Source: an optimization exercise on an open RTL-to-GDS flow (aim: small area and a short achievable clock period). Production flows keep margins and buffers that such runs may drop. In this exercise RTL edits were held to simulation tests only and were not proved equivalent to the original. Not every run is shown, and edits may drop behaviour that the tests do not exercise. The flow treats the clock pin as an ideal source, which a real chip does not have. No activity file was given, so power comes from the tool's default toggle rates.

Run 1, supply network:
Pins as bars on the die edge.
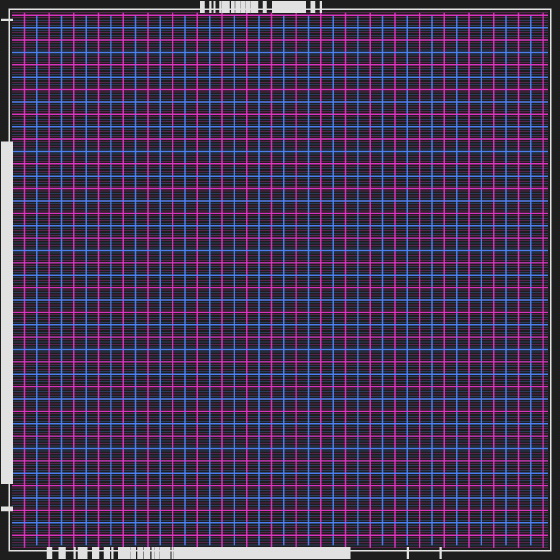
Run 1, cell classes on the final placement:
Drawn at 1 px/um. Fill, decap, tap and diode cells in grey.
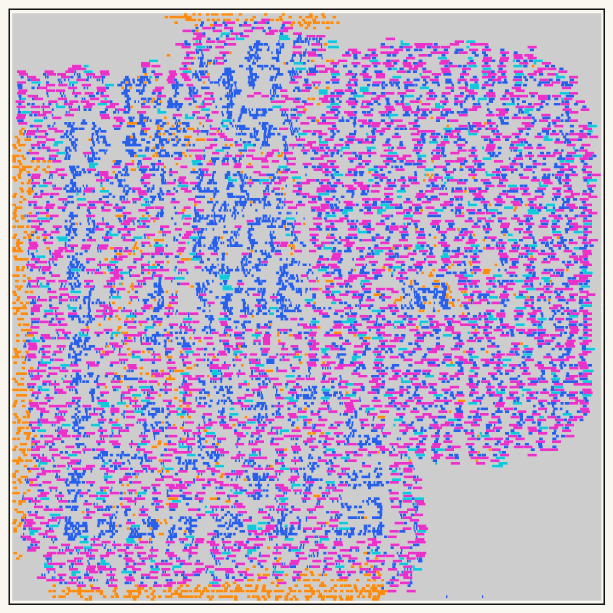
Run 1, clock distribution:
Drawn at 1 px/um.
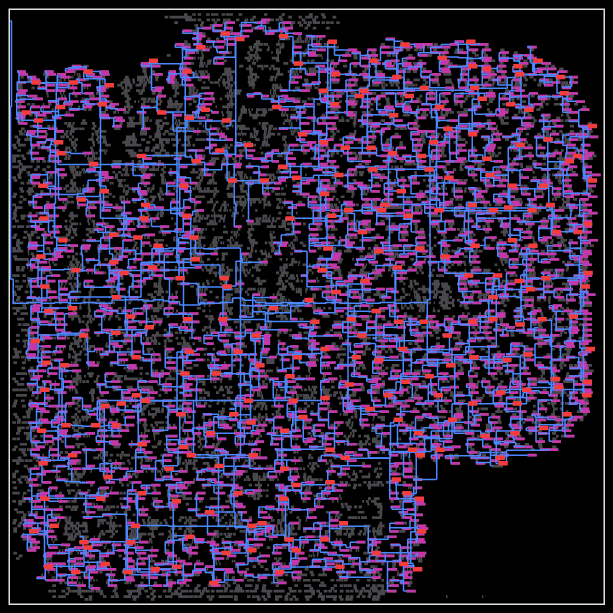
--- design.v ---
`timescale 1ns / 1ps
module Pipelined(s0, s1, s2, s3, s4, s5, s6, s7, t0, t1, t2, t3, t4, t5, t6, t7, t8, t9, CurrentPC, Instruction, SwitchClk_10, reset);
	input SwitchClk_10, reset;
	input [31:0] Instruction;
	output [31:0] s0, s1, s2, s3, s4, s5, s6, s7, t0, t1, t2, t3, t4, t5, t6, t7, t8, t9;
	output [31:0] CurrentPC;
	wire clk = SwitchClk_10;
	reg [31:2] PC;
	reg [31:0] IFID_Instr;
	reg [31:0] IDEX_RD1, IDEX_RD2, IDEX_Imm;
	reg [4:0]  IDEX_Dest;
	reg        IDEX_RegWrite, IDEX_MemRead, IDEX_MemWrite, IDEX_Beq, IDEX_Bne, IDEX_Jump;
	reg        IDEX_FA, IDEX_FB, IDEX_UseRt, IDEX_BJ;
	reg        IDEX_Sub, IDEX_And, IDEX_Or, IDEX_Slt;
	reg [31:0] EXMEM_ALU, EXMEM_Data;
	reg [4:0]  EXMEM_Dest;
	reg        EXMEM_RegWrite, EXMEM_MemRead, EXMEM_MemWrite, EXMEM_Taken;
	assign CurrentPC = {PC, 2'b00};
	wire taken = EXMEM_Taken;
	wire [4:0] maddr = EXMEM_ALU[6:2];
	wire [31:0] dmem [0:31];
	wire [31:0] rf [0:31];
	assign rf[0] = 32'd0;
	genvar g;
	generate
		for (g = 0; g < 32; g = g + 1) begin : words
			reg [31:0] m;
			always @(posedge clk, posedge reset) begin
				if (reset) m <= 0;
				else if (EXMEM_MemWrite && maddr == g) m <= EXMEM_Data;
			end
			assign dmem[g] = m;
		end
	endgenerate
	wire [31:0] MemData = dmem[maddr];
	wire [31:0] WD = EXMEM_MemRead ? MemData : EXMEM_ALU;
	generate
		for (g = 1; g < 32; g = g + 1) begin : regs
			reg [31:0] r;
			always @(posedge clk, posedge reset) begin
				if (reset) r <= 0;
				else if (EXMEM_RegWrite && EXMEM_Dest == g) r <= WD;
			end
			assign rf[g] = r;
		end
	endgenerate
	assign t0 = rf[8];  assign t1 = rf[9];  assign t2 = rf[10]; assign t3 = rf[11];
	assign t4 = rf[12]; assign t5 = rf[13]; assign t6 = rf[14]; assign t7 = rf[15];
	assign s0 = rf[16]; assign s1 = rf[17]; assign s2 = rf[18]; assign s3 = rf[19];
	assign s4 = rf[20]; assign s5 = rf[21]; assign s6 = rf[22]; assign s7 = rf[23];
	assign t8 = rf[24]; assign t9 = rf[25];
	wire [5:0] op = IFID_Instr[31:26];
	wire [4:0] rs = IFID_Instr[25:21];
	wire [4:0] rt = IFID_Instr[20:16];
	wire [4:0] rd = IFID_Instr[15:11];
	wire [5:0] fn = IFID_Instr[5:0];
	wire [15:0] imm = IFID_Instr[15:0];
	wire isR   = op == 6'h00;
	wire isJ   = op == 6'h02;
	wire isBeq = op == 6'h04;
	wire isBne = op == 6'h05;
	wire isAndi = op == 6'h0c;
	wire isLw  = op == 6'h23;
	wire isSw  = op == 6'h2b;
	wire [4:0] dest = isR ? rd : rt;
	wire regWrite = !(isBeq || isBne || isJ || isSw) && dest != 0;
	wire useRt = isR || isBeq || isBne;
	wire stall = IDEX_MemRead && ((!isJ && rs == IDEX_Dest) || (useRt && rt == IDEX_Dest));
	wire fwdMemRs = EXMEM_RegWrite && EXMEM_Dest == rs;
	wire fwdMemRt = EXMEM_RegWrite && EXMEM_Dest == rt;
	wire [31:0] RD1 = fwdMemRs ? WD : rf[rs];
	wire [31:0] RD2 = fwdMemRt ? WD : rf[rt];
	wire [31:2] brTarget = PC + {{14{imm[15]}}, imm};
	wire [31:0] immOut = isJ ? {PC[23:20], IFID_Instr[25:0], 2'b00} :
	                     (isBeq || isBne) ? {brTarget, 2'b00} :
	                     isAndi ? {16'd0, imm} : {{16{imm[15]}}, imm};
	wire kill = stall || taken;
	always @(posedge clk, posedge reset) begin
		if (reset) begin
			IDEX_RegWrite <= 0; IDEX_MemRead <= 0; IDEX_MemWrite <= 0;
			IDEX_Beq <= 0; IDEX_Bne <= 0; IDEX_Jump <= 0;
		end else if (kill) begin
			IDEX_RegWrite <= 0; IDEX_MemRead <= 0; IDEX_MemWrite <= 0;
			IDEX_Beq <= 0; IDEX_Bne <= 0; IDEX_Jump <= 0;
		end else begin
			IDEX_RegWrite <= regWrite; IDEX_MemRead <= isLw; IDEX_MemWrite <= isSw;
			IDEX_Beq <= isBeq; IDEX_Bne <= isBne; IDEX_Jump <= isJ;
		end
	end
	always @(posedge clk) begin
		IDEX_RD1 <= RD1;
		IDEX_RD2 <= RD2;
		IDEX_Imm <= immOut;
		IDEX_Dest <= dest;
		IDEX_FA <= IDEX_RegWrite && IDEX_Dest == rs;
		IDEX_FB <= IDEX_RegWrite && IDEX_Dest == rt;
		IDEX_UseRt <= useRt;
		IDEX_BJ <= isBeq || isBne || isJ;
		IDEX_Sub <= isR && fn[2:1] == 2'b01 && !fn[3];
		IDEX_Slt <= isR && fn[2:1] == 2'b01 && fn[3];
		IDEX_And <= isAndi || (isR && fn[2] && !fn[0]);
		IDEX_Or  <= isR && fn[2] && fn[0];
	end
	wire [31:0] A = IDEX_FA ? EXMEM_ALU : IDEX_RD1;
	wire [31:0] Breg = IDEX_FB ? EXMEM_ALU : IDEX_RD2;
	wire [31:0] B = IDEX_UseRt ? Breg : IDEX_Imm;
	wire subOp = IDEX_Sub || IDEX_Slt;
	wire [32:0] sum = {1'b0, A} + {1'b0, subOp ? ~B : B} + {32'd0, subOp};
	wire [31:0] ALU = IDEX_And ? (A & B) :
	                  IDEX_Or ? (A | B) :
	                  IDEX_Slt ? {31'd0, !sum[32]} : sum[31:0];
	wire eq = A == Breg;
	wire fwdC = IDEX_MemWrite && EXMEM_MemRead && EXMEM_RegWrite && EXMEM_Dest == IDEX_Dest;
	wire [31:0] data = fwdC ? WD : IDEX_BJ ? IDEX_Imm : Breg;
	always @(posedge clk, posedge reset) begin
		if (reset) begin
			EXMEM_RegWrite <= 0; EXMEM_MemRead <= 0; EXMEM_MemWrite <= 0; EXMEM_Taken <= 0;
		end else if (taken) begin
			EXMEM_RegWrite <= 0; EXMEM_MemRead <= 0; EXMEM_MemWrite <= 0; EXMEM_Taken <= 0;
		end else begin
			EXMEM_RegWrite <= IDEX_RegWrite; EXMEM_MemRead <= IDEX_MemRead; EXMEM_MemWrite <= IDEX_MemWrite;
			EXMEM_Taken <= IDEX_Jump || (IDEX_Beq && eq) || (IDEX_Bne && !eq);
		end
	end
	always @(posedge clk) begin
		EXMEM_ALU <= ALU;
		EXMEM_Data <= data;
		EXMEM_Dest <= IDEX_Dest;
	end
	always @(posedge clk, posedge reset) begin
		if (reset) begin
			PC <= 0;
			IFID_Instr <= 0;
		end else if (taken) begin
			PC <= EXMEM_Data[31:2];
			IFID_Instr <= 0;
		end else if (!stall) begin
			PC <= PC + 1'b1;
			IFID_Instr <= Instruction;
		end
	end
endmodule
--- constraint.sdc ---
create_clock -name core_clock -period 9.0 [get_ports {SwitchClk_10}]
set_input_delay 1.8000 -clock core_clock [delete_from_list [all_inputs] [get_ports {SwitchClk_10}]]
set_output_delay 1.8000 -clock core_clock [all_outputs]
set_load 0.01 [all_outputs]
--- config.mk ---
export PLATFORM = sky130hd
export DESIGN_NAME = Pipelined
export DESIGN_NICKNAME = Pipelined
export VERILOG_FILES = /design/flow/design.v
export SDC_FILE = /design/flow/constraint.sdc
export NUM_CORES = 4
export LEC_CHECK = 0
export CAP_MARGIN = 20
export CORE_MARGIN = 2
export CORE_UTILIZATION = 30
export PLACE_DENSITY = 0.4
export SLEW_MARGIN = 20
--- run.sh ---
#!/bin/bash
# synth_recipe.tcl (not shown) runs the flow's synth.tcl, then flattens the netlist and writes it again
# the make line also repeats each setting of config.mk as NAME=value (left out here)
make -C /OpenROAD-flow-scripts/flow DESIGN_CONFIG=/design/flow/config.mk WORK_HOME=/design/flow/orfs CLKGATE_MAP_FILE= SYNTH_SCRIPT=/design/flow/synth_recipe.tcl finish
==> impl_metrics.csv, run 1 <==
group,metric,value,unit
die,num_rows,216,
drt,drt-initial-drc-count,12550,
critical_path,timing.rr.end,"regs[4].r[22]$_DFFE_PP0P_",
hold_path,hold-path-cell-count,0,
finish,layout-drive-gt1-share,0.2041,
sta,hold_viol_final,0,
placement,port_buffers,639,
finish,post_layout_nonfiller_instances,14800,
die,die_width,593.4,um
flow_run,cap_viol_max_count,0,
clock_tree,tritoncts.num_buffers,280,
sta,max_freq,178.9,MHz
critical_path,timing.critical_path.required,9800,ps
critical_path,critPathKind,"reg -> reg",
sta,grt_setup_unrepaired,"no",
critical_path,worst_path_largest_cell_delay,910,ps
sta,max-slew-margin-rel,0.1821,
clock_tree,cts_tree,"built",
outcome,run_status,"finished clean",
die,initial_core_util,0.3012,
clock_tree,postCtsResizedCells,0,
placement,numPlacedInstances,14280,
synth,synth-edff-count,0,
critical_path,timing.critical_path.mode_cell,"buf_4",
placement,final_hpwl_from_detailed_placement,390.2,mm
power,power.leakage,55.33,nW
placement,finalWeightedCongestion,0.9462,
grt,grt-ovfl-total,0,
synth,synth_top_area_frac,0.5014,
critical_path,critPathCaptureType,"register",
placement,detailedPlace.worstSlack,3413,ps
critical_path,cp_top_family,"simple AND/OR/NAND/NOR gates",
critical_path,setup.reg_to_reg.worst_slack,3410,ps
synth,synthSimpleGateAreaFrac,0.08688,
sta,clock-skew-final,82.40,ps
hold_path,min-delay-path-class,"reg -> reg",
power,vdd.ir_drop.worst,189.6,uV
synth,post_synth_num_cell_types,80,
clock_tree,cts.hold.buffers_added,0,
finish,layout.filler_cells,34070,
clock_tree,cts.root.buffer_cell,"clkbuf_16",
clock_tree,cts_setup_buffers,0,
grt,grt_first_pass_wirelength,813.0,mm
synth,synth_seq_cells,2266,
synth,synth.yosys.seq_area_share,0.5356,
synth,synthAdderAreaFrac,0.008309,
critical_path,worst_setup_path_startpoint,"EXMEM_ALU[3]$_DFF_P_",
sta,hold_slack,423.1,ps
sta,final.period_utilization,0.6209,
finish,syn_to_final_growth,21.52,%
grt,track_usage,0.3358,
critical_path,cell_chain_critical_path,"nand2b_1, nor2_4, buf_4, buf_4, a22oi_1, nand4_1, nor4_2, nor3_1, a21oi_4, o21ai_0",
critical_path,critPathLaunchType,"register",
sta,setup_slack,3412,ps
clock_tree,cts_sinks,2266,
placement,placed_area,0.1170,mm2
About 'supply network':
| net | colour |
|---|---|
| VSS | magenta |
| VDD | blue |
met1 rails: 217
rows: 216
signal pins: 642

About 'cell classes on the final placement':
| class | colour | cells | share of their area |
|---|---|---|---|
| clock drivers and dummy loads | cyan | 503 | 7.9% |
| combinational and other logic | blue | 6461 | 38% |
| remaining buffers and delay cells | orange | 976 | 7.7% |
| sequential cells | magenta | 2266 | 46% |

About 'clock distribution':
[clock drivers] red | count: 280
[clock wires] blue | length: 34.8 mm
[flip-flops] magenta | count: 2266
flops lie: all over the die
routed clock nets: 281

## run 1: cell type report
cell class | instances | area, um2 | share of cell area
inverters | 51 | 195.2 | 0.001541
diodes | 15 | 37.54 | 0.0002964
clock inverters | 80 | 1049 | 0.008280
well taps | 4578 | 5728 | 0.04523
repair buffers | 976 | 9261 | 0.07313
clock buffers | 423 | 8481 | 0.06697
flip-flops and latches | 2266 | 55840 | 0.4409
multi-input cells | 6410 | 46050 | 0.3636
## run 1: placed cells by master (no fill, tap or decap), drive strengths merged, types with 10 or more instances in the layout
master         synthesis  layout
and3                  47      47
dfxtp                178     178
nand4                190     190
nor3                  89      89
nand2                677     677
a222oi                76      76
inv                   49      59
diode                  0      15
xnor2                 76      76
mux2                1052    1052
nor2                 709     709
or3                   12      12
clkbuf               640     423
ha                    66      66
o211ai                45      45
clkdlybuf4s50          0     639
a22oi                573     573
dfrtp               2088    2088
mux2i                 81      81
a21o                  39      39
o21a                  15      15
nor2b                 25      25
or2                   11      11
bufinv                 0      20
a21oi                634     634
xor2                  84      84
buf                  264     337
nand3b                10      10
nand3                193     193
nand2b                16      16
clkinv                 2      46
nor4                  35      35
o21ai                639     639
o22ai                 78      78
a211oi                11      11
o32a                  21      21
a221oi               398     398
a22o                 418     418
## run 1: sequential cells by signal, indices dropped and copies added, names as in the netlist, 5 cells and up
signal	count
IDEX_RD1	32
IDEX_Imm	32
words.m	1024
EXMEM_Dest	5
PC	30
IDEX_RD2	32
IFID_Instr	32
EXMEM_Data	32
IDEX_Dest	5
regs.r	992
EXMEM_ALU	32
## run 1: per-layer routing
metal	global-route usage	routed length [um]	up-vias
li1	-	-	36700
met1	0.4210	238300	47600
met2	0.5275	271300	5845
met3	0.07965	52610	1929
met4	0.1969	43540	22
met5	0	149	-
## run 1: where the power goes
part	leakage [nW]	switching, mW	total, mW	internal [mW]
sequential	28.7	5.11	18.0	12.9
clock	4.69	4.83	11.9	7.09
combinational	21.9	7.68	12.6	4.95
## run 1: kinds of logic after synthesis
| logic type | after synthesis |
|---|---|
| compound gates | 3003 |
| xor+xnor | 160 |
| fa+ha+maj | 68 |
| buf+inv | 955 |
| flops | 2266 |
| mux | 1133 |
| other cells | 1 |
| simple gates | 2044 |
## Run 2: what changed since run 1
--- a/design.v
+++ b/design.v
@@ -22,24 +22,39 @@
 	wire [31:0] rf [0:31];
 	assign rf[0] = 32'd0;
 	genvar g;
+	reg [31:0] dvalid;
 	generate
 		for (g = 0; g < 32; g = g + 1) begin : words
 			reg [31:0] m;
-			always @(posedge clk, posedge reset) begin
-				if (reset) m <= 0;
-				else if (EXMEM_MemWrite && maddr == g) m <= EXMEM_Data;
-			end
+			always @(posedge clk)
+				if (EXMEM_MemWrite && maddr == g) m <= EXMEM_Data;
+			always @(posedge clk, posedge reset)
+				if (reset) dvalid[g] <= 1'b0;
+				else if (EXMEM_MemWrite && maddr == g) dvalid[g] <= 1'b1;
 			assign dmem[g] = m;
 		end
 	endgenerate
-	wire [31:0] MemData = dmem[maddr];
+	wire [31:0] MemData = dvalid[maddr] ? dmem[maddr] : 32'd0;
 	wire [31:0] WD = EXMEM_MemRead ? MemData : EXMEM_ALU;
+	wire [31:0] rvalid;
+	assign rvalid[0] = 1'b1;
 	generate
 		for (g = 1; g < 32; g = g + 1) begin : regs
 			reg [31:0] r;
-			always @(posedge clk, posedge reset) begin
-				if (reset) r <= 0;
-				else if (EXMEM_RegWrite && EXMEM_Dest == g) r <= WD;
+			if (g >= 8 && g <= 25) begin : vis
+				always @(posedge clk, posedge reset) begin
+					if (reset) r <= 0;
+					else if (EXMEM_RegWrite && EXMEM_Dest == g) r <= WD;
+				end
+				assign rvalid[g] = 1'b1;
+			end else begin : hid
+				reg v;
+				always @(posedge clk)
+					if (EXMEM_RegWrite && EXMEM_Dest == g) r <= WD;
+				always @(posedge clk, posedge reset)
+					if (reset) v <= 1'b0;
+					else if (EXMEM_RegWrite && EXMEM_Dest == g) v <= 1'b1;
+				assign rvalid[g] = v;
 			end
 			assign rf[g] = r;
 		end
@@ -68,8 +83,8 @@
 	wire stall = IDEX_MemRead && ((!isJ && rs == IDEX_Dest) || (useRt && rt == IDEX_Dest));
 	wire fwdMemRs = EXMEM_RegWrite && EXMEM_Dest == rs;
 	wire fwdMemRt = EXMEM_RegWrite && EXMEM_Dest == rt;
-	wire [31:0] RD1 = fwdMemRs ? WD : rf[rs];
-	wire [31:0] RD2 = fwdMemRt ? WD : rf[rt];
+	wire [31:0] RD1 = fwdMemRs ? WD : rvalid[rs] ? rf[rs] : 32'd0;
+	wire [31:0] RD2 = fwdMemRt ? WD : rvalid[rt] ? rf[rt] : 32'd0;
 	wire [31:2] brTarget = PC + {{14{imm[15]}}, imm};
 	wire [31:0] immOut = isJ ? {PC[23:20], IFID_Instr[25:0], 2'b00} :
 	                     (isBeq || isBne) ? {brTarget, 2'b00} :
@@ -105,7 +120,8 @@
 	wire [31:0] Breg = IDEX_FB ? EXMEM_ALU : IDEX_RD2;
 	wire [31:0] B = IDEX_UseRt ? Breg : IDEX_Imm;
 	wire subOp = IDEX_Sub || IDEX_Slt;
-	wire [32:0] sum = {1'b0, A} + {1'b0, subOp ? ~B : B} + {32'd0, subOp};
+	wire [33:0] sum2 = {1'b0, A, 1'b1} + {1'b0, subOp ? ~B : B, subOp};
+	wire [32:0] sum = sum2[33:1];
 	wire [31:0] ALU = IDEX_And ? (A & B) :
 	                  IDEX_Or ? (A | B) :
 	                  IDEX_Slt ? {31'd0, !sum[32]} : sum[31:0];
--- a/config.mk
+++ b/config.mk
@@ -9,4 +9,5 @@
 export CORE_MARGIN = 2
 export CORE_UTILIZATION = 30
 export PLACE_DENSITY = 0.4
+export SETUP_SLACK_MARGIN = 5
 export SLEW_MARGIN = 20
Run 2, clock distribution:
Drawn at 1 px/um.
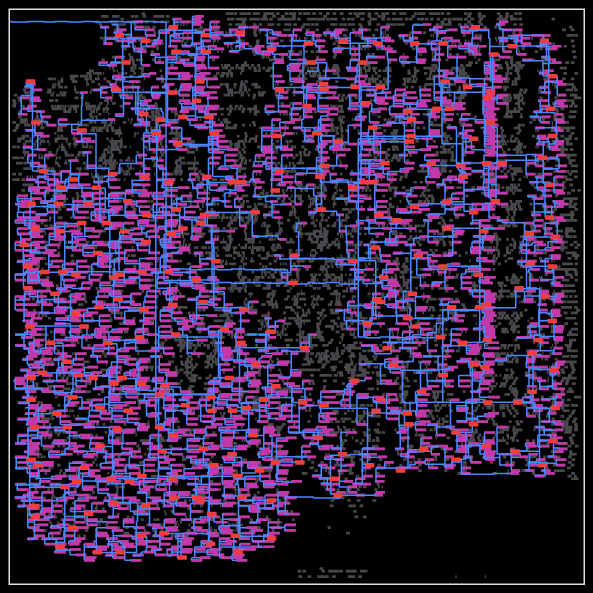
[flip-flops] magenta | count: 2311
[clock drivers] red | count: 274
[clock wires] blue | length: 32.2 mm
routed clock nets: 275
flops lie: all over the die

Run 2, track usage over the die:
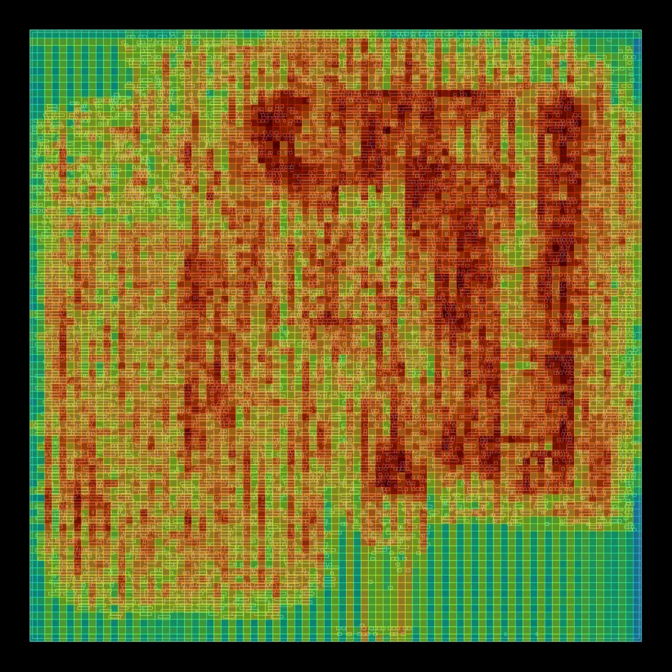
overall routing resource usage: 0.3393
final design utilization: 0.3725
Routed WL per cell: 44.55 um
met1 layer usage reported by global route: 0.4409

==> impl_metrics.csv, run 2 <==
group,metric,value,unit
finish,largest_registers,"words.m: 1024 flops, regs.r: 992 flops",
critical_path,worst_setup_path_startpoint,"IFID_Instr[17]$_DFFE_PP0P_",
finish,final_cell_mix,"1440 x edfxtp_1, 742 x a22oi_1, 672 x dfrtp_1",
finish,buffering_overhead,0.07833,
sta,setup_slack,4795,ps
finish,layout.filler_cells,31040,
finish,layout-drive-gt1-share,0.1402,
sta,max_freq,237.8,MHz
sta,final.period_utilization,0.4673,
synth,synth.yosys.seq_area_share,0.6594,
sta,hold_viol_final,0,
clock_tree,cts.hold.buffers_added,0,
critical_path,critPathKind,"reg -> reg",
placement,final_hpwl_from_detailed_placement,369.3,mm
hold_path,min-delay-path-class,"reg -> reg",
placement,finalWeightedCongestion,0.9482,
power,vdd.ir_drop.worst,161.7,uV
critical_path,timing.critical_path.required,9730,ps
finish,mostFrequentLayoutCell,"edfxtp_1",
clock_tree,cts.root.buffer_cell,"clkbuf_16",
die,num_rows,209,
sta,hold_slack,448.7,ps
critical_path,timing.rr.end,"IDEX_RD2[29]$_DFF_P_",
clock_tree,tritoncts.num_buffers,274,
clock_tree,cts_sinks,2311,
sta,grt_setup_unrepaired,"yes",
grt,grt-ovfl-total,0,
synth,synth_seq_cells,2311,
grt,grt_first_pass_wirelength,757.4,mm
finish,seq_share,0.5328,
finish,largest_reg_flops,1024,
finish,buffers_excl_clock,997,
sta,max-slew-margin-rel,0.06723,
finish,count_of_multi_input_combinational_gates,4737,
finish,post_layout_nonfiller_instances,12980,
sta,clock-skew-final,64.68,ps
finish,clock_buffer_count,364,
finish,multi_input_area_share,0.2656,
die,die_width,573.5,um
critical_path,setup.reg_to_reg.worst_slack,4790,ps
placement,port_buffers,639,
clock_tree,cts_tree,"built",
finish,final.signal_inverter_count,98,
finish,top_area_cell_class,"registers",
critical_path,critPathCaptureType,"register",
placement,placed_area,0.1100,mm2
die,initial_core_util,0.3007,
critical_path,critPathLaunchType,"register",
finish,top_register,"words.m",
synth,netlist_area,0.09728,mm2
drt,drt-initial-drc-count,13820,
synth,synth-edff-count,1440,
outcome,run_status,"finished clean",
run 2: changes by cell type after synthesis, moves of 164 or more:
cell / delta
o21ai_0: -193
dfrtp_1: -1395
a21oi_1: -190
nand2_1: -167
clkbuf_1: -248
nor2_1: -164
a22oi_1: +170
mux2_2: -1034
edfxtp_1: +1440
run 2: per-layer routing:
metal / vias up / routed length, um / global-route usage
li1: 31740 / - / -
met1: 42750 / 228900 / 0.4409
met2: 6186 / 258800 / 0.5298
met3: 1619 / 60100 / 0.09289
met4: 14 / 30340 / 0.1464
met5: - / 124 / 0
run 2: report_power, final:
part / switching, mW / total [mW] / internal, mW
Sequential: 3.65 / 17.3 / 13.6
Clock: 4.75 / 11.3 / 6.55
Combinational: 7.70 / 12.4 / 4.68
Total: 16.1 / 41.0 / 24.8
run 2: worst max path at each step:
stage / to / slack (ps) / depth (start not counted)
after floorplan: EXMEM_MemRead$_DFF_PP0_ / -2280 / 1
after global placement: regs[1].r[24]$_DFFE_PP_ / 3650 / 10
after detailed placement: regs[26].r[24]$_DFFE_PP_ / 3640 / 10
after CTS: regs[28].r[0]$_DFFE_PP_ / 4940 / 14
after global routing: EXMEM_ALU[29]$_DFF_P_ / 4890 / 17
final: IDEX_RD2[29]$_DFF_P_ / 4790 / 9
run 2: logic make-up (layout without fill, tap and decap cells):
family                     after synthesis  count (layout)  share of synthesized area
buffers and inverters                  682            1587                    0.02920
DFF                                   2311            2311                     0.6594
xor gates and xnor gates               155             155                    0.01395
muxes                                  109             109                    0.01325
adders and majority gates               64              64                   0.008283
AOI/OAI and AO/OA                     2621            2622                     0.1911
other                                    1              21                 0.00003855
and+or+nand+nor                       1785            1785                    0.08482
run 2: what timing repair did:
item                                     CTS  global route
setup buffers                             34            18
gates cloned                               6             9
endpoints found under the hold margin      0             0
endpoints found under the setup margin  1392           367
gates resized for setup                  131           111
pin swaps                                 19            18
run 2: worst max-delay path, cell delays in order, from the launching register on:
cell and delay [ps]:
dfrtp_1 450, buf_4 270, nand2_1 650, nor2_4 220
buf_4 380, a22o_1 340, a221oi_1 290, nand4_1 140
nor3_1 860, o22ai_1 200
## Run 3: what changed since run 2
==> flow/run.sh (new file) <==
#!/bin/bash
# Own layout flow: the standard ORFS flow (standard.sh, unchanged synthesis),
# with a few extra optimisation knobs passed through the environment:
#  - ports are buffered with a small plain buffer instead of the delay buffer
#    OpenROAD picks by default (every port still gets its own buffer)
set -euo pipefail
export BUFFER_PORTS_ARGS="-buffer_cell sky130_fd_sc_hd__buf_2"
export SETUP_SLACK_MARGIN=${FLOW_FLOW_MARGIN:-5.6}
bash standard.sh finish > flow_standard.log 2>&1
==> standard.sh (new file) <==
#!/bin/bash
# synth_recipe.tcl (not shown) runs the flow's synth.tcl, then flattens the netlist and writes it again
# the make line also repeats each setting of config.mk as NAME=value (left out here)
make -C /OpenROAD-flow-scripts/flow DESIGN_CONFIG=/design/flow/config.mk WORK_HOME=/design/flow/orfs CLKGATE_MAP_FILE= SYNTH_SCRIPT=/design/flow/synth_recipe.tcl "${@:-finish}"
--- a/config.mk
+++ b/config.mk
@@ -8,6 +8,7 @@
 export CAP_MARGIN = 20
 export CORE_MARGIN = 2
 export CORE_UTILIZATION = 30
+export CTS_CLUSTER_DIAMETER = 100
+export CTS_CLUSTER_SIZE = 24
 export PLACE_DENSITY = 0.4
-export SETUP_SLACK_MARGIN = 5
 export SLEW_MARGIN = 20
removed: run.sh
Run 3, track usage over the die:
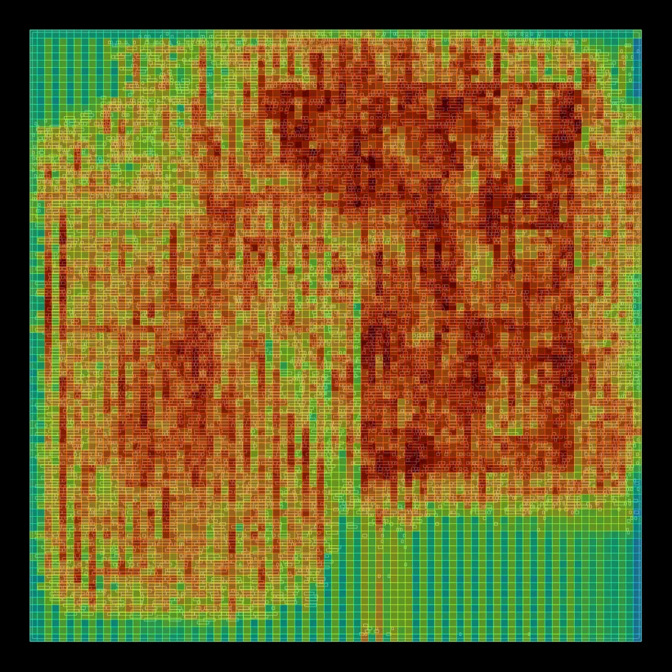
overall routing resource usage: 0.3500
Global Route met3 Usage: 0.09688

Run 3, the worst timing path:
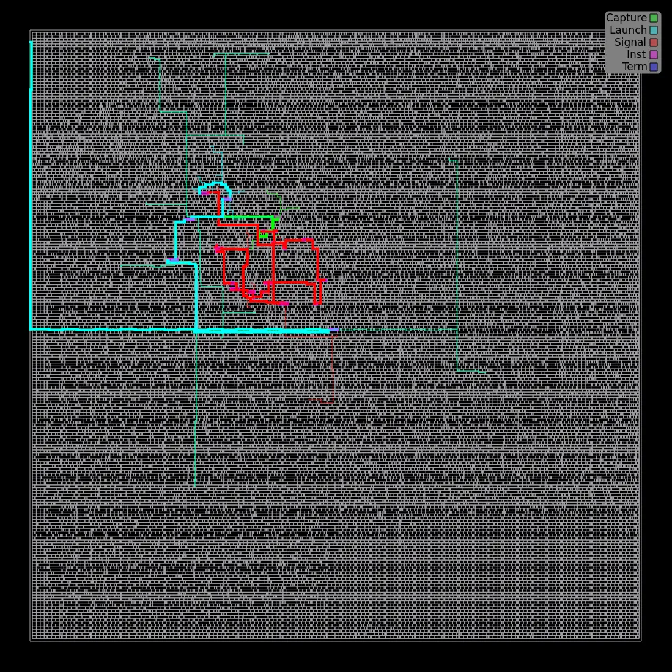
sum of negative setup slack: 0 ps
Worst Setup Slack, final: 5249 ps
final design utilization: 0.3930
number of non-filler instances in the completed layout: 13480

==> impl_metrics.csv, run 3 <==
group,metric,value,unit
critical_path,timing.rr.end,"EXMEM_ALU[30]$_DFF_P_",
critical_path,cp_top_family,"compound AO/OA/AOI/OAI gates",
clock_tree,tritoncts.num_buffers,124,
critical_path,cell_chain_critical_path,"buf_16, mux2i_4, nand2_1, o21ai_2, xor2_2, ha_4, buf_12, o21ai_1, nor3_2, o2111ai_4, nand3_2, a41o_4, a221oi_4, o21a_1, xnor2_1, o2111a_1",
critical_path,worst_path_largest_cell_delay,450,ps
clock_tree,cts.hold.buffers_added,0,
power,power.leakage,46.22,nW
clock_tree,cts.root.buffer_cell,"clkbuf_16",
outcome,run_status,"finished clean",
sta,hold_viol_final,0,
critical_path,worstPathBufferInverterCount,2,
synth,synth.yosys.seq_area_share,0.6594,
synth,netlist_area,0.09728,mm2
clock_tree,cts_sinks,2311,
critical_path,critPathKind,"reg -> reg",
hold_path,min-delay-path-class,"reg -> reg",
sta,max_freq,266.6,MHz
synth,post_synthesis_async_set_or_reset_flop_share,0.2999,
die,initial_core_util,0.3007,
finish,mostFrequentLayoutCell,"edfxtp_1",
sta,clock-skew-final,66.18,ps
grt,grt_first_pass_wirelength,778.7,mm
critical_path,worst_path_max_delay_cell,"dfxtp_4",
critical_path,critPathCaptureType,"register",
placement,port_buffers,639,
placement,final_hpwl_from_detailed_placement,363.5,mm
finish,largest_registers,"words.m: 1024 flops, regs.r: 992 flops",
placement,numPlacedInstances,12380,
synth,synth-edff-count,1440,
hold_path,hold_end,"EXMEM_Dest[4]$_DFF_P_",
finish,layout-drive-gt1-share,0.3833,
critical_path,timing.critical_path.required,9820,ps
grt,grt-ovfl-total,0,
sta,report.final.slew_viol_count,0,
hold_path,hold-path-cell-count,0,
sta,grt_setup_unrepaired,"yes",
finish,syn_to_final_growth,30.67,%
power,vdd.ir_drop.worst,194.6,uV
clock_tree,cts_tree,"built",
finish,largest_reg_flops,1024,
finish,num-nets-final,9144,
drt,drt-initial-drc-count,14600,
die,num_rows,209,
finish,top_register,"words.m",
grt,antenna_found_initial,35,
die,die_width,573.5,um
synth,post_synth_num_cell_types,89,
finish,final_cell_mix,"1440 x edfxtp_1, 779 x buf_4, 676 x a22oi_1",
run 3: worst max-delay path by stage:
| stage | startpoint | endpoint | slack [ps] | depth (start not counted) |
|---|---|---|---|---|
| global placement | EXMEM_ALU[2]$_DFF_P_ | regs[1].r[28]$_DFFE_PP_ | 3670 | 11 |
| detailed placement | EXMEM_ALU[6]$_DFF_P_ | regs[28].r[27]$_DFFE_PP_ | 3740 | 11 |
| CTS | IDEX_FB$_DFF_P_ | EXMEM_ALU[30]$_DFF_P_ | 5190 | 15 |
| floorplan | reset | EXMEM_MemRead$_DFF_PP0_ | -2280 | 1 |
| global route | IDEX_FB$_DFF_P_ | EXMEM_ALU[30]$_DFF_P_ | 5150 | 16 |
| finish | IDEX_FB$_DFF_P_ | EXMEM_ALU[30]$_DFF_P_ | 5250 | 16 |
run 3: cell families after synthesis:
kind of cell,synth area share
AOI/OAI and AO/OA,0.1911
xor gates and xnor gates,0.01395
adders and majority gates,0.008283
buffers and inverters,0.02920
DFF,0.6594
muxes,0.01325
other,0.00003855
and+or+nand+nor,0.08482
run 3: stage by stage:
stage	hold WS, ps	setup WS [ps]	util	area [um2]
finish	434.9	5249	0.3930	127100
detailed placement	437.5	3744	0.3301	106800
global route	449.3	5152	0.3928	127100
global placement	438.0	3673	0.3301	106800
floorplan	395.0	-2284	-	97410
CTS	453.1	5188	0.3696	119600
run 3: power by group:
| part | switching [mW] | internal (mW) | total, mW |
|---|---|---|---|
| sequential | 2.67 | 13.8 | 16.4 |
| combinational | 11.2 | 7.23 | 18.5 |
| clock | 3.94 | 2.75 | 6.69 |
run 3: area by class of cell:
cell class	instances	area [um2]
Antenna cell	23	57.56
Clock buffer	172	3361
Clock inverter	41	479.2
Fill cell	30820	196400
Inverter	85	445.4
Multi-Input combinational cell	4740	35940
Sequential cell	2311	64710
Tap cell	4325	5411
Timing Repair Buffer	1757	16510
Timing Repair inverter	28	210.2
run 3: per-layer routing:
metal	up-vias	part of all wire	track usage
met1	45420	0.39	0.4560
li1	32920	-	-
met4	24	0.065	0.1667
met2	6738	0.43	0.5371
met5	-	0.00049	0
met3	1800	0.11	0.09688
run 3: timing repair:
item | 4_1_cts | 5_1_grt
gates resized for setup | 1158 | 1089
cloned | 63 | 66
endpoints found under the setup margin | 2342 | 1090
pin swaps | 135 | 398
setup buffers | 517 | 222
==> run 4: a larger rewrite; changed files in full <==
==> design.v <==
`timescale 1ns / 1ps
module Pipelined(s0, s1, s2, s3, s4, s5, s6, s7, t0, t1, t2, t3, t4, t5, t6, t7, t8, t9, CurrentPC, Instruction, SwitchClk_10, reset);
	input SwitchClk_10, reset;
	input [31:0] Instruction;
	output [31:0] s0, s1, s2, s3, s4, s5, s6, s7, t0, t1, t2, t3, t4, t5, t6, t7, t8, t9;
	output [31:0] CurrentPC;
	wire clk = SwitchClk_10;
	reg [31:2] PC;
	reg [31:0] IFID_Instr;
	reg [31:0] IDEX_A, IDEX_B, IDEX_X;
	reg [4:0]  IDEX_Dest;
	reg        IDEX_RegWrite, IDEX_MemRead, IDEX_MemWrite, IDEX_Beq, IDEX_Bne, IDEX_Jump;
	reg        IDEX_FA, IDEX_FBp, IDEX_FBn, IDEX_FX;
	reg        IDEX_SubOp, IDEX_And, IDEX_Or, IDEX_Slt, IDEX_Logic;
	reg [31:0] EXMEM_ALU, EXMEM_Data;
	reg [31:0] EXMEM_AddrOH;	 
	reg [4:0]  EXMEM_Dest;
	reg        EXMEM_RegWrite, EXMEM_MemRead, EXMEM_MemWrite, EXMEM_Taken;
	assign CurrentPC = {PC, 2'b00};
	wire taken = EXMEM_Taken;
	wire [31:0] dmem [0:31];
	wire [31:0] rf [0:31];
	assign rf[0] = 32'd0;
	genvar g;
	reg [31:0] dvalid;
	generate
		for (g = 0; g < 32; g = g + 1) begin : words
			reg [31:0] m;
			always @(posedge clk)
				if (EXMEM_MemWrite && EXMEM_AddrOH[g]) m <= EXMEM_Data;
			always @(posedge clk, posedge reset)
				if (reset) dvalid[g] <= 1'b0;
				else if (EXMEM_MemWrite && EXMEM_AddrOH[g]) dvalid[g] <= 1'b1;
			assign dmem[g] = m;
		end
	endgenerate
	reg [31:0] MemData;
	integer k;
	always @* begin
		MemData = 32'd0;
		for (k = 0; k < 32; k = k + 1)
			MemData = MemData | (dmem[k] & {32{EXMEM_AddrOH[k] & dvalid[k]}});
	end
	wire [31:0] WD = EXMEM_MemRead ? MemData : EXMEM_ALU;
	wire [31:0] rvalid;
	assign rvalid[0] = 1'b1;
	generate
		for (g = 1; g < 32; g = g + 1) begin : regs
			reg [31:0] r;
			if (g >= 8 && g <= 25) begin : vis
				always @(posedge clk, posedge reset) begin
					if (reset) r <= 0;
					else if (EXMEM_RegWrite && EXMEM_Dest == g) r <= WD;
				end
				assign rvalid[g] = 1'b1;
			end else begin : hid
				reg v;
				always @(posedge clk)
					if (EXMEM_RegWrite && EXMEM_Dest == g) r <= WD;
				always @(posedge clk, posedge reset)
					if (reset) v <= 1'b0;
					else if (EXMEM_RegWrite && EXMEM_Dest == g) v <= 1'b1;
				assign rvalid[g] = v;
			end
			assign rf[g] = r;
		end
	endgenerate
	assign t0 = rf[8];  assign t1 = rf[9];  assign t2 = rf[10]; assign t3 = rf[11];
	assign t4 = rf[12]; assign t5 = rf[13]; assign t6 = rf[14]; assign t7 = rf[15];
	assign s0 = rf[16]; assign s1 = rf[17]; assign s2 = rf[18]; assign s3 = rf[19];
	assign s4 = rf[20]; assign s5 = rf[21]; assign s6 = rf[22]; assign s7 = rf[23];
	assign t8 = rf[24]; assign t9 = rf[25];
	wire [5:0] op = IFID_Instr[31:26];
	wire [4:0] rs = IFID_Instr[25:21];
	wire [4:0] rt = IFID_Instr[20:16];
	wire [4:0] rd = IFID_Instr[15:11];
	wire [5:0] fn = IFID_Instr[5:0];
	wire [15:0] imm = IFID_Instr[15:0];
	wire isR   = op == 6'h00;
	wire isJ   = op == 6'h02;
	wire isBeq = op == 6'h04;
	wire isBne = op == 6'h05;
	wire isAndi = op == 6'h0c;
	wire isLw  = op == 6'h23;
	wire isSw  = op == 6'h2b;
	wire [4:0] dest = isR ? rd : rt;
	wire regWrite = !(isBeq || isBne || isJ || isSw) && dest != 0;
	wire useRt = isR || isBeq || isBne;
	wire stall = IDEX_MemRead && ((!isJ && rs == IDEX_Dest) || (useRt && rt == IDEX_Dest));
	wire fwdMemRs = EXMEM_RegWrite && EXMEM_Dest == rs;
	wire fwdMemRt = EXMEM_RegWrite && EXMEM_Dest == rt;
	wire [31:0] RD1 = fwdMemRs ? WD : rvalid[rs] ? rf[rs] : 32'd0;
	wire [31:0] RD2 = fwdMemRt ? WD : rvalid[rt] ? rf[rt] : 32'd0;
	wire subOp = isR && fn[2:1] == 2'b01;
	wire fwdExRt = IDEX_RegWrite && IDEX_Dest == rt;
	wire [31:2] brTarget = PC + {{14{imm[15]}}, imm};
	wire [31:0] immOut = isJ ? {PC[23:20], IFID_Instr[25:0], 2'b00} :
	                     (isBeq || isBne) ? {brTarget, 2'b00} :
	                     isAndi ? {16'd0, imm} : {{16{imm[15]}}, imm};
	wire kill = stall || taken;
	always @(posedge clk, posedge reset) begin
		if (reset) begin
			IDEX_RegWrite <= 0; IDEX_MemRead <= 0; IDEX_MemWrite <= 0;
			IDEX_Beq <= 0; IDEX_Bne <= 0; IDEX_Jump <= 0;
		end else if (kill) begin
			IDEX_RegWrite <= 0; IDEX_MemRead <= 0; IDEX_MemWrite <= 0;
			IDEX_Beq <= 0; IDEX_Bne <= 0; IDEX_Jump <= 0;
		end else begin
			IDEX_RegWrite <= regWrite; IDEX_MemRead <= isLw; IDEX_MemWrite <= isSw;
			IDEX_Beq <= isBeq; IDEX_Bne <= isBne; IDEX_Jump <= isJ;
		end
	end
	always @(posedge clk) begin
		IDEX_A <= RD1;
		IDEX_B <= useRt ? (RD2 ^ {32{subOp}}) : immOut;
		IDEX_X <= isSw ? RD2 : immOut;
		IDEX_Dest <= dest;
		IDEX_FA <= IDEX_RegWrite && IDEX_Dest == rs;
		IDEX_FBp <= fwdExRt && useRt && !subOp;
		IDEX_FBn <= fwdExRt && useRt && subOp;
		IDEX_FX <= fwdExRt && isSw;
		IDEX_SubOp <= subOp;
		IDEX_Slt <= subOp && fn[3];
		IDEX_And <= isAndi || (isR && fn[2] && !fn[0]);
		IDEX_Or  <= isR && fn[2] && fn[0];
		IDEX_Logic <= isAndi || (isR && fn[2]);
	end
	wire [31:0] A = IDEX_FA ? EXMEM_ALU : IDEX_A;
	wire [31:0] B = ({32{IDEX_FBp}} & EXMEM_ALU) | ({32{IDEX_FBn}} & ~EXMEM_ALU) |
	                ({32{!(IDEX_FBp || IDEX_FBn)}} & IDEX_B);
	wire [33:0] sum2 = {1'b0, A, 1'b1} + {1'b0, B, IDEX_SubOp};
	wire [32:0] sum = sum2[33:1];
	wire [31:0] logicRes = IDEX_And ? (A & B) : (A | B);
	wire [31:0] ALU = IDEX_Logic ? logicRes :
	                  IDEX_Slt ? {31'd0, !sum[32]} : sum[31:0];
	wire eq = A == B;	 
	wire fwdC = IDEX_MemWrite && EXMEM_MemRead && EXMEM_RegWrite && EXMEM_Dest == IDEX_Dest;
	wire [31:0] data = fwdC ? WD : IDEX_FX ? EXMEM_ALU : IDEX_X;
	wire [4:0] addr = sum[6:2];	 
	always @(posedge clk, posedge reset) begin
		if (reset) begin
			EXMEM_RegWrite <= 0; EXMEM_MemRead <= 0; EXMEM_MemWrite <= 0; EXMEM_Taken <= 0;
		end else if (taken) begin
			EXMEM_RegWrite <= 0; EXMEM_MemRead <= 0; EXMEM_MemWrite <= 0; EXMEM_Taken <= 0;
		end else begin
			EXMEM_RegWrite <= IDEX_RegWrite; EXMEM_MemRead <= IDEX_MemRead; EXMEM_MemWrite <= IDEX_MemWrite;
			EXMEM_Taken <= IDEX_Jump || (IDEX_Beq && eq) || (IDEX_Bne && !eq);
		end
	end
	always @(posedge clk) begin
		EXMEM_ALU <= ALU;
		EXMEM_AddrOH <= 32'd1 << addr;
		EXMEM_Data <= data;
		EXMEM_Dest <= IDEX_Dest;
	end
	always @(posedge clk, posedge reset) begin
		if (reset) begin
			PC <= 0;
			IFID_Instr <= 0;
		end else if (taken) begin
			PC <= EXMEM_Data[31:2];
			IFID_Instr <= 0;
		end else if (!stall) begin
			PC <= PC + 1'b1;
			IFID_Instr <= Instruction;
		end
	end
endmodule
==> flow/run.sh <==
#!/bin/bash
# Own layout flow: the standard ORFS flow (standard.sh, unchanged synthesis),
# with a few extra optimisation knobs passed through the environment:
#  - ports are buffered with a small plain buffer instead of the delay buffer
#    OpenROAD picks by default (every port still gets its own buffer)
set -euo pipefail
export BUFFER_PORTS_ARGS="-buffer_cell sky130_fd_sc_hd__buf_2"
export SETUP_SLACK_MARGIN=${FLOW_FLOW_MARGIN:-5.7}
bash standard.sh finish > flow_standard.log 2>&1
Run 4, wiring by layer:
Drawn at 1.5 px/um.
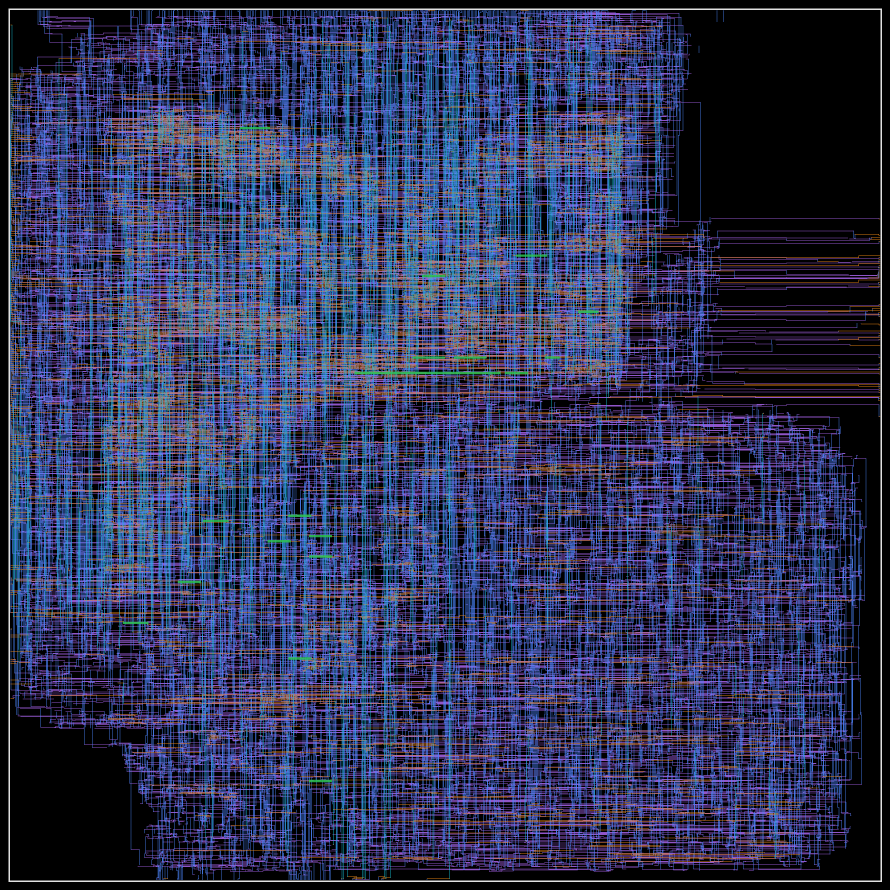
| layer | colour | wire length |
|---|---|---|
| metal 1 | purple | 240 mm |
| metal 3 | orange | 56.2 mm |
| metal 4 | cyan | 46.0 mm |
| metal 5 | green | 350 um |
| metal 2 | blue | 266 mm |

Run 4, cell classes on the final placement:
Drawn at 1 px/um. Fill, decap, tap and diode cells in grey.
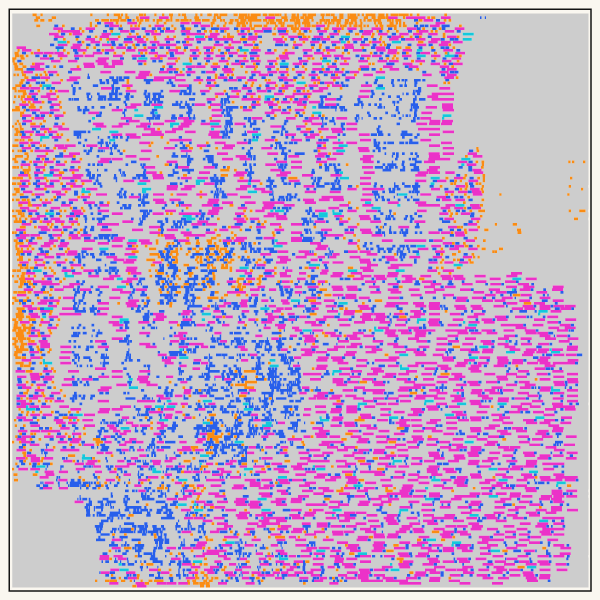
| class | colour | cells | share of their area |
|---|---|---|---|
| combinational and other logic | blue | 4500 | 30% |
| clock drivers and dummy loads | cyan | 235 | 3.6% |
| sequential cells | magenta | 2343 | 55% |
| remaining buffers and delay cells | orange | 1696 | 12% |

==> impl_metrics.csv, run 4 <==
group,metric,value,unit
finish,num-nets-final,8806,
die,die_width,580.3,um
synth,post_synthesis_async_set_or_reset_flop_share,0.2958,
grt,grt_first_pass_wirelength,790.1,mm
synth,netlist_area,0.09962,mm2
power,internal_power,22.38,mW
sta,hold_slack,440.0,ps
sta,grt_setup_unrepaired,"yes",
grt,antenna_found_initial,41,
sta,clock-skew-final,81.54,ps
finish,top_register,"words.m",
sta,hold_viol_final,0,
clock_tree,cts.root.buffer_cell,"clkbuf_16",
critical_path,critPathKind,"reg -> reg",
die,num_rows,211,
power,p_seq_frac,0.429,
power,power.switching_fraction,0.3986,
placement,placed_area,0.1095,mm2
clock_tree,tritoncts.num_buffers,135,
grt,grt-ovfl-total,0,
finish,post_layout_nonfiller_instances,13160,
finish,final_cell_mix,"1440 x edfxtp_1, 944 x buf_4, 922 x a22oi_1",
clock_tree,cts_setup_buffers,712,
power,comb_power_share,0.378,
clock_tree,cts_sinks,2343,
synth,synth_seq_cells,2343,
finish,mostFrequentLayoutCell,"edfxtp_1",
grt,track_usage,0.3489,
finish,stdcell_area,0.1247,mm2
critical_path,worst_path_largest_cell_delay,840,ps
drt,drt-initial-drc-count,12590,
outcome,run_status,"finished clean",
die,initial_core_util,0.3014,
critical_path,critPathLaunchType,"register",
finish,largest_reg_flops,1024,
synth,post_synth_num_cell_types,87,
finish,layout.filler_cells,31810,
finish,layout-drive-gt1-share,0.4049,
power,p_clk_frac,0.192,
clock_tree,cts.hold.buffers_added,0,
power,total_switching_power,14.83,mW
placement,port_buffers,639,
placement,final_hpwl_from_detailed_placement,369.5,mm
hold_path,min-delay-path-class,"reg -> reg",
sta,max-slew-margin-rel,0.1938,
drt,routed_wire_length_per_instance,46.22,um
critical_path,critPathCaptureType,"register",
placement,finalWeightedCongestion,0.9378,
synth,synth_top_area_frac,0.4341,
synth,synth-edff-count,1440,
critical_path,timing.critical_path.mode_cell,"buf_4",
critical_path,cp_top_family,"buffers and inverters",
critical_path,timing.critical_path.required,9680,ps
flow_run,cap_viol_max_count,0,
finish,syn_to_final_growth,25.20,%
finish,final_core_util,0.3773,
==> run 4: changes by cell type in the layout (fill, tap and decap cells not counted), moves of 150 or more <==
| cell | previous run | this run |
|---|---|---|
| mux2_2 | 18 | 585 |
| a22oi_1 | 676 | 922 |
| o21ai_2 | 196 | 3 |
| a21oi_2 | 192 | 19 |
| buf_4 | 779 | 944 |
| nor2_1 | 423 | 270 |
| dfrtp_1 | 272 | 120 |
| buf_2 | 507 | 357 |
==> run 4: worst paths after layout <==
kind,from,to,slack [ps],cells after the start
setup / recovery,IFID_Instr[22]$_DFFE_PP0P_,IDEX_A[9]$_DFF_P_,5590,10
hold reg to reg,IDEX_Dest[0]$_DFF_P_,EXMEM_Dest[0]$_DFF_P_,440,0
hold / removal,IDEX_Dest[0]$_DFF_P_,EXMEM_Dest[0]$_DFF_P_,440,0
setup reg to reg,IFID_Instr[22]$_DFFE_PP0P_,IDEX_A[9]$_DFF_P_,5590,10
max in group asynchronous,reset,regs[19].r[11]$_DFFE_PP0P_,6050,4
min in group asynchronous,reset,regs[12].r[2]$_DFFE_PP0P_,960,2
==> run 4: final cells by class <==
class | count | area (um2) | area share
Inverter | 97 | 375.4 | 0.003010
Sequential cell | 2343 | 65550 | 0.5256
Antenna cell | 21 | 52.55 | 0.0004213
Clock buffer | 188 | 3729 | 0.02989
Clock inverter | 47 | 508.0 | 0.004073
Multi-Input combinational cell | 4403 | 35040 | 0.2809
Timing Repair Buffer | 1696 | 14010 | 0.1123
Tap cell | 4366 | 5463 | 0.04380
==> run 4: cell families after synthesis <==
group | after synthesis | synth area share
flops | 2343 | 0.6503
compound gates | 1989 | 0.1504
simple gates | 1477 | 0.07074
mux | 697 | 0.07779
buf+inv | 677 | 0.02658
xor+xnor | 136 | 0.01196
fa+ha+maj | 96 | 0.01221
other cells | 1 | 0.00003764
==> run 4: power by group through the flow <==
stage	clock network [mW]	registers (mW)	logic, mW
floorplan	0	15.6	3.59
global placement	0	17.7	8.24
detailed placement	0	17.7	8.29
CTS	7.22	15.9	13.4
global route	7.57	16.0	14.4
finish	7.16	16.0	14.1
==> run 4: per-layer routing <==
layer  track usage  vias up  part of all wire
li1              -    31520                 -
met5     0.0001417        -           0.00057
met1        0.4482    43620              0.39
met3       0.08382     1696             0.092
met2        0.5336     5874              0.44
met4        0.2066       36             0.076
## Run 5: what changed since run 4
==> flow/run.sh (replaced) <==
#!/bin/bash
# Own layout flow: the standard ORFS flow (standard.sh, unchanged synthesis
# and SDC), run in two parts with a few optimisation knobs set through the
# environment:
#  - ports are buffered with a plain buf_2 instead of the delay buffer OpenROAD
#    picks by default (every port still gets its own buffer)
set -euo pipefail
export BUFFER_PORTS_ARGS="-buffer_cell sky130_fd_sc_hd__buf_2"
export SETUP_SLACK_MARGIN=5.6
bash standard.sh cts > flow_to_cts.log 2>&1
export SETUP_SLACK_MARGIN=4.8
bash standard.sh finish > flow_to_finish.log 2>&1
Run 5, supply network:
Pins as bars on the die edge.
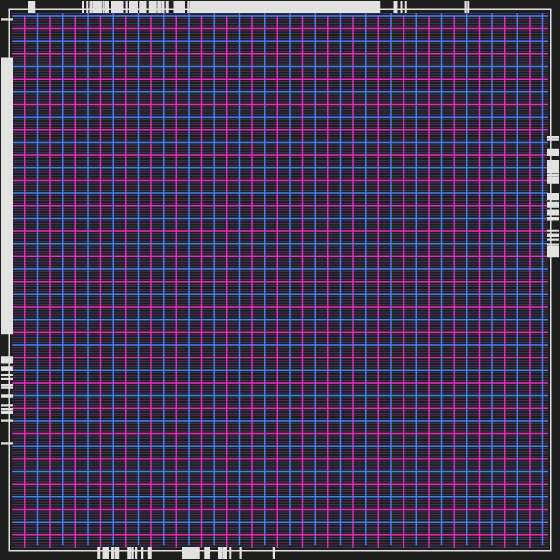
| net | colour |
|---|---|
| VSS | magenta |
| VDD | blue |
met1 rails: 212
met4 straps: 42
signal pins: 642

Run 5, wiring by layer:
Drawn at 1.5 px/um.
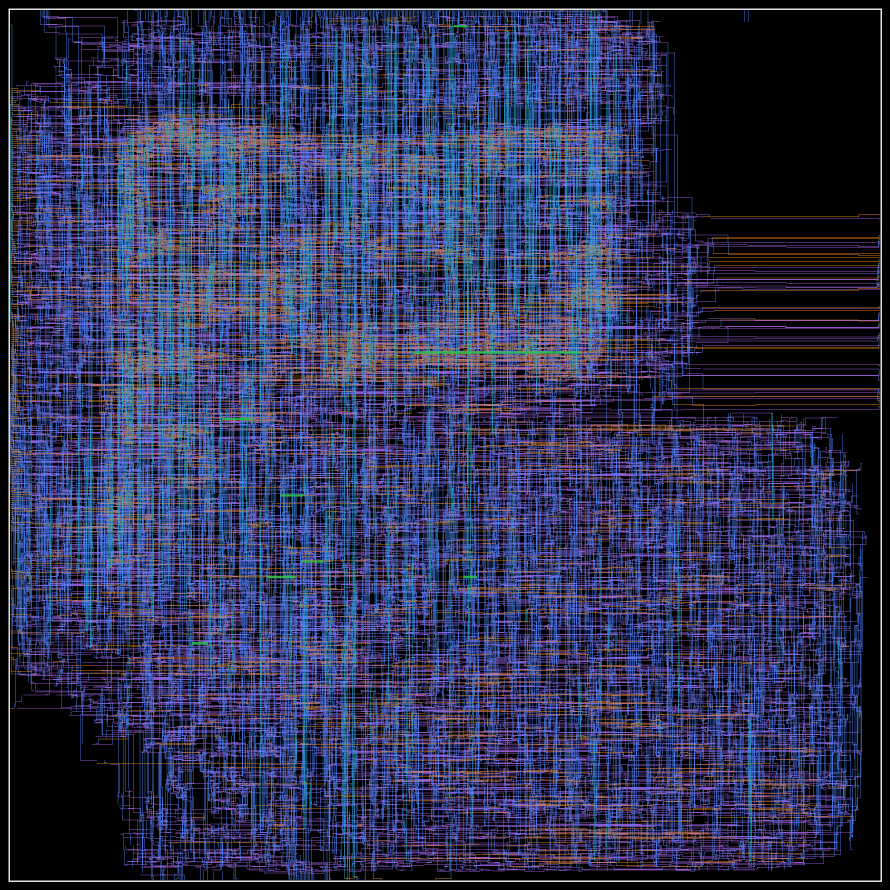
| layer | colour | wire length |
|---|---|---|
| metal 4 | cyan | 40.8 mm |
| metal 5 | green | 196 um |
| metal 3 | orange | 54.6 mm |
| metal 1 | purple | 234 mm |
| metal 2 | blue | 261 mm |

==> impl_metrics.csv, run 5 <==
group,metric,value,unit
critical_path,worstPathBufferInverterCount,2,
power,total_switching_power,13.95,mW
critical_path,critPathLaunchType,"register",
placement,numPlacedInstances,12110,
hold_path,hold-path-cell-count,0,
sta,max-slew-margin-rel,0.1776,
critical_path,timing.rr.end,"IDEX_A[17]$_DFF_P_",
grt,grt-ovfl-total,0,
power,vdd.ir_drop.worst,200.2,uV
hold_path,min-delay-path-class,"reg -> reg",
sta,clock-skew-final,78.28,ps
critical_path,setup.reg_to_reg.worst_slack,5320,ps
grt,antenna_found_initial,38,
placement,final_hpwl_from_detailed_placement,363.3,mm
synth,synth_seq_cells,2343,
sta,hold_viol_final,0,
finish,largest_registers,"words.m: 1024 flops, regs.r: 992 flops",
grt,track_usage,0.3390,
clock_tree,cts_sinks,2343,
die,initial_core_util,0.3014,
outcome,run_status,"finished clean",
power,comb_cell_power,9.53,mW
clock_tree,tritoncts.num_buffers,134,
power,comb_power_share,0.281,
critical_path,worst_path_largest_cell_delay,590,ps
critical_path,cell_chain_critical_path,"buf_4, nor2b_1, nand2_1, nor2_4, buf_6, a22o_1, a221oi_1, nand4_1, nor3_1, o21ai_1",
hold_path,hold_end,"EXMEM_Dest[2]$_DFF_P_",
placement,port_buffers,639,
synth,synth-edff-count,1440,
power,p_seq_frac,0.511,
clock_tree,cts.root.buffer_cell,"clkbuf_16",
critical_path,worst_path_max_delay_cell,"nor2_4",
synth,synth_top_area_frac,0.4341,
clock_tree,cts_tree,"built",
run 5: worst max path at each step:
| stage | startpoint | endpoint | depth (start not counted) |
|---|---|---|---|
| 2_1_floorplan | reset | EXMEM_MemRead$_DFF_PP0_ | 1 |
| 3_3_place_gp | dvalid[7]$_DFFE_PP0P_ | IDEX_B[11]$_DFF_P_ | 9 |
| 3_5_place_dp | IFID_Instr[16]$_DFFE_PP0P_ | IDEX_B[9]$_DFF_P_ | 10 |
| 4_1_cts | IFID_Instr[19]$_DFFE_PP0P_ | IDEX_B[9]$_DFF_P_ | 10 |
| 5_1_grt | IFID_Instr[19]$_DFFE_PP0P_ | IDEX_B[9]$_DFF_P_ | 10 |
| 6_report | IFID_Instr[21]$_DFFE_PP0P_ | IDEX_A[17]$_DFF_P_ | 10 |
run 5: what timing repair did:
| action | in CTS | in global routing |
|---|---|---|
| resized for setup | 657 | 0 |
| setup buffers | 163 | 0 |
| endpoints found under the setup margin | 1023 | 0 |
run 5: area by class of cell:
type | instances | area, um2
sequential | 2343 | 65330
fill | 32400 | 213900
clock inverter | 44 | 461.7
clock buffer | 179 | 3638
inverter | 97 | 371.6
multi-input combinational | 4403 | 34200
timing repair buffer | 1077 | 7173
antenna | 20 | 50.05
tap | 4366 | 5463
run 5: cells by family (layout without fill, tap and decap cells):
logic type / Yosys count / in the layout / share of synthesized area
compound gates: 1989 / 1995 / 0.1504
xor+xnor: 136 / 136 / 0.01196
fa+ha+maj: 96 / 96 / 0.01221
buf+inv: 677 / 1397 / 0.02658
flops: 2343 / 2343 / 0.6503
mux: 697 / 697 / 0.07779
other cells: 1 / 22 / 0.00003764
simple gates: 1477 / 1477 / 0.07074
run 5: per-stage QoR:
| stage | TNS, ps | instance area (um2) | utilization |
|---|---|---|---|
| after detailed placement | 0 | 109400 | 0.3310 |
| after CTS | 0 | 116600 | 0.3529 |
| after global routing | 0 | 116600 | 0.3529 |
| final | 0 | 116700 | 0.3530 |
| after global placement | 0 | 109400 | 0.3309 |
| after floorplan | -1582860 | 99640 | - |
run 5: layer usage:
metal,part of all wire,wire length (um),track usage,up-vias
met5,0.00033,195,0,-
met4,0.069,40760,0.1857,16
met3,0.092,54620,0.07668,1549
met2,0.44,260500,0.5235,5879
met1,0.40,234400,0.4402,42580
li1,-,-,-,30320
## Run 6: what changed since run 5
--- a/config.mk
+++ b/config.mk
@@ -7,8 +7,8 @@
 export LEC_CHECK = 0
 export CAP_MARGIN = 20
 export CORE_MARGIN = 2
-export CORE_UTILIZATION = 30
+export CORE_UTILIZATION = 42
 export CTS_CLUSTER_DIAMETER = 100
 export CTS_CLUSTER_SIZE = 24
-export PLACE_DENSITY = 0.4
+export PLACE_DENSITY = 0.52
 export SLEW_MARGIN = 20
Run 6, the worst timing path:
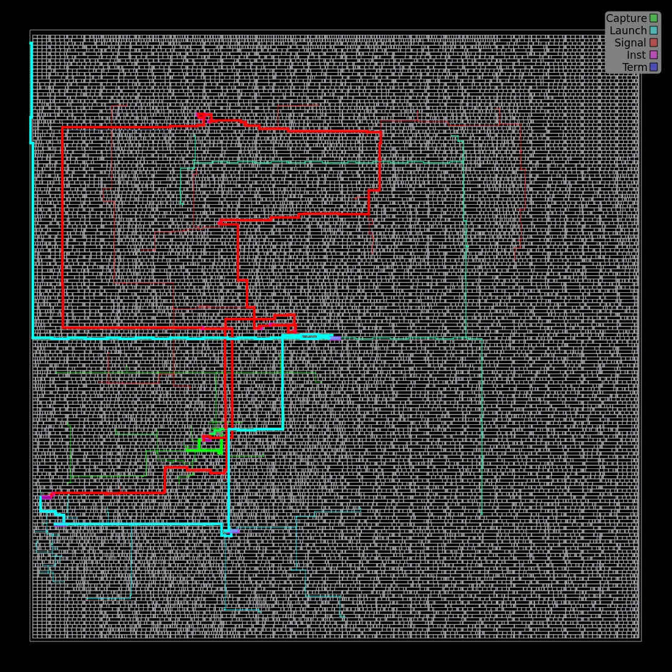
final design utilization: 0.4810
shortest clock period the worst path allows after layout: 3939 ps
number of non-filler instances in the completed layout: 11190
Worst Setup Slack, final: 5061 ps

Run 6, wiring by layer:
Drawn at 1.5 px/um.
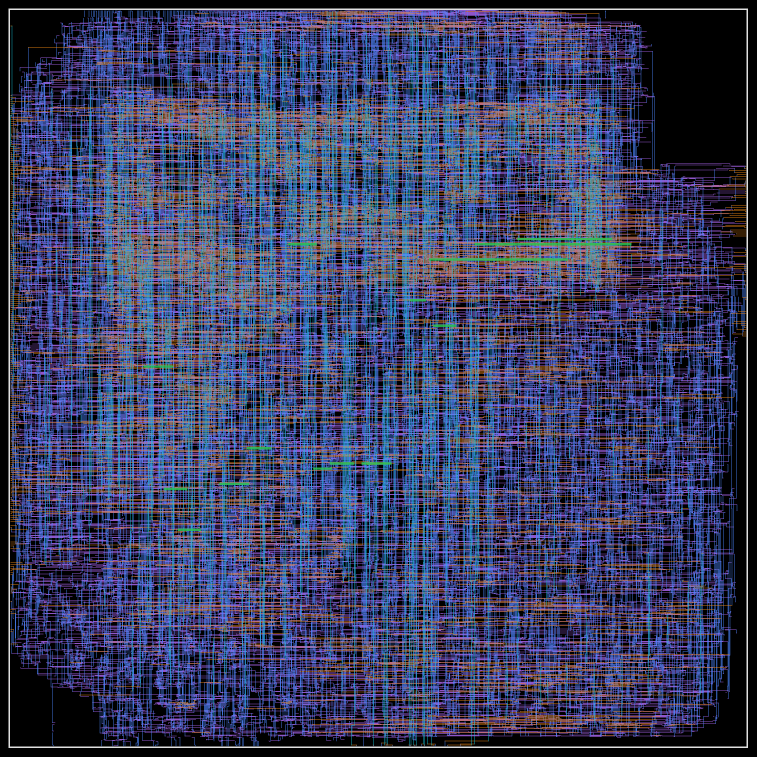
| layer | colour | wire length |
|---|---|---|
| metal 5 | green | 420 um |
| metal 2 | blue | 222 mm |
| metal 1 | purple | 203 mm |
| metal 4 | cyan | 41.9 mm |
| metal 3 | orange | 68.9 mm |

==> impl_metrics.csv, run 6 <==
group,metric,value,unit
clock_tree,cts.root.buffer_cell,"clkbuf_16",
finish,layout-drive-gt1-share,0.2881,
finish,syn_to_final_growth,13.78,%
finish,final_cell_mix,"1440 x edfxtp_1, 937 x a22oi_1, 615 x buf_2",
placement,numPlacedInstances,10860,
power,power.leakage,41.65,nW
flow_run,cap_viol_max_count,0,
critical_path,timing.reg2reg.worst_path_depth,11,
grt,track_usage,0.4318,
clock_tree,tritoncts.num_buffers,116,
critical_path,critPathCaptureType,"register",
synth,synthSimpleGateAreaFrac,0.07074,
finish,stdcell_area,0.1133,mm2
grt,grt-ovfl-total,0,
sta,final.period_utilization,0.4377,
critical_path,timing.rr.start,"IFID_Instr[21]$_DFFE_PP0P_",
synth,synth.yosys.seq_area_share,0.6503,
placement,detailedPlace.worstSlack,4550,ps
placement,finalWeightedCongestion,0.9678,
sta,sum_of_negative_setup_slack,0,ps
sta,grt_setup_unrepaired,"no",
die,num_rows,178,
hold_path,min-delay-path-class,"reg -> reg",
synth,post_synth_mux_area_share,0.07779,
power,p_seq_frac,0.532,
outcome,run_status,"finished clean",
sta,max_freq,253.8,MHz
finish,num-nets-final,8047,
sta,hold_viol_final,0,
placement,port_buffers,639,
critical_path,timing.critical_path.mode_cell,"buf_4",
run 6: metal layers:
metal	up-vias	track usage	routed length (um)
met4	29	0.2672	41890
met1	42360	0.5733	203200
met5	-	0.005556	419
li1	30010	-	-
met3	1763	0.1353	68940
met2	7068	0.6139	222400
run 6: cell families after synthesis:
group           count (synthesis)
xor+xnor                      136
simple gates                 1477
other cells                     1
fa+ha+maj                      96
mux                           697
compound gates               1989
buf+inv                       677
flops                        2343
run 6: power by group through the flow:
stage	Sequential (mW)	Combinational, mW	Clock [mW]
detailed placement	17.2	8.08	0
finish	17.3	8.79	6.47
global placement	17.2	7.98	0
global route	17.2	9.08	6.79
floorplan	15.6	3.59	0
CTS	17.0	8.51	6.42
run 6: critical path: cells and delay by family (launching register included):
kind	cells	cell delay, ps
AND/OR/NAND/NOR	4	1470
flip-flops	1	360
buffers and inverters	4	1280
AO/OA/AOI/OAI	3	610
run 6: how the worst min path moves through the flow:
| stage | startpoint | to | slack (ps) | cells after the start |
|---|---|---|---|---|
| finish | IDEX_Dest[2]$_DFF_P_ | EXMEM_Dest[2]$_DFF_P_ | 430 | 0 |
| global route | IDEX_Dest[0]$_DFF_P_ | EXMEM_Dest[0]$_DFF_P_ | 440 | 0 |
| CTS | IDEX_Dest[2]$_DFF_P_ | EXMEM_Dest[2]$_DFF_P_ | 430 | 0 |
| detailed placement | IDEX_Dest[2]$_DFF_P_ | EXMEM_Dest[2]$_DFF_P_ | 410 | 0 |
| global placement | IDEX_Dest[2]$_DFF_P_ | EXMEM_Dest[2]$_DFF_P_ | 410 | 0 |
| floorplan | IDEX_Dest[0]$_DFF_P_ | EXMEM_Dest[0]$_DFF_P_ | 400 | 0 |
run 6: area by class of cell:
| class | instances | share of cell area |
|---|---|---|
| Antenna cell | 19 | 0.0004195 |
| Tap cell | 3150 | 0.03477 |
| Timing Repair Buffer | 956 | 0.05352 |
| Clock buffer | 193 | 0.02881 |
| Multi-Input combinational cell | 4403 | 0.3010 |
| Clock inverter | 26 | 0.003455 |
| Inverter | 97 | 0.003312 |
| Sequential cell | 2343 | 0.5747 |
run 6: repair_timing:
action	4_1_cts	5_1_grt
setup endpoints to repair	799	0
setup buffers	79	0
gates resized for setup	453	0
## Run 7: what changed since run 6
--- a/flow/run.sh
+++ b/flow/run.sh
@@ -6,7 +6,11 @@
 #    picks by default (every port still gets its own buffer)
 set -euo pipefail
 export BUFFER_PORTS_ARGS="-buffer_cell sky130_fd_sc_hd__buf_2"
-export SETUP_SLACK_MARGIN=5.6
+
+export SETUP_SLACK_MARGIN=5.65
 bash standard.sh cts > flow_to_cts.log 2>&1
-export SETUP_SLACK_MARGIN=4.8
+ws=$(sed -n 's/^worst slack max \([-0-9.]*\).*/\1/p' orfs/reports/*/Pipelined/base/4_cts_final.rpt | tail -1)
+m=$(awk -v w="${ws:-0}" 'BEGIN { m = w - 0.02; if (m > 5.65) m = 5.65; if (m < 0) m = 0; printf "%.2f", m }')
+echo "worst slack after CTS: ${ws:-unknown}; margin from global route on: $m" > flow_margin.log
+export SETUP_SLACK_MARGIN=$m
 bash standard.sh finish > flow_to_finish.log 2>&1
Run 7, cell classes on the final placement:
Drawn at 1 px/um. Fill, decap, tap and diode cells in grey.
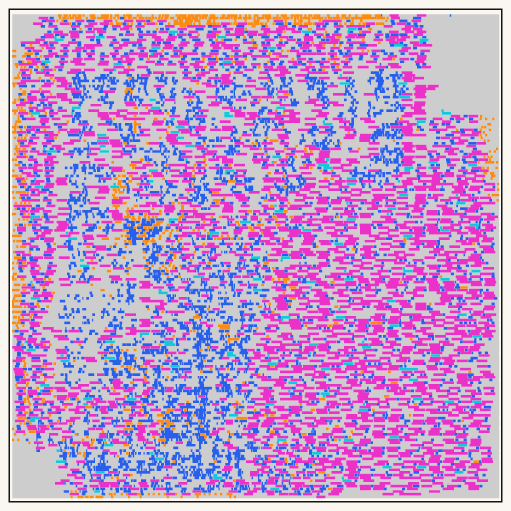
| class | colour | cells | share of their area |
|---|---|---|---|
| combinational and other logic | blue | 4499 | 31% |
| sequential cells | magenta | 2343 | 58% |
| clock drivers and dummy loads | cyan | 203 | 3.2% |
| remaining buffers and delay cells | orange | 1192 | 7.5% |
final design utilization: 0.4930
cell area after layout: 0.1162 mm2

Run 7, clock distribution:
Drawn at 1 px/um.
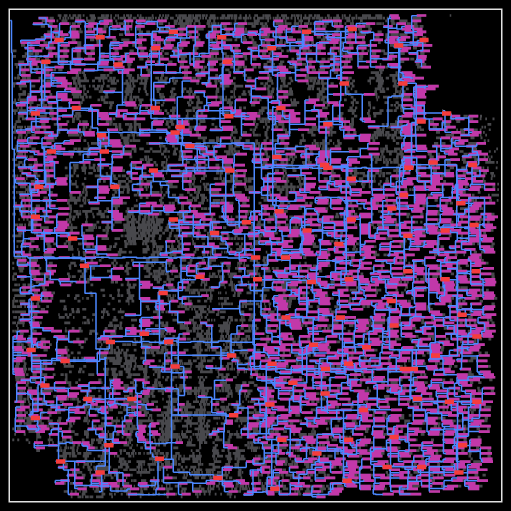
[clock wires] blue | length: 27.0 mm
[clock drivers] red | count: 115
[flip-flops] magenta | count: 2343
routed clock nets: 116
Power Clock: 6.32 mW
clock network latency to the later pin of the worst-skew pair: 880 ps
part of the total power dissipated in the clock network: 0.188

==> impl_metrics.csv, run 7 <==
group,metric,value,unit
synth,post_synthesis_async_set_or_reset_flop_share,0.2958,
finish,mostFrequentLayoutCell,"edfxtp_1",
critical_path,cell_chain_critical_path,"buf_6, or3b_4, buf_4, nor2_4, buf_6, a22oi_1, and4_1, nand4_1, a22oi_2, a221oi_1",
drt,met3_length,67.32,mm
critical_path,critPathCaptureType,"register",
critical_path,worst_path_max_delay_cell,"dfrtp_4",
placement,final_hpwl_from_detailed_placement,322.9,mm
grt,most_used_routing_layer,"met2",
sta,hold_viol_final,0,
critical_path,setup.reg_to_reg.worst_slack,5480,ps
synth,synth_top_area_frac,0.4341,
finish,footprint_of_the_multi_input_gates,0.03443,mm2
finish,syn_to_final_growth,16.60,%
drt,top_layer,"met5",
critical_path,critPathKind,"reg -> reg",
drt,routed_wire_length_per_instance,47.59,um
finish,largest_reg_flops,1024,
clock_tree,tritoncts.num_buffers,115,
finish,post_layout_nonfiller_instances,11410,
grt,grt_first_pass_wirelength,711.8,mm
outcome,run_status,"finished clean",
critical_path,critPathLaunchType,"register",
finish,largest_registers,"words.m: 1024 flops, regs.r: 992 flops",
grt,groute.layer.met1.usage,0.5447,
grt,antenna_found_initial,31,
die,die_width,491.0,um
placement,placed_area,0.1074,mm2
sta,grt_setup_unrepaired,"yes",
critical_path,worst_path_largest_cell_delay,580,ps
grt,track_usage,0.4356,
synth,netlist_area,0.09962,mm2
run 7: cell types whose count changed in the layout (fill, tap and decap cells not counted), sizes merged:
cell | before | now
buf | 953 | 1185
clkbuf | 193 | 178
clkinv | 9 | 13
inv | 111 | 109
a21oi | 158 | 157
clkinvlp | 3 | 4
diode | 19 | 20
run 7: final timing paths:
check / from / end / depth (start not counted)
max: IFID_Instr[19]$_DFFE_PP0P_ / IDEX_X[18]$_DFF_P_ / 10
max reg2reg: IFID_Instr[19]$_DFFE_PP0P_ / IDEX_X[18]$_DFF_P_ / 10
min in group asynchronous: reset / regs[17].r[3]$_DFFE_PP0P_ / 2
min reg2reg: IDEX_Dest[0]$_DFF_P_ / EXMEM_Dest[0]$_DFF_P_ / 0
min: IDEX_Dest[0]$_DFF_P_ / EXMEM_Dest[0]$_DFF_P_ / 0
max in group asynchronous: reset / regs[10].r[25]$_DFFE_PP0P_ / 4
run 7: what timing repair did:
action / 4_1_cts / 5_1_grt
resized for setup: 697 / 134
cloned: 9 / 1
setup endpoints to repair: 1024 / 89
pin swaps: 60 / 43
endpoints found under the hold margin: 0 / 0
setup buffers: 268 / 45
run 7: cells by family (layout without fill, tap and decap cells):
logic type               count (synthesis)  count (layout)  synth area share
AO/OA/AOI/OAI                         1989            1994            0.1504
XOR/XNOR                               136             136           0.01196
adder cells (fa/ha/maj)                 96              96           0.01221
buffers and inverters                  677            1492           0.02658
flip-flops                            2343            2343            0.6503
multiplexers                           697             697           0.07779
other                                    1              22        0.00003764
AND/OR/NAND/NOR                       1477            1477           0.07074
run 7: area by class of cell:
class,count,area share
Sequential cell,2343,0.5628
Inverter,97,0.003232
Clock inverter,29,0.003285
Antenna cell,20,0.0004309
Tap cell,3150,0.03393
Clock buffer,174,0.02740
Timing Repair Buffer,1192,0.07243
Multi-Input combinational cell,4402,0.2964
run 7: worst max-delay path, delay by kind of cell, from the launching register on:
| kind | cells | cell delay, ps |
|---|---|---|
| AND/OR/NAND/NOR | 4 | 1310 |
| buffers and inverters | 3 | 780 |
| AO/OA/AOI/OAI | 3 | 690 |
| flip-flops | 1 | 580 |
run 7: where the power goes:
group	total (mW)	internal (mW)	switching, mW
Sequential	17.0	13.6	3.32
Combinational	10.2	3.81	6.43
Clock	6.32	2.53	3.79
## Run 8: what changed since run 7
--- a/design.v
+++ b/design.v
@@ -94,9 +94,8 @@
 	wire subOp = isR && fn[2:1] == 2'b01;
 	wire fwdExRt = IDEX_RegWrite && IDEX_Dest == rt;
 	wire [31:2] brTarget = PC + {{14{imm[15]}}, imm};
-	wire [31:0] immOut = isJ ? {PC[23:20], IFID_Instr[25:0], 2'b00} :
-	                     (isBeq || isBne) ? {brTarget, 2'b00} :
-	                     isAndi ? {16'd0, imm} : {{16{imm[15]}}, imm};
+	wire [31:0] target = isJ ? {PC[23:20], IFID_Instr[25:0], 2'b00} : {brTarget, 2'b00};
+	wire [31:0] immOut = isAndi ? {16'd0, imm} : {{16{imm[15]}}, imm};
 	wire kill = stall || taken;
 	always @(posedge clk, posedge reset) begin
 		if (reset) begin
@@ -113,7 +112,7 @@
 	always @(posedge clk) begin
 		IDEX_A <= RD1;
 		IDEX_B <= useRt ? (RD2 ^ {32{subOp}}) : immOut;
-		IDEX_X <= isSw ? RD2 : immOut;
+		IDEX_X <= isSw ? RD2 : target;
 		IDEX_Dest <= dest;
 		IDEX_FA <= IDEX_RegWrite && IDEX_Dest == rs;
 		IDEX_FBp <= fwdExRt && useRt && !subOp;
Run 8, supply network:
Drawn at 1 px/um. Pins as bars on the die edge.
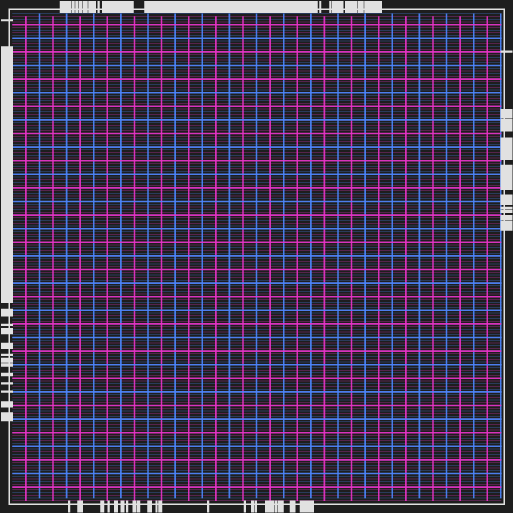
| net | colour |
|---|---|
| VSS | magenta |
| VDD | blue |
met5 straps: 35
met1 rails: 180
met4 straps: 36

Run 8, track usage over the die:
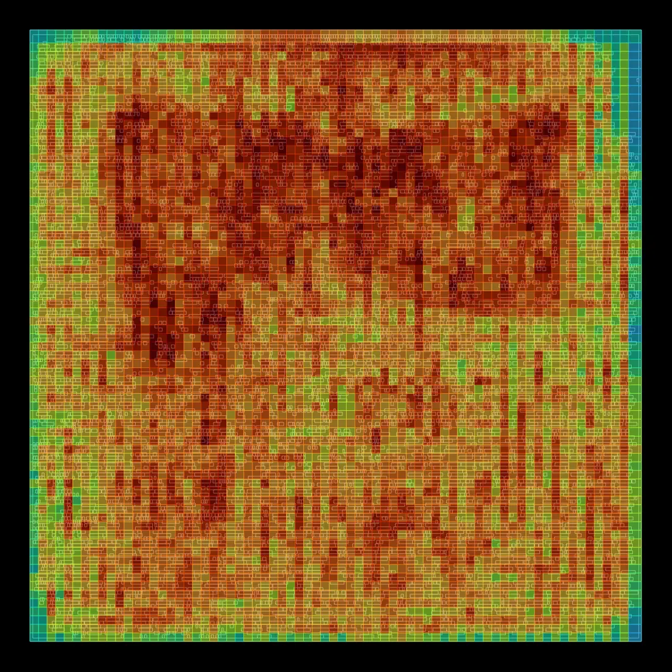
Global Route met3 Usage: 0.1575
met2 track demand over resource in global routing: 0.6268
overall routing resource usage: 0.4584
most used routing layer: met1

==> impl_metrics.csv, run 8 <==
group,metric,value,unit
outcome,run_status,"finished clean",
critical_path,critPathCaptureType,"register",
drt,routed_wire_length_per_instance,49.38,um
synth,synth-edff-count,1440,
placement,numPlacedInstances,10980,
placement,finalWeightedCongestion,1.044,
die,num_rows,179,
finish,top_register,"words.m",
sta,clock-skew-final,58.54,ps
finish,largest_reg_flops,1024,
sta,grt_setup_unrepaired,"yes",
finish,layout-drive-gt1-share,0.3566,
critical_path,worst_path_max_delay_cell,"dfrtp_2",
finish,num-nets-final,8472,
sta,layout_min_cycle_time,3678,ps
finish,final_core_util,0.4944,
clock_tree,cts.hold.buffers_added,0,
power,comb_power_share,0.351,
power,total_switching_power,15.52,mW
die,die_width,493.4,um
power,vdd.ir_drop.worst,215.9,uV
clock_tree,cts.root.buffer_cell,"clkbuf_16",
critical_path,worstPathBufferInverterCount,1,
finish,layout.filler_cells,20850,
die,initial_core_util,0.4225,
-- run 8: cell count changes in the layout (fill, tap and decap cells not counted), sizes merged, moves of 38 or more --
cell     delta
and3      +230
buf       +129
a221oi    -110
a22o       -89
a2111oi    +73
o21ai      -63
nor2       -62
nand2      -48
xnor2      -38
-- run 8: logic make-up after synthesis --
logic type / Yosys count / synth area share
flops: 2343 / 0.6440
fa+ha+maj: 97 / 0.01219
xor+xnor: 85 / 0.007400
simple gates: 1679 / 0.08606
mux: 708 / 0.07821
compound gates: 1895 / 0.1442
buf+inv: 695 / 0.02789
other cells: 1 / 0.00003728
-- run 8: worst paths after layout --
path	startpoint	end	slack, ps
setup / recovery	IFID_Instr[22]$_DFFE_PP0P_	IDEX_A[0]$_DFF_P_	5320
hold / removal	IDEX_Dest[1]$_DFF_P_	EXMEM_Dest[1]$_DFF_P_	450
setup reg to reg	IFID_Instr[22]$_DFFE_PP0P_	IDEX_A[0]$_DFF_P_	5320
hold reg to reg	IDEX_Dest[1]$_DFF_P_	EXMEM_Dest[1]$_DFF_P_	450
max in group asynchronous	reset	PC[12]$_DFFE_PP0P_	5840
min in group asynchronous	reset	regs[25].r[11]$_DFFE_PP0P_	1060
-- run 8: stage by stage --
step                setup TNS [ps]  cell area (um2)  hold slack (ps)
floorplan                 -1582860           100600            396.1
global placement                 0           108500            416.5
detailed placement               0           108600            422.7
CTS                              0           117400            443.7
global route                     0           117700            470.7
finish                           0           117700            446.3
-- run 8: what timing repair did --
item / CTS / global route
pin swaps: 40 / 9
resized for setup: 864 / 18
cloned: 3 / 1
buffers inserted: 393 / 11
setup endpoints to repair: 813 / 21
-- run 8: layout make-up --
class                           count  area [um2]  area share
Clock inverter                     36       523.0    0.004443
Tap cell                         3167        3963     0.03366
Antenna cell                       17       42.54   0.0003614
Sequential cell                  2343       65500      0.5565
Inverter                           96       371.6    0.003157
Multi-Input combinational cell   4468       35080      0.2980
Timing Repair Buffer             1316        9020     0.07663
Clock buffer                      183        3206     0.02723
-- run 8: power by group through the flow --
stage	logic, mW	clock network [mW]	registers (mW)
final	13.0	6.51	17.6
after global routing	13.2	6.83	17.6
after detailed placement	9.53	0	18.6
after CTS	12.4	6.48	17.4
after global placement	9.44	0	18.6
after floorplan	4.00	0	16.7
## Run 9: what changed since run 8
--- a/design.v
+++ b/design.v
@@ -7,6 +7,7 @@
 	wire clk = SwitchClk_10;
 	reg [31:2] PC;
 	reg [31:0] IFID_Instr;
+	reg [31:1] IFID_RsOH, IFID_RtOH;
 	reg [31:0] IDEX_A, IDEX_B, IDEX_X;
 	reg [4:0]  IDEX_Dest;
 	reg        IDEX_RegWrite, IDEX_MemRead, IDEX_MemWrite, IDEX_Beq, IDEX_Bne, IDEX_Jump;
@@ -89,8 +90,18 @@
 	wire stall = IDEX_MemRead && ((!isJ && rs == IDEX_Dest) || (useRt && rt == IDEX_Dest));
 	wire fwdMemRs = EXMEM_RegWrite && EXMEM_Dest == rs;
 	wire fwdMemRt = EXMEM_RegWrite && EXMEM_Dest == rt;
-	wire [31:0] RD1 = fwdMemRs ? WD : rvalid[rs] ? rf[rs] : 32'd0;
-	wire [31:0] RD2 = fwdMemRt ? WD : rvalid[rt] ? rf[rt] : 32'd0;
+	reg [31:0] rfRs, rfRt;
+	integer j;
+	always @* begin
+		rfRs = 32'd0;
+		rfRt = 32'd0;
+		for (j = 1; j < 32; j = j + 1) begin
+			rfRs = rfRs | (rf[j] & {32{IFID_RsOH[j] & rvalid[j]}});
+			rfRt = rfRt | (rf[j] & {32{IFID_RtOH[j] & rvalid[j]}});
+		end
+	end
+	wire [31:0] RD1 = fwdMemRs ? WD : rfRs;
+	wire [31:0] RD2 = fwdMemRt ? WD : rfRt;
 	wire subOp = isR && fn[2:1] == 2'b01;
 	wire fwdExRt = IDEX_RegWrite && IDEX_Dest == rt;
 	wire [31:2] brTarget = PC + {{14{imm[15]}}, imm};
@@ -152,16 +163,27 @@
 		EXMEM_Data <= data;
 		EXMEM_Dest <= IDEX_Dest;
 	end
+	function [31:1] onehot(input [4:0] r);
+		integer i;
+		for (i = 1; i < 32; i = i + 1)
+			onehot[i] = r == i;
+	endfunction
 	always @(posedge clk, posedge reset) begin
 		if (reset) begin
 			PC <= 0;
 			IFID_Instr <= 0;
+			IFID_RsOH <= 0;
+			IFID_RtOH <= 0;
 		end else if (taken) begin
 			PC <= EXMEM_Data[31:2];
 			IFID_Instr <= 0;
+			IFID_RsOH <= 0;
+			IFID_RtOH <= 0;
 		end else if (!stall) begin
 			PC <= PC + 1'b1;
 			IFID_Instr <= Instruction;
+			IFID_RsOH <= onehot(Instruction[25:21]);
+			IFID_RtOH <= onehot(Instruction[20:16]);
 		end
 	end
 endmodule
Run 9, wiring by layer:
Drawn at 1.5 px/um.
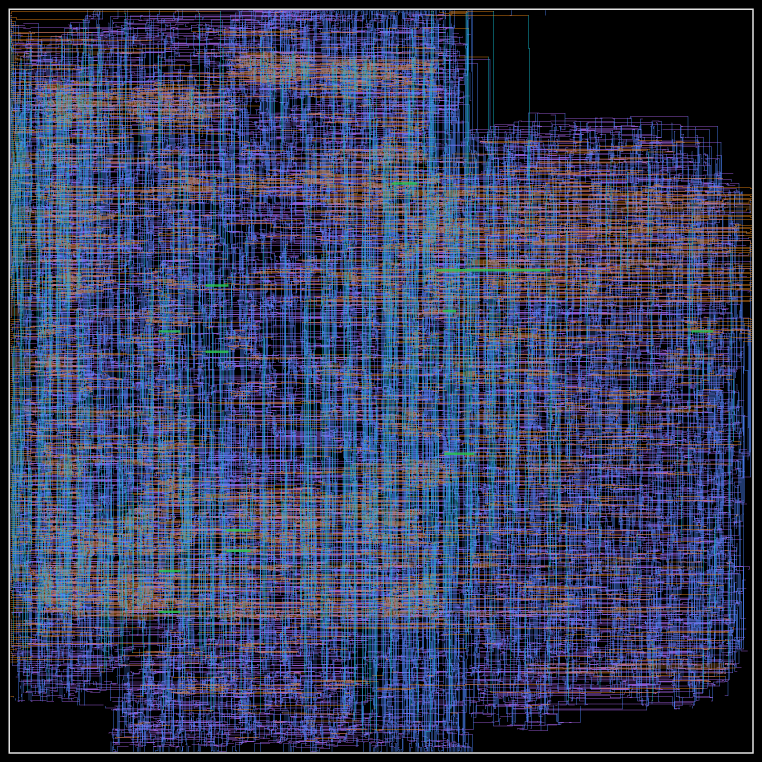
| layer | colour | wire length |
|---|---|---|
| metal 3 | orange | 70.4 mm |
| metal 1 | purple | 184 mm |
| metal 5 | green | 225 um |
| metal 4 | cyan | 47.5 mm |
| metal 2 | blue | 226 mm |

Run 9, clock distribution:
Drawn at 1 px/um.
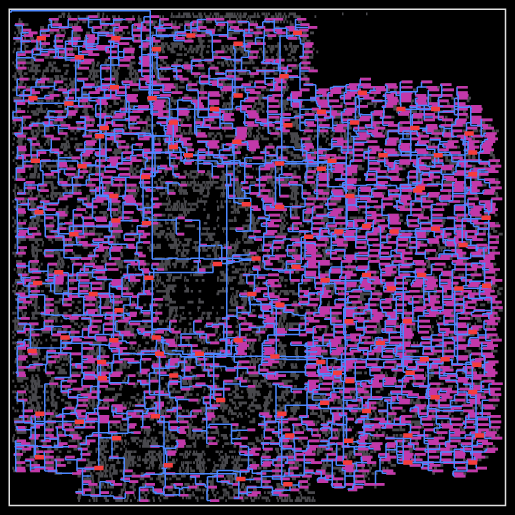
[flip-flops] magenta | count: 2405
[clock drivers] red | count: 115
[clock wires] blue | length: 27.6 mm
flops lie: all over the die
part of the total power dissipated in the clock network: 0.182
Power Clock: 6.38 mW

==> impl_metrics.csv, run 9 <==
group,metric,value,unit
finish,register_area,0.06668,mm2
power,power.leakage,42.24,nW
synth,post_synth_mux_area_share,0.07160,
synth,largest_family_of_logic_cells_by_synthesized_area,"compound AO/OA/AOI/OAI gates",
power,total_switching_power,14.15,mW
placement,placed_area,0.1086,mm2
synth,synth-xor-area-share,0.009783,
clock_tree,tritoncts.num_buffers,115,
clock_tree,cts_tree,"built",
critical_path,worst_path_largest_cell_delay,800,ps
critical_path,cp_top_family,"compound AO/OA/AOI/OAI gates",
critical_path,worst_path_max_delay_cell,"dfrtp_2",
clock_tree,cts.hold.buffers_added,0,
outcome,run_status,"finished clean",
synth,synth_compound_area_frac,0.1593,
flow_run,cap_viol_max_count,0,
synth,netlist_area,0.1012,mm2
power,internal_power,20.93,mW
synth,synth_seq_cells,2405,
placement,numPlacedInstances,10740,
finish,stdcell_area,0.1152,mm2
synth,synth_top_area_frac,0.4274,
clock_tree,cts_sinks,2405,
hold_path,min-delay-path-class,"reg -> reg",
finish,syn_to_final_growth,13.84,%
synth,post_synth_num_cell_types,93,
sta,clock-skew-final,46.81,ps
finish,largest_reg_flops,1024,
finish,layout-drive-gt1-share,0.2955,
run 9: area by class of cell:
cell class | count | share of cell area
diodes | 19 | 0.0004129
flip-flops and latches | 2405 | 0.5790
repair buffers | 1014 | 0.05932
inverters | 91 | 0.002999
clock buffers | 179 | 0.02781
multi-input cells | 4205 | 0.2931
clock inverters | 24 | 0.002738
well taps | 3185 | 0.03460
run 9: worst paths after layout:
path | startpoint | endpoint | slack [ps] | depth (start not counted)
hold reg to reg | IDEX_Dest[3]$_DFF_P_ | EXMEM_Dest[3]$_DFF_P_ | 440 | 0
min in group asynchronous | reset | regs[24].r[8]$_DFFE_PP0P_ | 950 | 2
hold / removal | IDEX_Dest[3]$_DFF_P_ | EXMEM_Dest[3]$_DFF_P_ | 440 | 0
max in group asynchronous | reset | regs[12].r[30]$_DFFE_PP0P_ | 5960 | 4
setup / recovery | IFID_RtOH[16]$_DFFE_PP0P_ | IDEX_B[17]$_DFF_P_ | 5390 | 8
setup reg to reg | IFID_RtOH[16]$_DFFE_PP0P_ | IDEX_B[17]$_DFF_P_ | 5390 | 8
run 9: cell families after synthesis:
family	count (synthesis)
compound gates	2064
fa+ha+maj	96
xor+xnor	113
mux	651
simple gates	1269
other cells	1
buf+inv	670
flops	2405
run 9: metrics by stage:
stage               worst slack (ps)    util  hold slack (ps)
floorplan                      -3151       -            396.7
global placement                4130  0.4518            441.8
detailed placement              4489  0.4523            445.3
CTS                             5523  0.4790            445.9
global route                    5384  0.4795            462.9
finish                          5388  0.4797            437.3
run 9: routing by layer:
| layer | global-route usage | share of wire | wire [um] |
|---|---|---|---|
| met2 | 0.6228 | 0.43 | 226200 |
| met3 | 0.1585 | 0.13 | 70350 |
| met5 | 0 | 0.00042 | 224 |
| met4 | 0.2923 | 0.090 | 47530 |
| met1 | 0.5079 | 0.35 | 184400 |
run 9: power by group through the flow:
stage	Clock, mW	Combinational (mW)	Sequential, mW
after floorplan	0	3.88	17.0
after global placement	0	8.95	18.2
after detailed placement	0	9.02	18.3
after CTS	6.34	10.1	17.9
after global routing	6.72	10.8	18.2
final	6.38	10.5	18.2
run 9: what timing repair did:
action,in CTS,in global routing
endpoints found under the setup margin,751,17
cloned,13,0
pin swaps,63,13
setup buffers,140,3
resized for setup,488,15
## Run 10: what changed since run 9
--- a/design.v
+++ b/design.v
@@ -105,8 +105,9 @@
 	wire subOp = isR && fn[2:1] == 2'b01;
 	wire fwdExRt = IDEX_RegWrite && IDEX_Dest == rt;
 	wire [31:2] brTarget = PC + {{14{imm[15]}}, imm};
-	wire [31:0] target = isJ ? {PC[23:20], IFID_Instr[25:0], 2'b00} : {brTarget, 2'b00};
-	wire [31:0] immOut = isAndi ? {16'd0, imm} : {{16{imm[15]}}, imm};
+	wire [31:0] immOut = isJ ? {PC[23:20], IFID_Instr[25:0], 2'b00} :
+	                     (isBeq || isBne) ? {brTarget, 2'b00} :
+	                     isAndi ? {16'd0, imm} : {{16{imm[15]}}, imm};
 	wire kill = stall || taken;
 	always @(posedge clk, posedge reset) begin
 		if (reset) begin
@@ -123,7 +124,7 @@
 	always @(posedge clk) begin
 		IDEX_A <= RD1;
 		IDEX_B <= useRt ? (RD2 ^ {32{subOp}}) : immOut;
-		IDEX_X <= isSw ? RD2 : target;
+		IDEX_X <= isSw ? RD2 : immOut;
 		IDEX_Dest <= dest;
 		IDEX_FA <= IDEX_RegWrite && IDEX_Dest == rs;
 		IDEX_FBp <= fwdExRt && useRt && !subOp;
Run 10, clock distribution:
Drawn at 1 px/um.
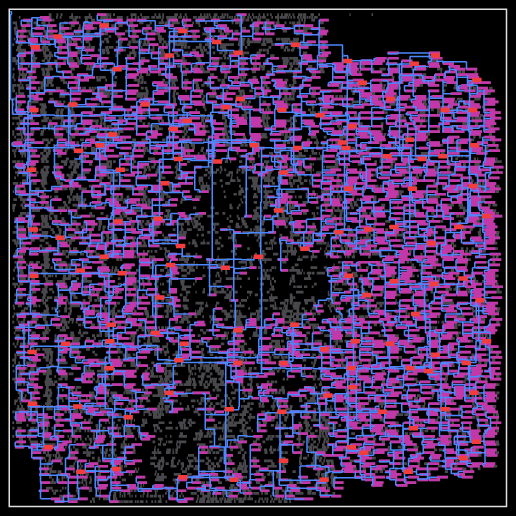
[clock wires] blue | length: 27.9 mm
[flip-flops] magenta | count: 2405
[clock drivers] red | count: 121
flops lie: all over the die

Run 10, wiring by layer:
Drawn at 1.5 px/um.
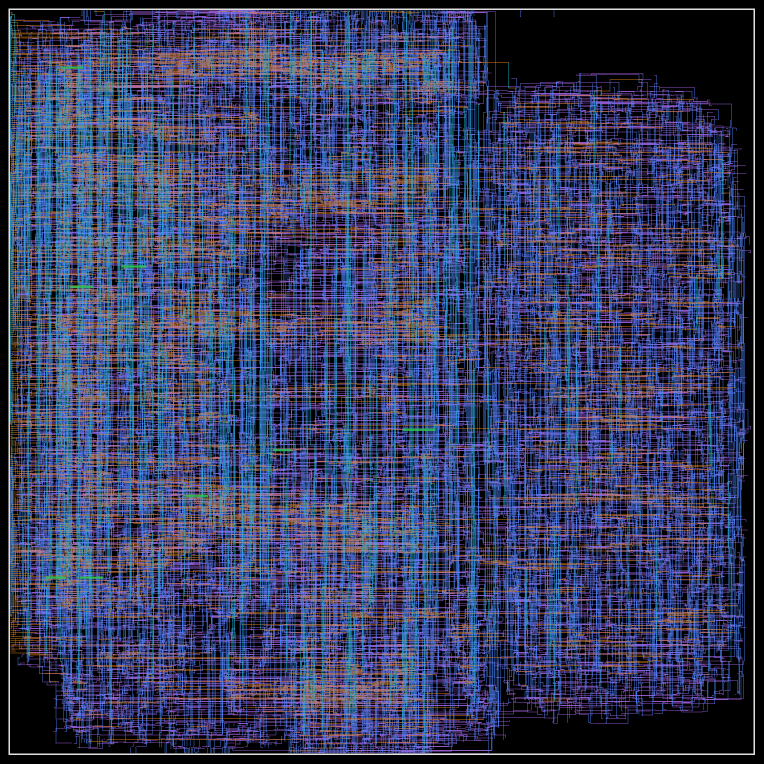
| layer | colour | wire length |
|---|---|---|
| metal 4 | cyan | 47.7 mm |
| metal 5 | green | 111 um |
| metal 2 | blue | 229 mm |
| metal 1 | purple | 191 mm |
| metal 3 | orange | 63.1 mm |

==> impl_metrics.csv, run 10 <==
group,metric,value,unit
power,power.leakage,42.45,nW
die,initial_core_util,0.4222,
finish,post_layout_nonfiller_instances,11300,
finish,stdcell_area,0.1158,mm2
clock_tree,cts_sinks,2405,
sta,clock-skew-final,70.90,ps
sta,hold_viol_final,0,
finish,final_core_util,0.4815,
finish,top_register,"words.m",
die,die_width,495.7,um
grt,globalRouteMet3Util,0.1185,
critical_path,critPathLaunchType,"register",
finish,largest_reg_flops,1024,
synth,post_synth_num_cell_types,82,
sta,hold_slack,424.8,ps
grt,antenna_found_initial,48,
synth,synth_compound_area_frac,0.1557,
placement,finalWeightedCongestion,1.008,
outcome,run_status,"finished clean",
synth,synthAdderAreaFrac,0.01198,
placement,numPlacedInstances,10890,
synth,synth.yosys.seq_area_share,0.6533,
die,num_rows,180,
sta,report.final.slew_viol_count,0,
drt,routed_wire_length_per_instance,46.91,um
synth,netlist_area,0.1015,mm2
grt,track_usage,0.4204,
grt,grt-ovfl-total,0,
## run 10: cell types whose count changed in the layout (fill, tap and decap cells not counted), sizes merged, moves of 19 or more
cell and delta:
a22oi -55, o21ai +21, nor3 +48, nand4 -29, buf +57, a21oi +101, nor2 +51, a221oi +41
a22o -53, inv +20, xor2 +19, nand2 +36
## run 10: critical path, stage by stage, from the launching register on
cell and delay, ps:
dfrtp_1 380, and2_2 290, buf_6 300, a22o_1 250, a221oi_1 430, nand4_1 300
o32a_1 430, buf_4 280, o21ai_4 350, xnor2_1 160, nor2_1 50, a31oi_1 140
## run 10: cell families after synthesis
kind of cell	count (synthesis)
fa+ha+maj	96
buf+inv	726
flops	2405
simple gates	1352
other cells	1
xor+xnor	142
mux	655
compound gates	2073
## run 10: power breakdown
group / leakage (nW) / switching (mW) / internal, mW
clock network: 1.80 / 3.91 / 2.67
logic: 16.7 / 6.13 / 3.66
registers: 23.9 / 2.88 / 13.8
## run 10: layout make-up
class / count / area [um2] / area share
Sequential cell: 2405 / 66700 / 0.5759
Multi-Input combinational cell: 4325 / 33710 / 0.2911
Timing Repair Buffer: 1069 / 7272 / 0.06279
Tap cell: 3185 / 3985 / 0.03441
Clock buffer: 163 / 3249 / 0.02806
Clock inverter: 38 / 467.9 / 0.004041
Inverter: 98 / 376.6 / 0.003252
Antenna cell: 21 / 52.55 / 0.0004538
## run 10: final timing paths
| check | start | to | slack (ps) | cells past startpoint |
|---|---|---|---|---|
| min in group asynchronous | reset | regs[4].hid.v$_DFFE_PP0P_ | 920 | 2 |
| min | IDEX_Dest[1]$_DFF_P_ | EXMEM_Dest[1]$_DFF_P_ | 420 | 0 |
| max in group asynchronous | reset | regs[14].r[11]$_DFFE_PP0P_ | 6020 | 4 |
| max | dvalid[18]$_DFFE_PP0P_ | IDEX_B[6]$_DFF_P_ | 5490 | 11 |
| min reg2reg | IDEX_Dest[1]$_DFF_P_ | EXMEM_Dest[1]$_DFF_P_ | 420 | 0 |
| max reg2reg | dvalid[18]$_DFFE_PP0P_ | IDEX_B[6]$_DFF_P_ | 5490 | 11 |
## run 10: timing repair
item	in CTS	in global routing
resized for setup	482	18
cloned	7	0
pin swaps	37	8
setup endpoints to repair	627	15
setup buffers	177	5
## run 10: metal layers
layer	share of wire	vias to the layer above
li1	-	30500
met1	0.36	41760
met2	0.43	6607
met3	0.12	1769
met4	0.090	16
met5	0.00021	-
## Run 11: what changed since run 10
--- a/design.v
+++ b/design.v
@@ -40,9 +40,10 @@
 	always @* begin
 		MemData = 32'd0;
 		for (k = 0; k < 32; k = k + 1)
-			MemData = MemData | (dmem[k] & {32{EXMEM_AddrOH[k] & dvalid[k]}});
+			MemData = MemData | (dmem[k] & {32{EXMEM_AddrOH[k]}});
 	end
-	wire [31:0] WD = EXMEM_MemRead ? MemData : EXMEM_ALU;
+	wire memOK = |(EXMEM_AddrOH & dvalid);
+	wire [31:0] WD = EXMEM_MemRead ? (memOK ? MemData : 32'd0) : EXMEM_ALU;
 	wire [31:0] rvalid;
 	assign rvalid[0] = 1'b1;
 	generate
@@ -100,14 +101,11 @@
 			rfRt = rfRt | (rf[j] & {32{IFID_RtOH[j] & rvalid[j]}});
 		end
 	end
-	wire [31:0] RD1 = fwdMemRs ? WD : rfRs;
-	wire [31:0] RD2 = fwdMemRt ? WD : rfRt;
 	wire subOp = isR && fn[2:1] == 2'b01;
 	wire fwdExRt = IDEX_RegWrite && IDEX_Dest == rt;
 	wire [31:2] brTarget = PC + {{14{imm[15]}}, imm};
-	wire [31:0] immOut = isJ ? {PC[23:20], IFID_Instr[25:0], 2'b00} :
-	                     (isBeq || isBne) ? {brTarget, 2'b00} :
-	                     isAndi ? {16'd0, imm} : {{16{imm[15]}}, imm};
+	wire [31:0] target = isJ ? {PC[23:20], IFID_Instr[25:0], 2'b00} : {brTarget, 2'b00};
+	wire [31:0] immOut = isAndi ? {16'd0, imm} : {{16{imm[15]}}, imm};
 	wire kill = stall || taken;
 	always @(posedge clk, posedge reset) begin
 		if (reset) begin
@@ -122,9 +120,11 @@
 		end
 	end
 	always @(posedge clk) begin
-		IDEX_A <= RD1;
-		IDEX_B <= useRt ? (RD2 ^ {32{subOp}}) : immOut;
-		IDEX_X <= isSw ? RD2 : immOut;
+		IDEX_A <= fwdMemRs ? WD : rfRs;
+		IDEX_B <= (useRt && fwdMemRt && !subOp) ? WD :
+		          (useRt && fwdMemRt && subOp) ? ~WD :
+		          useRt ? (rfRt ^ {32{subOp}}) : immOut;
+		IDEX_X <= (isSw && fwdMemRt) ? WD : isSw ? rfRt : target;
 		IDEX_Dest <= dest;
 		IDEX_FA <= IDEX_RegWrite && IDEX_Dest == rs;
 		IDEX_FBp <= fwdExRt && useRt && !subOp;
Run 11, wiring by layer:
Drawn at 1.5 px/um.
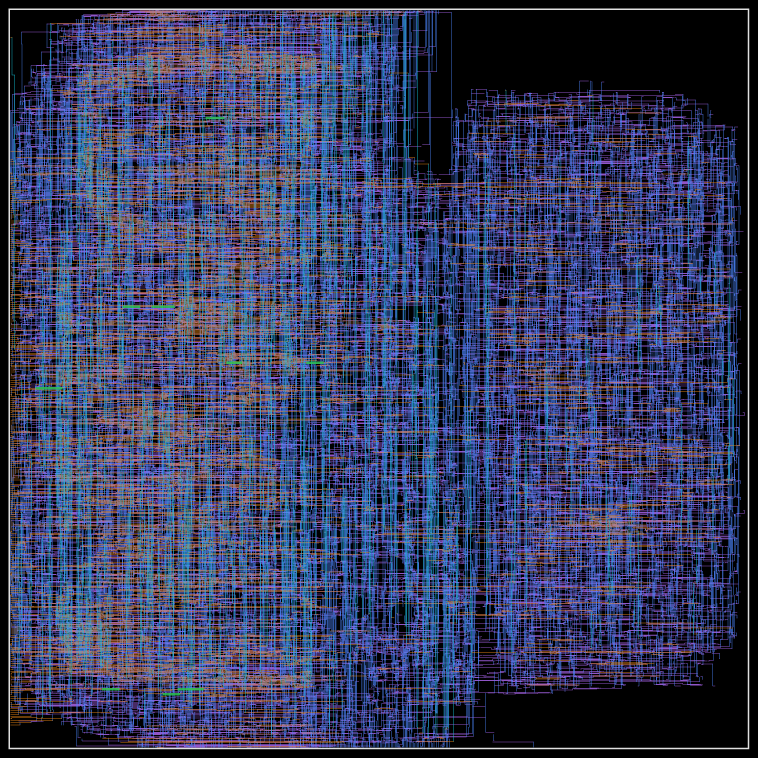
| layer | colour | wire length |
|---|---|---|
| metal 1 | purple | 180 mm |
| metal 4 | cyan | 38.6 mm |
| metal 2 | blue | 225 mm |
| metal 5 | green | 107 um |
| metal 3 | orange | 62.3 mm |

Run 11, supply network:
Drawn at 1 px/um. Pins as bars on the die edge.
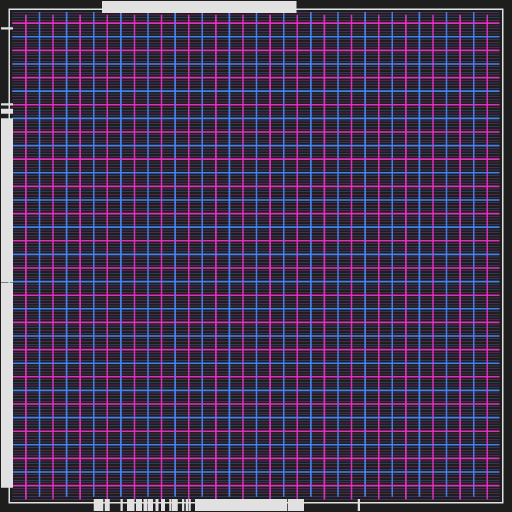
| net | colour |
|---|---|
| VSS | magenta |
| VDD | blue |
met5 straps: 35
rows: 179
signal pins: 642
met4 straps: 35
met1 rails: 180

==> impl_metrics.csv, run 11 <==
group,metric,value,unit
outcome,run_status,"finished clean",
critical_path,setup.reg_to_reg.worst_slack,5430,ps
grt,track_usage,0.4048,
die,initial_core_util,0.4215,
synth,synth-edff-count,1440,
sta,max_freq,280.1,MHz
placement,finalWeightedCongestion,0.9846,
placement,port_buffers,639,
grt,grt-ovfl-total,0,
placement,detailedPlace.worstSlack,4378,ps
synth,netlist_area,0.09998,mm2
critical_path,critPathCaptureType,"register",
synth,post_synthesis_async_set_or_reset_flop_share,0.3139,
hold_path,min-delay-path-class,"reg -> reg",
critical_path,cp_capture_point,"IDEX_X[17]$_DFF_P_",
grt,grt_first_pass_wirelength,674.6,mm
sta,grt_setup_unrepaired,"yes",
power,total_switching_power,15.42,mW
clock_tree,cts.root.buffer_cell,"clkbuf_16",
synth,synth.yosys.seq_area_share,0.6635,
clock_tree,cts.hold.buffers_added,0,
clock_tree,cts_tree,"built",
power,p_clk_frac,0.180,
finish,mostFrequentLayoutCell,"edfxtp_1",
die,die_width,491.9,um
clock_tree,cts_sinks,2405,
finish,post_layout_nonfiller_instances,11780,
finish,final_cell_mix,"1440 x edfxtp_1, 847 x a22oi_1, 749 x nand2_1",
critical_path,worst_setup_path_startpoint,"IFID_RtOH[21]$_DFFE_PP0P_",
synth,synth_seq_cells,2405,
hold_path,hold_end,"EXMEM_Dest[1]$_DFF_P_",
die,num_rows,179,
critical_path,timing.critical_path.required,9680,ps
clock_tree,tritoncts.num_buffers,119,
sta,hold_viol_final,0,
finish,num-nets-final,8632,
-- run 11: changes by cell type after synthesis, moves of 37 or more --
cell      change
a211oi_1     +46
a221oi_1     -77
nand4_1      +37
mux2_2      -579
clkbuf_1    +117
a22oi_1     +241
nor3_1       -89
nor2b_1      +45
o22ai_1      -37
nand2_1     +452
buf_2        -47
o21ai_0     +592
-- run 11: area by class of cell --
class / instances / area [um2]
clock buffer: 187 / 3392
fill: 21250 / 123600
timing repair buffer: 1069 / 7027
sequential: 2405 / 66800
inverter: 121 / 462.9
antenna: 19 / 47.55
tap: 3167 / 3963
multi-input combinational: 4786 / 31500
clock inverter: 28 / 345.3
-- run 11: metrics by stage --
stage	hold WS [ps]	power (mW)	TNS, ps	area, um2
2_1_floorplan	396.7	21.63	-2379230	100000
4_1_cts	443.7	35.95	0	113300
6_report	440.8	36.65	0	113500
3_5_place_dp	423.9	28.65	0	107100
5_1_grt	451.2	37.52	0	113500
3_3_place_gp	424.0	28.48	0	107100
-- run 11: logic make-up after synthesis --
logic type      Yosys count  synth area share
fa+ha+maj                96           0.01216
flops                  2405            0.6635
compound gates         2793            0.1966
mux                      42          0.004268
other cells               1        0.00003751
xor+xnor                131           0.01260
simple gates           1720           0.08093
buf+inv                 783           0.02986
-- run 11: power groups by stage --
stage / sequential, mW / clock, mW / combinational (mW)
2_1_floorplan: 16.9 / 0 / 4.71
3_3_place_gp: 18.3 / 0 / 10.2
3_5_place_dp: 18.4 / 0 / 10.3
4_1_cts: 17.8 / 6.55 / 11.6
5_1_grt: 18.0 / 6.90 / 12.6
6_report: 18.0 / 6.59 / 12.1
-- run 11: per-layer routing --
metal  up-vias  routed length (um)  GRT usage
li1      31960                   -          -
met4        18               38620     0.2475
met1     42100              179800     0.5010
met5         -                 106  0.0003968
met2      6628              225200     0.6208
met3      1769               62310     0.1247
-- run 11: worst max-delay path, cell delays in order (launching register included) --
cell	delay, ps
dfrtp_2	630
buf_4	360
buf_4	340
a22o_1	280
a221oi_1	250
nand4_1	140
nor2_1	150
nand4_1	520
o21ai_0	570
a22oi_1	120
-- run 11: what timing repair did --
item | CTS | global route
setup buffers | 179 | 11
gates cloned | 5 | 1
resized for setup | 422 | 30
setup endpoints to repair | 941 | 16
pin swaps | 16 | 11
## Run 12: what changed since run 11
--- a/flow/run.sh
+++ b/flow/run.sh
@@ -7,10 +7,10 @@
 set -euo pipefail
 export BUFFER_PORTS_ARGS="-buffer_cell sky130_fd_sc_hd__buf_2"
 
-export SETUP_SLACK_MARGIN=5.65
+export SETUP_SLACK_MARGIN=5.75
 bash standard.sh cts > flow_to_cts.log 2>&1
 ws=$(sed -n 's/^worst slack max \([-0-9.]*\).*/\1/p' orfs/reports/*/Pipelined/base/4_cts_final.rpt | tail -1)
-m=$(awk -v w="${ws:-0}" 'BEGIN { m = w - 0.02; if (m > 5.65) m = 5.65; if (m < 0) m = 0; printf "%.2f", m }')
+m=$(awk -v w="${ws:-0}" 'BEGIN { m = w - 0.02; if (m > 5.75) m = 5.75; if (m < 0) m = 0; printf "%.2f", m }')
 echo "worst slack after CTS: ${ws:-unknown}; margin from global route on: $m" > flow_margin.log
 export SETUP_SLACK_MARGIN=$m
 bash standard.sh finish > flow_to_finish.log 2>&1
Run 12, track usage over the die:
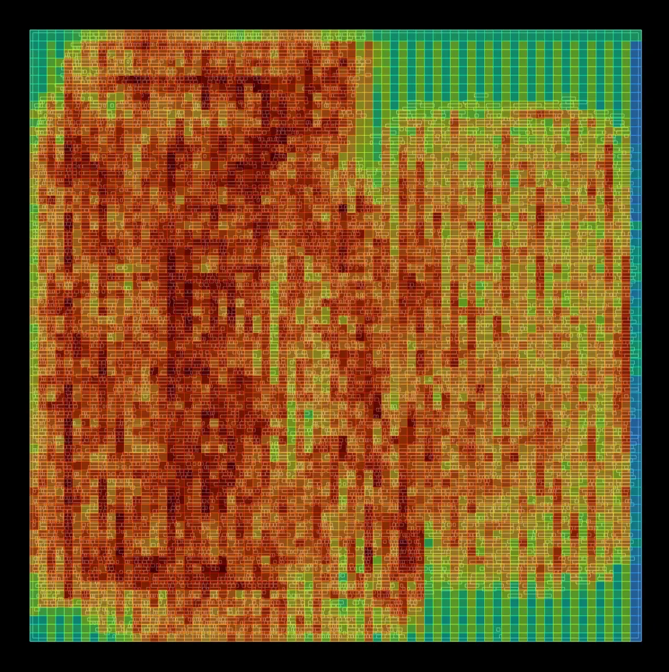
final design utilization: 0.5025
Global Route met3 Usage: 0.1366

Run 12, wiring by layer:
Drawn at 1.5 px/um.
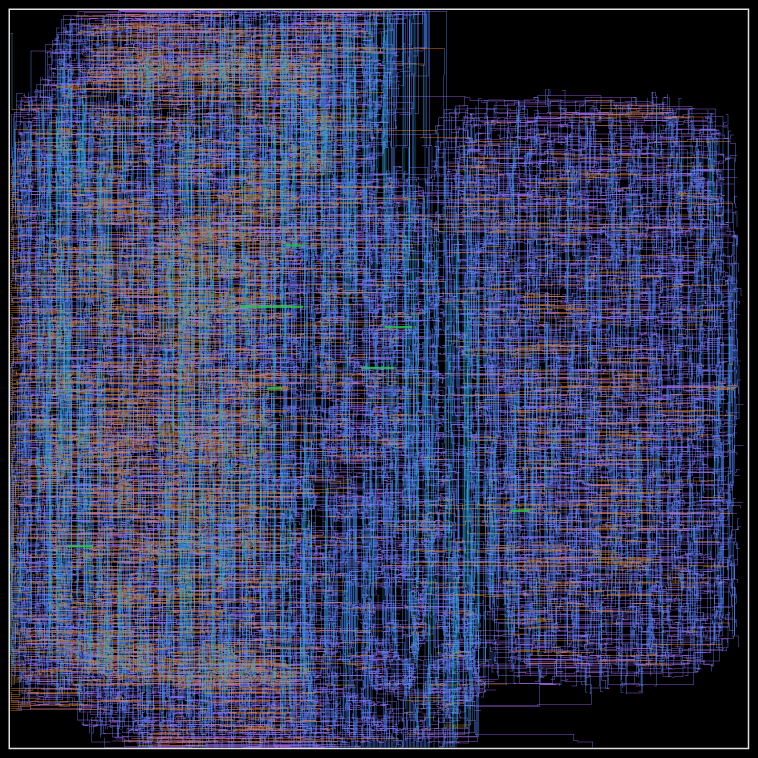
| layer | colour | wire length |
|---|---|---|
| metal 4 | cyan | 40.8 mm |
| metal 5 | green | 122 um |
| metal 2 | blue | 227 mm |
| metal 1 | purple | 181 mm |
| metal 3 | orange | 65.7 mm |
overall routed net length: 514.2 mm
routed via count: 84930
overall routing resource usage: 0.4122
Routed WL per cell: 41.94 um

==> impl_metrics.csv, run 12 <==
group,metric,value,unit
finish,num-nets-final,9109,
power,p_total,39.28,mW
finish,syn_to_final_growth,19.21,%
die,num_rows,179,
clock_tree,tritoncts.num_buffers,116,
power,vdd.ir_drop.worst,220.9,uV
sta,layout_min_cycle_time,3537,ps
synth,netlist_area,0.09998,mm2
power,p_seq_frac,0.438,
critical_path,timing.critical_path.required,9720,ps
power,power.switching_fraction,0.4119,
power,internal_power,23.10,mW
sta,grt_setup_unrepaired,"yes",
hold_path,min-delay-path-class,"reg -> reg",
synth,syn-mean-instance-area,12.54,um2
finish,layout.filler_cells,20890,
outcome,run_status,"finished clean",
finish,multi_input_area_share,0.2655,
finish,buffers_excl_clock,1547,
finish,seq_share,0.5610,
finish,top_area_cell_class,"registers",
drt,drt-initial-drc-count,14040,
synth,synth_top_area_frac,0.4325,
sta,clock-skew-final,57.11,ps
flow_run,cap_viol_max_count,0,
critical_path,critPathKind,"reg -> reg",
clock_tree,postCtsResizedCells,986,
placement,finalWeightedCongestion,0.9825,
finish,clockNetworkAreaShare,0.02912,
finish,final_cell_mix,"1440 x edfxtp_1, 859 x buf_4, 846 x a22oi_1",
die,nWellTaps,3167,
finish,mostFrequentLayoutCell,"edfxtp_1",
synth,post_synth_num_cell_types,69,
power,total_switching_power,16.18,mW
critical_path,critPathLaunchType,"register",
critical_path,critPathCaptureType,"register",
finish,clock_buffer_count,181,
sta,hold_viol_final,0,
clock_tree,cts_tree,"built",
finish,layout.sequential_cells,2405,
power,power.leakage,44.84,nW
sta,hold_slack,390.0,ps
placement,port_buffers,639,
grt,grt_first_pass_wirelength,689.6,mm
clock_tree,worst_skew_pair.late_latency,870,ps
finish,top_register,"words.m",
finish,layout-drive-gt1-share,0.2613,
clock_tree,cts.hold.buffers_added,0,
finish,final.signal_inverter_count,123,
synth,synth_seq_cells,2405,
clock_tree,cts.root.buffer_cell,"clkbuf_16",
finish,footprint_of_the_multi_input_gates,0.03165,mm2
die,initial_core_util,0.4215,
grt,grt-ovfl-total,0,
synth,synth-edff-count,1440,
synth,post_synthesis_async_set_or_reset_flop_share,0.3139,
finish,ant_diodes,24,
sta,sum_of_negative_setup_slack,0,ps
die,die_width,491.9,um
run 12: stage by stage:
| stage | utilization | instances | setup slack [ps] | area (um2) |
|---|---|---|---|---|
| finish | 0.5025 | 12260 | 5463 | 119200 |
| floorplan | - | 7972 | -3151 | 100000 |
| global route | 0.5023 | 12240 | 5478 | 119100 |
| detailed placement | 0.4516 | 11360 | 4721 | 107100 |
| CTS | 0.5019 | 12230 | 5559 | 119000 |
| global placement | 0.4515 | 11360 | 4622 | 107100 |
run 12: path summary, 6_finish.rpt:
path | from | endpoint | slack [ps] | depth (start not counted)
setup reg to reg | IFID_RtOH[11]$_DFFE_PP0P_ | IDEX_X[23]$_DFF_P_ | 5460 | 10
setup / recovery | IFID_RtOH[11]$_DFFE_PP0P_ | IDEX_X[23]$_DFF_P_ | 5460 | 10
min in group asynchronous | reset | IFID_Instr[2]$_DFFE_PP0P_ | 1050 | 2
hold reg to reg | IDEX_Dest[1]$_DFF_P_ | EXMEM_Dest[1]$_DFF_P_ | 390 | 0
max in group asynchronous | reset | regs[25].r[2]$_DFFE_PP0P_ | 5870 | 4
hold / removal | IDEX_Dest[1]$_DFF_P_ | EXMEM_Dest[1]$_DFF_P_ | 390 | 0
run 12: logic make-up after synthesis:
group                    count (synthesis)  synth area share
AO/OA/AOI/OAI                         2793            0.1966
other                                    1        0.00003751
flip-flops                            2405            0.6635
adder cells (fa/ha/maj)                 96           0.01216
multiplexers                            42          0.004268
AND/OR/NAND/NOR                       1720           0.08093
buffers and inverters                  783           0.02986
XOR/XNOR                               131           0.01260
run 12: worst max-delay path, stage by stage, from the launching register on:
cell and delay, ps:
dfrtp_2 630, buf_4 360, buf_4 330, a221oi_1 540, nand4_1 150, nor2_1 160, nand4_1 350, nor2_1 280
a211oi_2 140, a21oi_1 270, o21ai_0 120
run 12: power groups by stage:
stage | sequential, mW | clock, mW | combinational [mW]
after detailed placement | 18.2 | 0 | 10.6
after CTS | 17.0 | 6.30 | 15.1
final | 17.2 | 6.34 | 15.7
after global routing | 17.2 | 6.65 | 16.3
after global placement | 18.1 | 0 | 10.5
after floorplan | 16.9 | 0 | 4.71
run 12: metal layers:
metal	up-vias	GRT usage	share of wire
met5	-	0.002183	0.00024
met4	14	0.2574	0.079
met3	1849	0.1366	0.13
met2	6983	0.6288	0.44
met1	43190	0.5045	0.35
li1	32900	-	-
## Run 13: what changed since run 12
==> flow/run.sh (replaced) <==
#!/bin/bash
# Own layout flow: the standard ORFS flow (standard.sh, unchanged synthesis
# and SDC), run in two parts with a few optimisation knobs set through the
# environment:
#  - ports are buffered with a plain buf_1 instead of the delay buffer OpenROAD
#    picks by default (every port still gets its own buffer)
set -euo pipefail
export BUFFER_PORTS_ARGS="-buffer_cell sky130_fd_sc_hd__buf_1"

export SETUP_SLACK_MARGIN=5.65
bash standard.sh cts > flow_to_cts.log 2>&1
ws=$(sed -n 's/^worst slack max \([-0-9.]*\).*/\1/p' orfs/reports/*/Pipelined/base/4_cts_final.rpt | tail -1)
m=$(awk -v w="${ws:-0}" 'BEGIN { m = w + 0.05; if (m > 5.7) m = 5.7; if (m < 0) m = 0; printf "%.2f", m }')
echo "worst slack after CTS: ${ws:-unknown}; margin from global route on: $m" > flow_margin.log
export SETUP_SLACK_MARGIN=$m
bash standard.sh finish > flow_to_finish.log 2>&1
Run 13, clock distribution:
Drawn at 1 px/um.
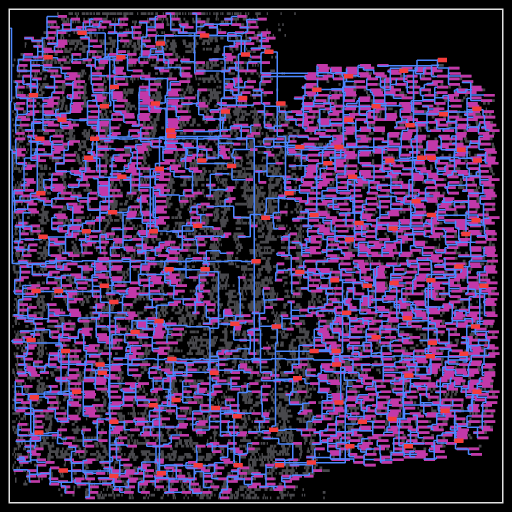
[clock wires] blue | length: 27.8 mm
[flip-flops] magenta | count: 2405
[clock drivers] red | count: 118
flops lie: all over the die
routed clock nets: 119

Run 13, track usage over the die:
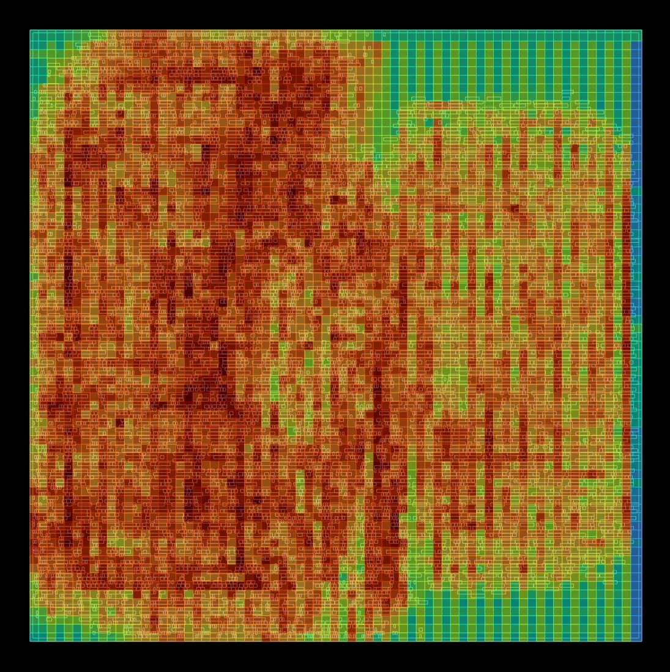
met2 track demand over resource in global routing: 0.6186
met1 layer usage reported by global route: 0.4983

==> impl_metrics.csv, run 13 <==
group,metric,value,unit
placement,placed_area,0.1062,mm2
synth,synth_seq_cells,2405,
sta,clock-skew-final,51.79,ps
critical_path,cp_capture_point,"IDEX_X[23]$_DFF_P_",
sta,setup_slack,5399,ps
grt,grt-ovfl-total,0,
critical_path,timing.rr.start,"IFID_RtOH[21]$_DFFE_PP0P_",
critical_path,cell_chain_critical_path,"buf_4, a222oi_1, nand4_1, nor2_1, nand4_1, nor2_1, a211oi_2, a21oi_1, o21ai_1",
synth,synth-edff-count,1440,
power,total_switching_power,15.56,mW
die,num_rows,179,
finish,syn_to_final_growth,12.78,%
clock_tree,worst_skew_pair.late_latency,850,ps
clock_tree,cts.hold.buffers_added,0,
synth,post_synth_num_cell_types,69,
drt,drt-initial-drc-count,13730,
drt,routed_wire_length_per_instance,43.46,um
placement,finalWeightedCongestion,0.9654,
finish,largest_registers,"words.m: 1024 flops, regs.r: 992 flops",
critical_path,critPathLaunchType,"register",
finish,layout.filler_cells,21350,
clock_tree,cts_tree,"built",
hold_path,hold-path-cell-count,0,
die,initial_core_util,0.4215,
finish,num-nets-final,8572,
critical_path,worst_path_largest_cell_delay,1130,ps
critical_path,timing.reg2reg.worst_path_depth,9,
drt,num_vias,82110,
sta,sum_of_negative_setup_slack,0,ps
critical_path,critPathKind,"reg -> reg",
outcome,run_status,"finished clean",
critical_path,timing.rr.end,"IDEX_X[23]$_DFF_P_",
finish,register_area,0.06674,mm2
critical_path,setup.reg_to_reg.worst_slack,5400,ps
==> run 13: power by group through the flow <==
stage | Clock, mW | Sequential (mW) | Combinational (mW)
after floorplan | 0 | 16.9 | 4.71
final | 6.58 | 18.0 | 11.9
after CTS | 6.56 | 17.8 | 11.5
after global routing | 6.92 | 18.0 | 12.4
after global placement | 0 | 18.1 | 10.2
after detailed placement | 0 | 18.2 | 10.2
==> run 13: area by class of cell <==
cell class	count	area share
sequential	2405	0.5919
clock buffer	185	0.02954
clock inverter	28	0.003506
multi-input combinational	4787	0.2804
tap	3167	0.03514
inverter	121	0.004083
antenna	11	0.0002441
timing repair buffer	1009	0.05517
==> run 13: layer usage <==
| metal | share of wire | routed length [um] |
|---|---|---|
| met4 | 0.081 | 41050 |
| met3 | 0.13 | 65100 |
| met1 | 0.35 | 179400 |
| met2 | 0.44 | 223300 |
| met5 | 0.00043 | 219 |
==> run 13: metrics by stage <==
stage	power [mW]	hold WS [ps]	instances
global route	37.39	452.2	11700
CTS	35.80	438.6	11700
finish	36.49	440.5	11710
floorplan	21.63	396.7	7972
global placement	28.26	425.5	11340
detailed placement	28.43	424.7	11340
==> run 13: timing repair <==
item | in CTS | in global routing
pin swaps | 27 | 9
resized for setup | 681 | 15
endpoints found under the setup margin | 1181 | 48
cloned | 8 | 0
buffers inserted | 138 | 3
==> run 13: cells by family (layout without fill, tap and decap cells) <==
| family | Yosys count | after routing | synth area share |
|---|---|---|---|
| DFF | 2405 | 2405 | 0.6635 |
| buffers and inverters | 783 | 1343 | 0.02986 |
| and+or+nand+nor | 1720 | 1720 | 0.08093 |
| xor gates and xnor gates | 131 | 131 | 0.01260 |
| muxes | 42 | 42 | 0.004268 |
| adders and majority gates | 96 | 96 | 0.01216 |
| other | 1 | 13 | 0.00003751 |
| AOI/OAI and AO/OA | 2793 | 2796 | 0.1966 |
==> run 13: critical path, delay by kind of cell (launching register included) <==
family | cells | cell delay (ps)
DFF | 1 | 1130
buffers and inverters | 1 | 590
AOI/OAI and AO/OA | 4 | 1140
and+or+nand+nor | 4 | 550
## Run 14: what changed since run 13
==> run.sh (new file) <==
#!/bin/bash
# synth_recipe.tcl (not shown) runs the flow's synth.tcl, then flattens the netlist and writes it again
# the make line also repeats each setting of config.mk as NAME=value (left out here)
make -C /OpenROAD-flow-scripts/flow DESIGN_CONFIG=/design/flow/config.mk WORK_HOME=/design/flow/orfs CLKGATE_MAP_FILE= SYNTH_SCRIPT=/design/flow/synth_recipe.tcl finish
--- a/config.mk
+++ b/config.mk
@@ -11,4 +11,5 @@
 export CTS_CLUSTER_DIAMETER = 100
 export CTS_CLUSTER_SIZE = 24
 export PLACE_DENSITY = 0.52
+export SETUP_SLACK_MARGIN = 5
 export SLEW_MARGIN = 20
removed: flow/run.sh
removed: standard.sh
Run 14, track usage over the die:
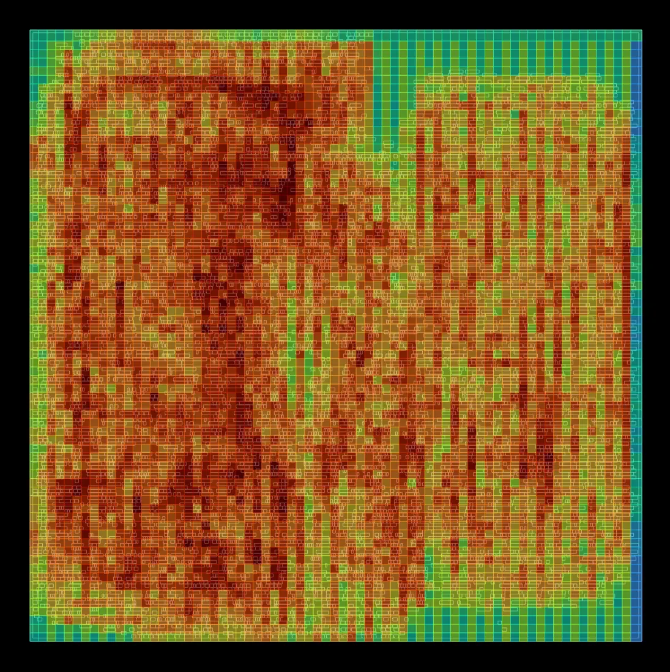
overall routing resource usage: 0.4061
most used routing layer: met2
met1 layer usage reported by global route: 0.5106

Run 14, wiring by layer:
Drawn at 1.5 px/um.
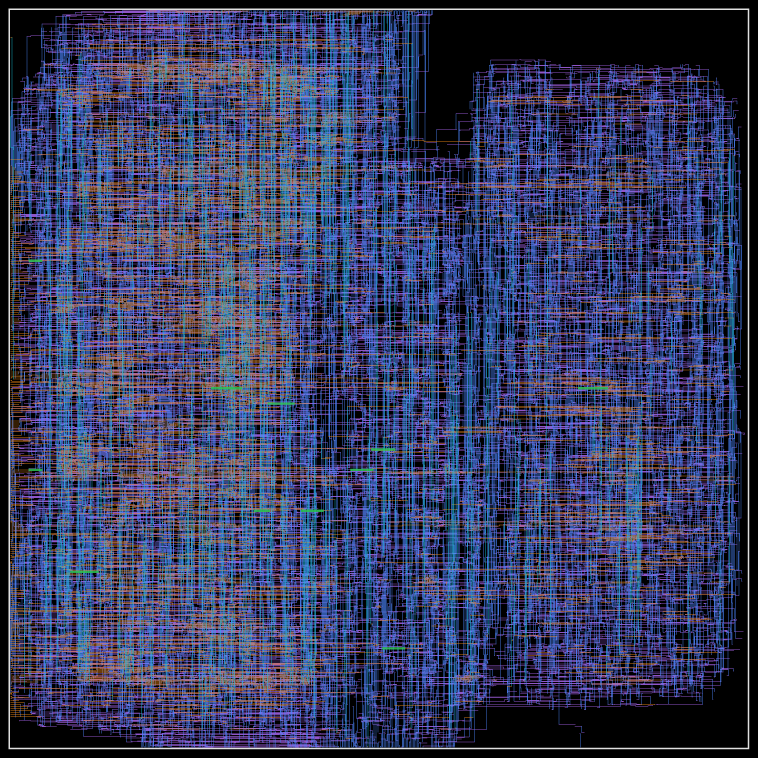
| layer | colour | wire length |
|---|---|---|
| metal 5 | green | 152 um |
| metal 1 | purple | 183 mm |
| metal 3 | orange | 59.9 mm |
| metal 4 | cyan | 35.9 mm |
| metal 2 | blue | 228 mm |
routed via count: 81040
overall routed net length: 506.0 mm

==> impl_metrics.csv, run 14 <==
group,metric,value,unit
sta,hold_slack,421.7,ps
critical_path,cp_capture_point,"s1[18]",
synth,synth-edff-count,1440,
placement,placed_area,0.1101,mm2
sta,grt_setup_unrepaired,"yes",
finish,top_register,"words.m",
critical_path,critPathLaunchType,"register",
synth,syn-mean-instance-area,12.54,um2
hold_path,hold_end,"EXMEM_Dest[4]$_DFF_P_",
critical_path,setup.reg_to_reg.worst_slack,5060,ps
power,internal_power,21.72,mW
finish,largest_reg_flops,1024,
die,initial_core_util,0.4215,
synth,synth_top_area_frac,0.4325,
sta,hold_viol_final,0,
finish,stdcell_area,0.1141,mm2
synth,post_synthesis_async_set_or_reset_flop_share,0.3139,
critical_path,critPathCaptureType,"primary output",
grt,antenna_found_initial,30,
critical_path,timing.critical_path.required,7200,ps
finish,largest_registers,"words.m: 1024 flops, regs.r: 992 flops",
clock_tree,cts_sinks,2405,
clock_tree,tritoncts.num_buffers,119,
grt,grt-ovfl-total,0,
power,p_seq_frac,0.504,
critical_path,worst_path_max_delay_cell,"dfrtp_1",
synth,synth.yosys.seq_area_share,0.6635,
synth,synth_seq_cells,2405,
power,p_clk_frac,0.177,
placement,finalWeightedCongestion,0.9622,
outcome,run_status,"finished clean",
die,die_width,491.9,um
sta,layout_min_cycle_time,4053,ps
synth,post_synth_num_cell_types,69,
critical_path,worst_setup_path_startpoint,"regs[17].r[18]$_DFFE_PP0P_",
==> run 14: cell counts after synthesis <==
Identical to the previous run, type by type.
==> run 14: power groups by stage <==
stage | sequential, mW | clock, mW | combinational (mW)
after floorplan | 16.9 | 0 | 4.70
after global placement | 18.5 | 0 | 11.4
after detailed placement | 18.5 | 0 | 11.5
after CTS | 18.3 | 6.53 | 11.6
after global routing | 18.6 | 6.91 | 12.4
final | 18.6 | 6.56 | 11.8
==> run 14: cell type report <==
type	instances	area, um2
Fill cell	21010	123000
Sequential cell	2405	66490
Multi-Input combinational cell	4785	31240
Timing Repair Buffer	867	8235
Tap cell	3167	3963
Clock buffer	177	3279
Inverter	121	461.7
Clock inverter	33	425.4
Antenna cell	17	42.54
==> run 14: per-stage QoR <==
| step | utilization | TNS [ps] | total power [mW] | setup WS, ps | std cells |
|---|---|---|---|---|---|
| after floorplan | - | -2379230 | 21.63 | -3151 | 7972 |
| after global routing | 0.4811 | 0 | 37.89 | 4976 | 11560 |
| after global placement | 0.4643 | 0 | 29.94 | 4227 | 11330 |
| after CTS | 0.4805 | 0 | 36.43 | 4944 | 11550 |
| final | 0.4812 | 0 | 36.97 | 4947 | 11570 |
| after detailed placement | 0.4643 | 0 | 30.05 | 4251 | 11330 |
==> run 14: cell families (layout without fill, tap and decap cells) <==
logic type | after synthesis | in the layout | share of synthesized area
compound gates | 2793 | 2794 | 0.1966
xor+xnor | 131 | 131 | 0.01260
fa+ha+maj | 96 | 96 | 0.01216
buf+inv | 783 | 1198 | 0.02986
flops | 2405 | 2405 | 0.6635
mux | 42 | 42 | 0.004268
other cells | 1 | 19 | 0.00003751
simple gates | 1720 | 1720 | 0.08093
==> run 14: timing repair <==
item                                    CTS  global route
cloned                                    1             0
setup buffers                             6             1
endpoints found under the setup margin   61            21
pin swaps                                 2             2
resized for setup                        42            20
==> run 14: routing by layer <==
metal / part of all wire / vias to the layer above / global-route usage
li1: - / 31540 / -
met1: 0.36 / 41360 / 0.5106
met2: 0.45 / 6501 / 0.6337
met3: 0.12 / 1620 / 0.1161
met4: 0.071 / 22 / 0.2203
met5: 0.00030 / - / 0

-- separate check: timing with driven ports --
In the flow no input, the clock included, has a driving cell. The finished layouts below were timed again as built, in two steps.
Step 1 assumes that a clkbuf_16 drives the clock port and a buf_2 every other input.
Step 2 times the ports against the registers' clock, not the clock port: input delays grow and output delays shrink by t, the midpoint of the rising clock arrivals with the driver on.
Slacks: ideal ports / drivers / drivers and shift; pairs: ideal ports / drivers.
run | shift t [ns] | slack for setup (ns) | latest minus earliest clock arrival (ns)
run 1 | 1.053 | 3.412 / 3.412 / 3.412 | 0.085 / 0.084
run 2 | 1.021 | 4.795 / 4.795 / 4.795 | 0.068 / 0.068
run 3 | 1.036 | 5.249 / 5.249 / 4.999 | 0.071 / 0.070
run 4 | 0.989 | 5.587 / 5.487 / 5.178 | 0.083 / 0.083
run 5 | 0.998 | 5.318 / 5.318 / 5.318 | 0.083 / 0.083
run 6 | 0.980 | 5.061 / 5.061 / 5.061 | 0.067 / 0.066
run 7 | 0.952 | 5.476 / 5.414 / 5.023 | 0.093 / 0.093
run 8 | 0.976 | 5.322 / 5.322 / 4.899 | 0.059 / 0.059
run 9 | 0.969 | 5.388 / 5.388 / 5.077 | 0.056 / 0.056
run 10 | 0.984 | 5.487 / 5.420 / 5.132 | 0.073 / 0.073
run 11 | 0.951 | 5.430 / 5.430 / 4.989 | 0.068 / 0.067
run 12 | 0.958 | 5.463 / 5.463 / 5.002 | 0.060 / 0.060
run 13 | 0.941 | 5.399 / 5.399 / 5.192 | 0.063 / 0.063
run 14 | 0.941 | 4.947 / 4.840 / 5.008 | 0.047 / 0.047
After both steps every run listed still meets setup and hold. The setup slack of run 12, which loses most, moves by 0.000 ns with the drivers and by -0.461 ns with both steps. Setup slack includes reset recovery checks.
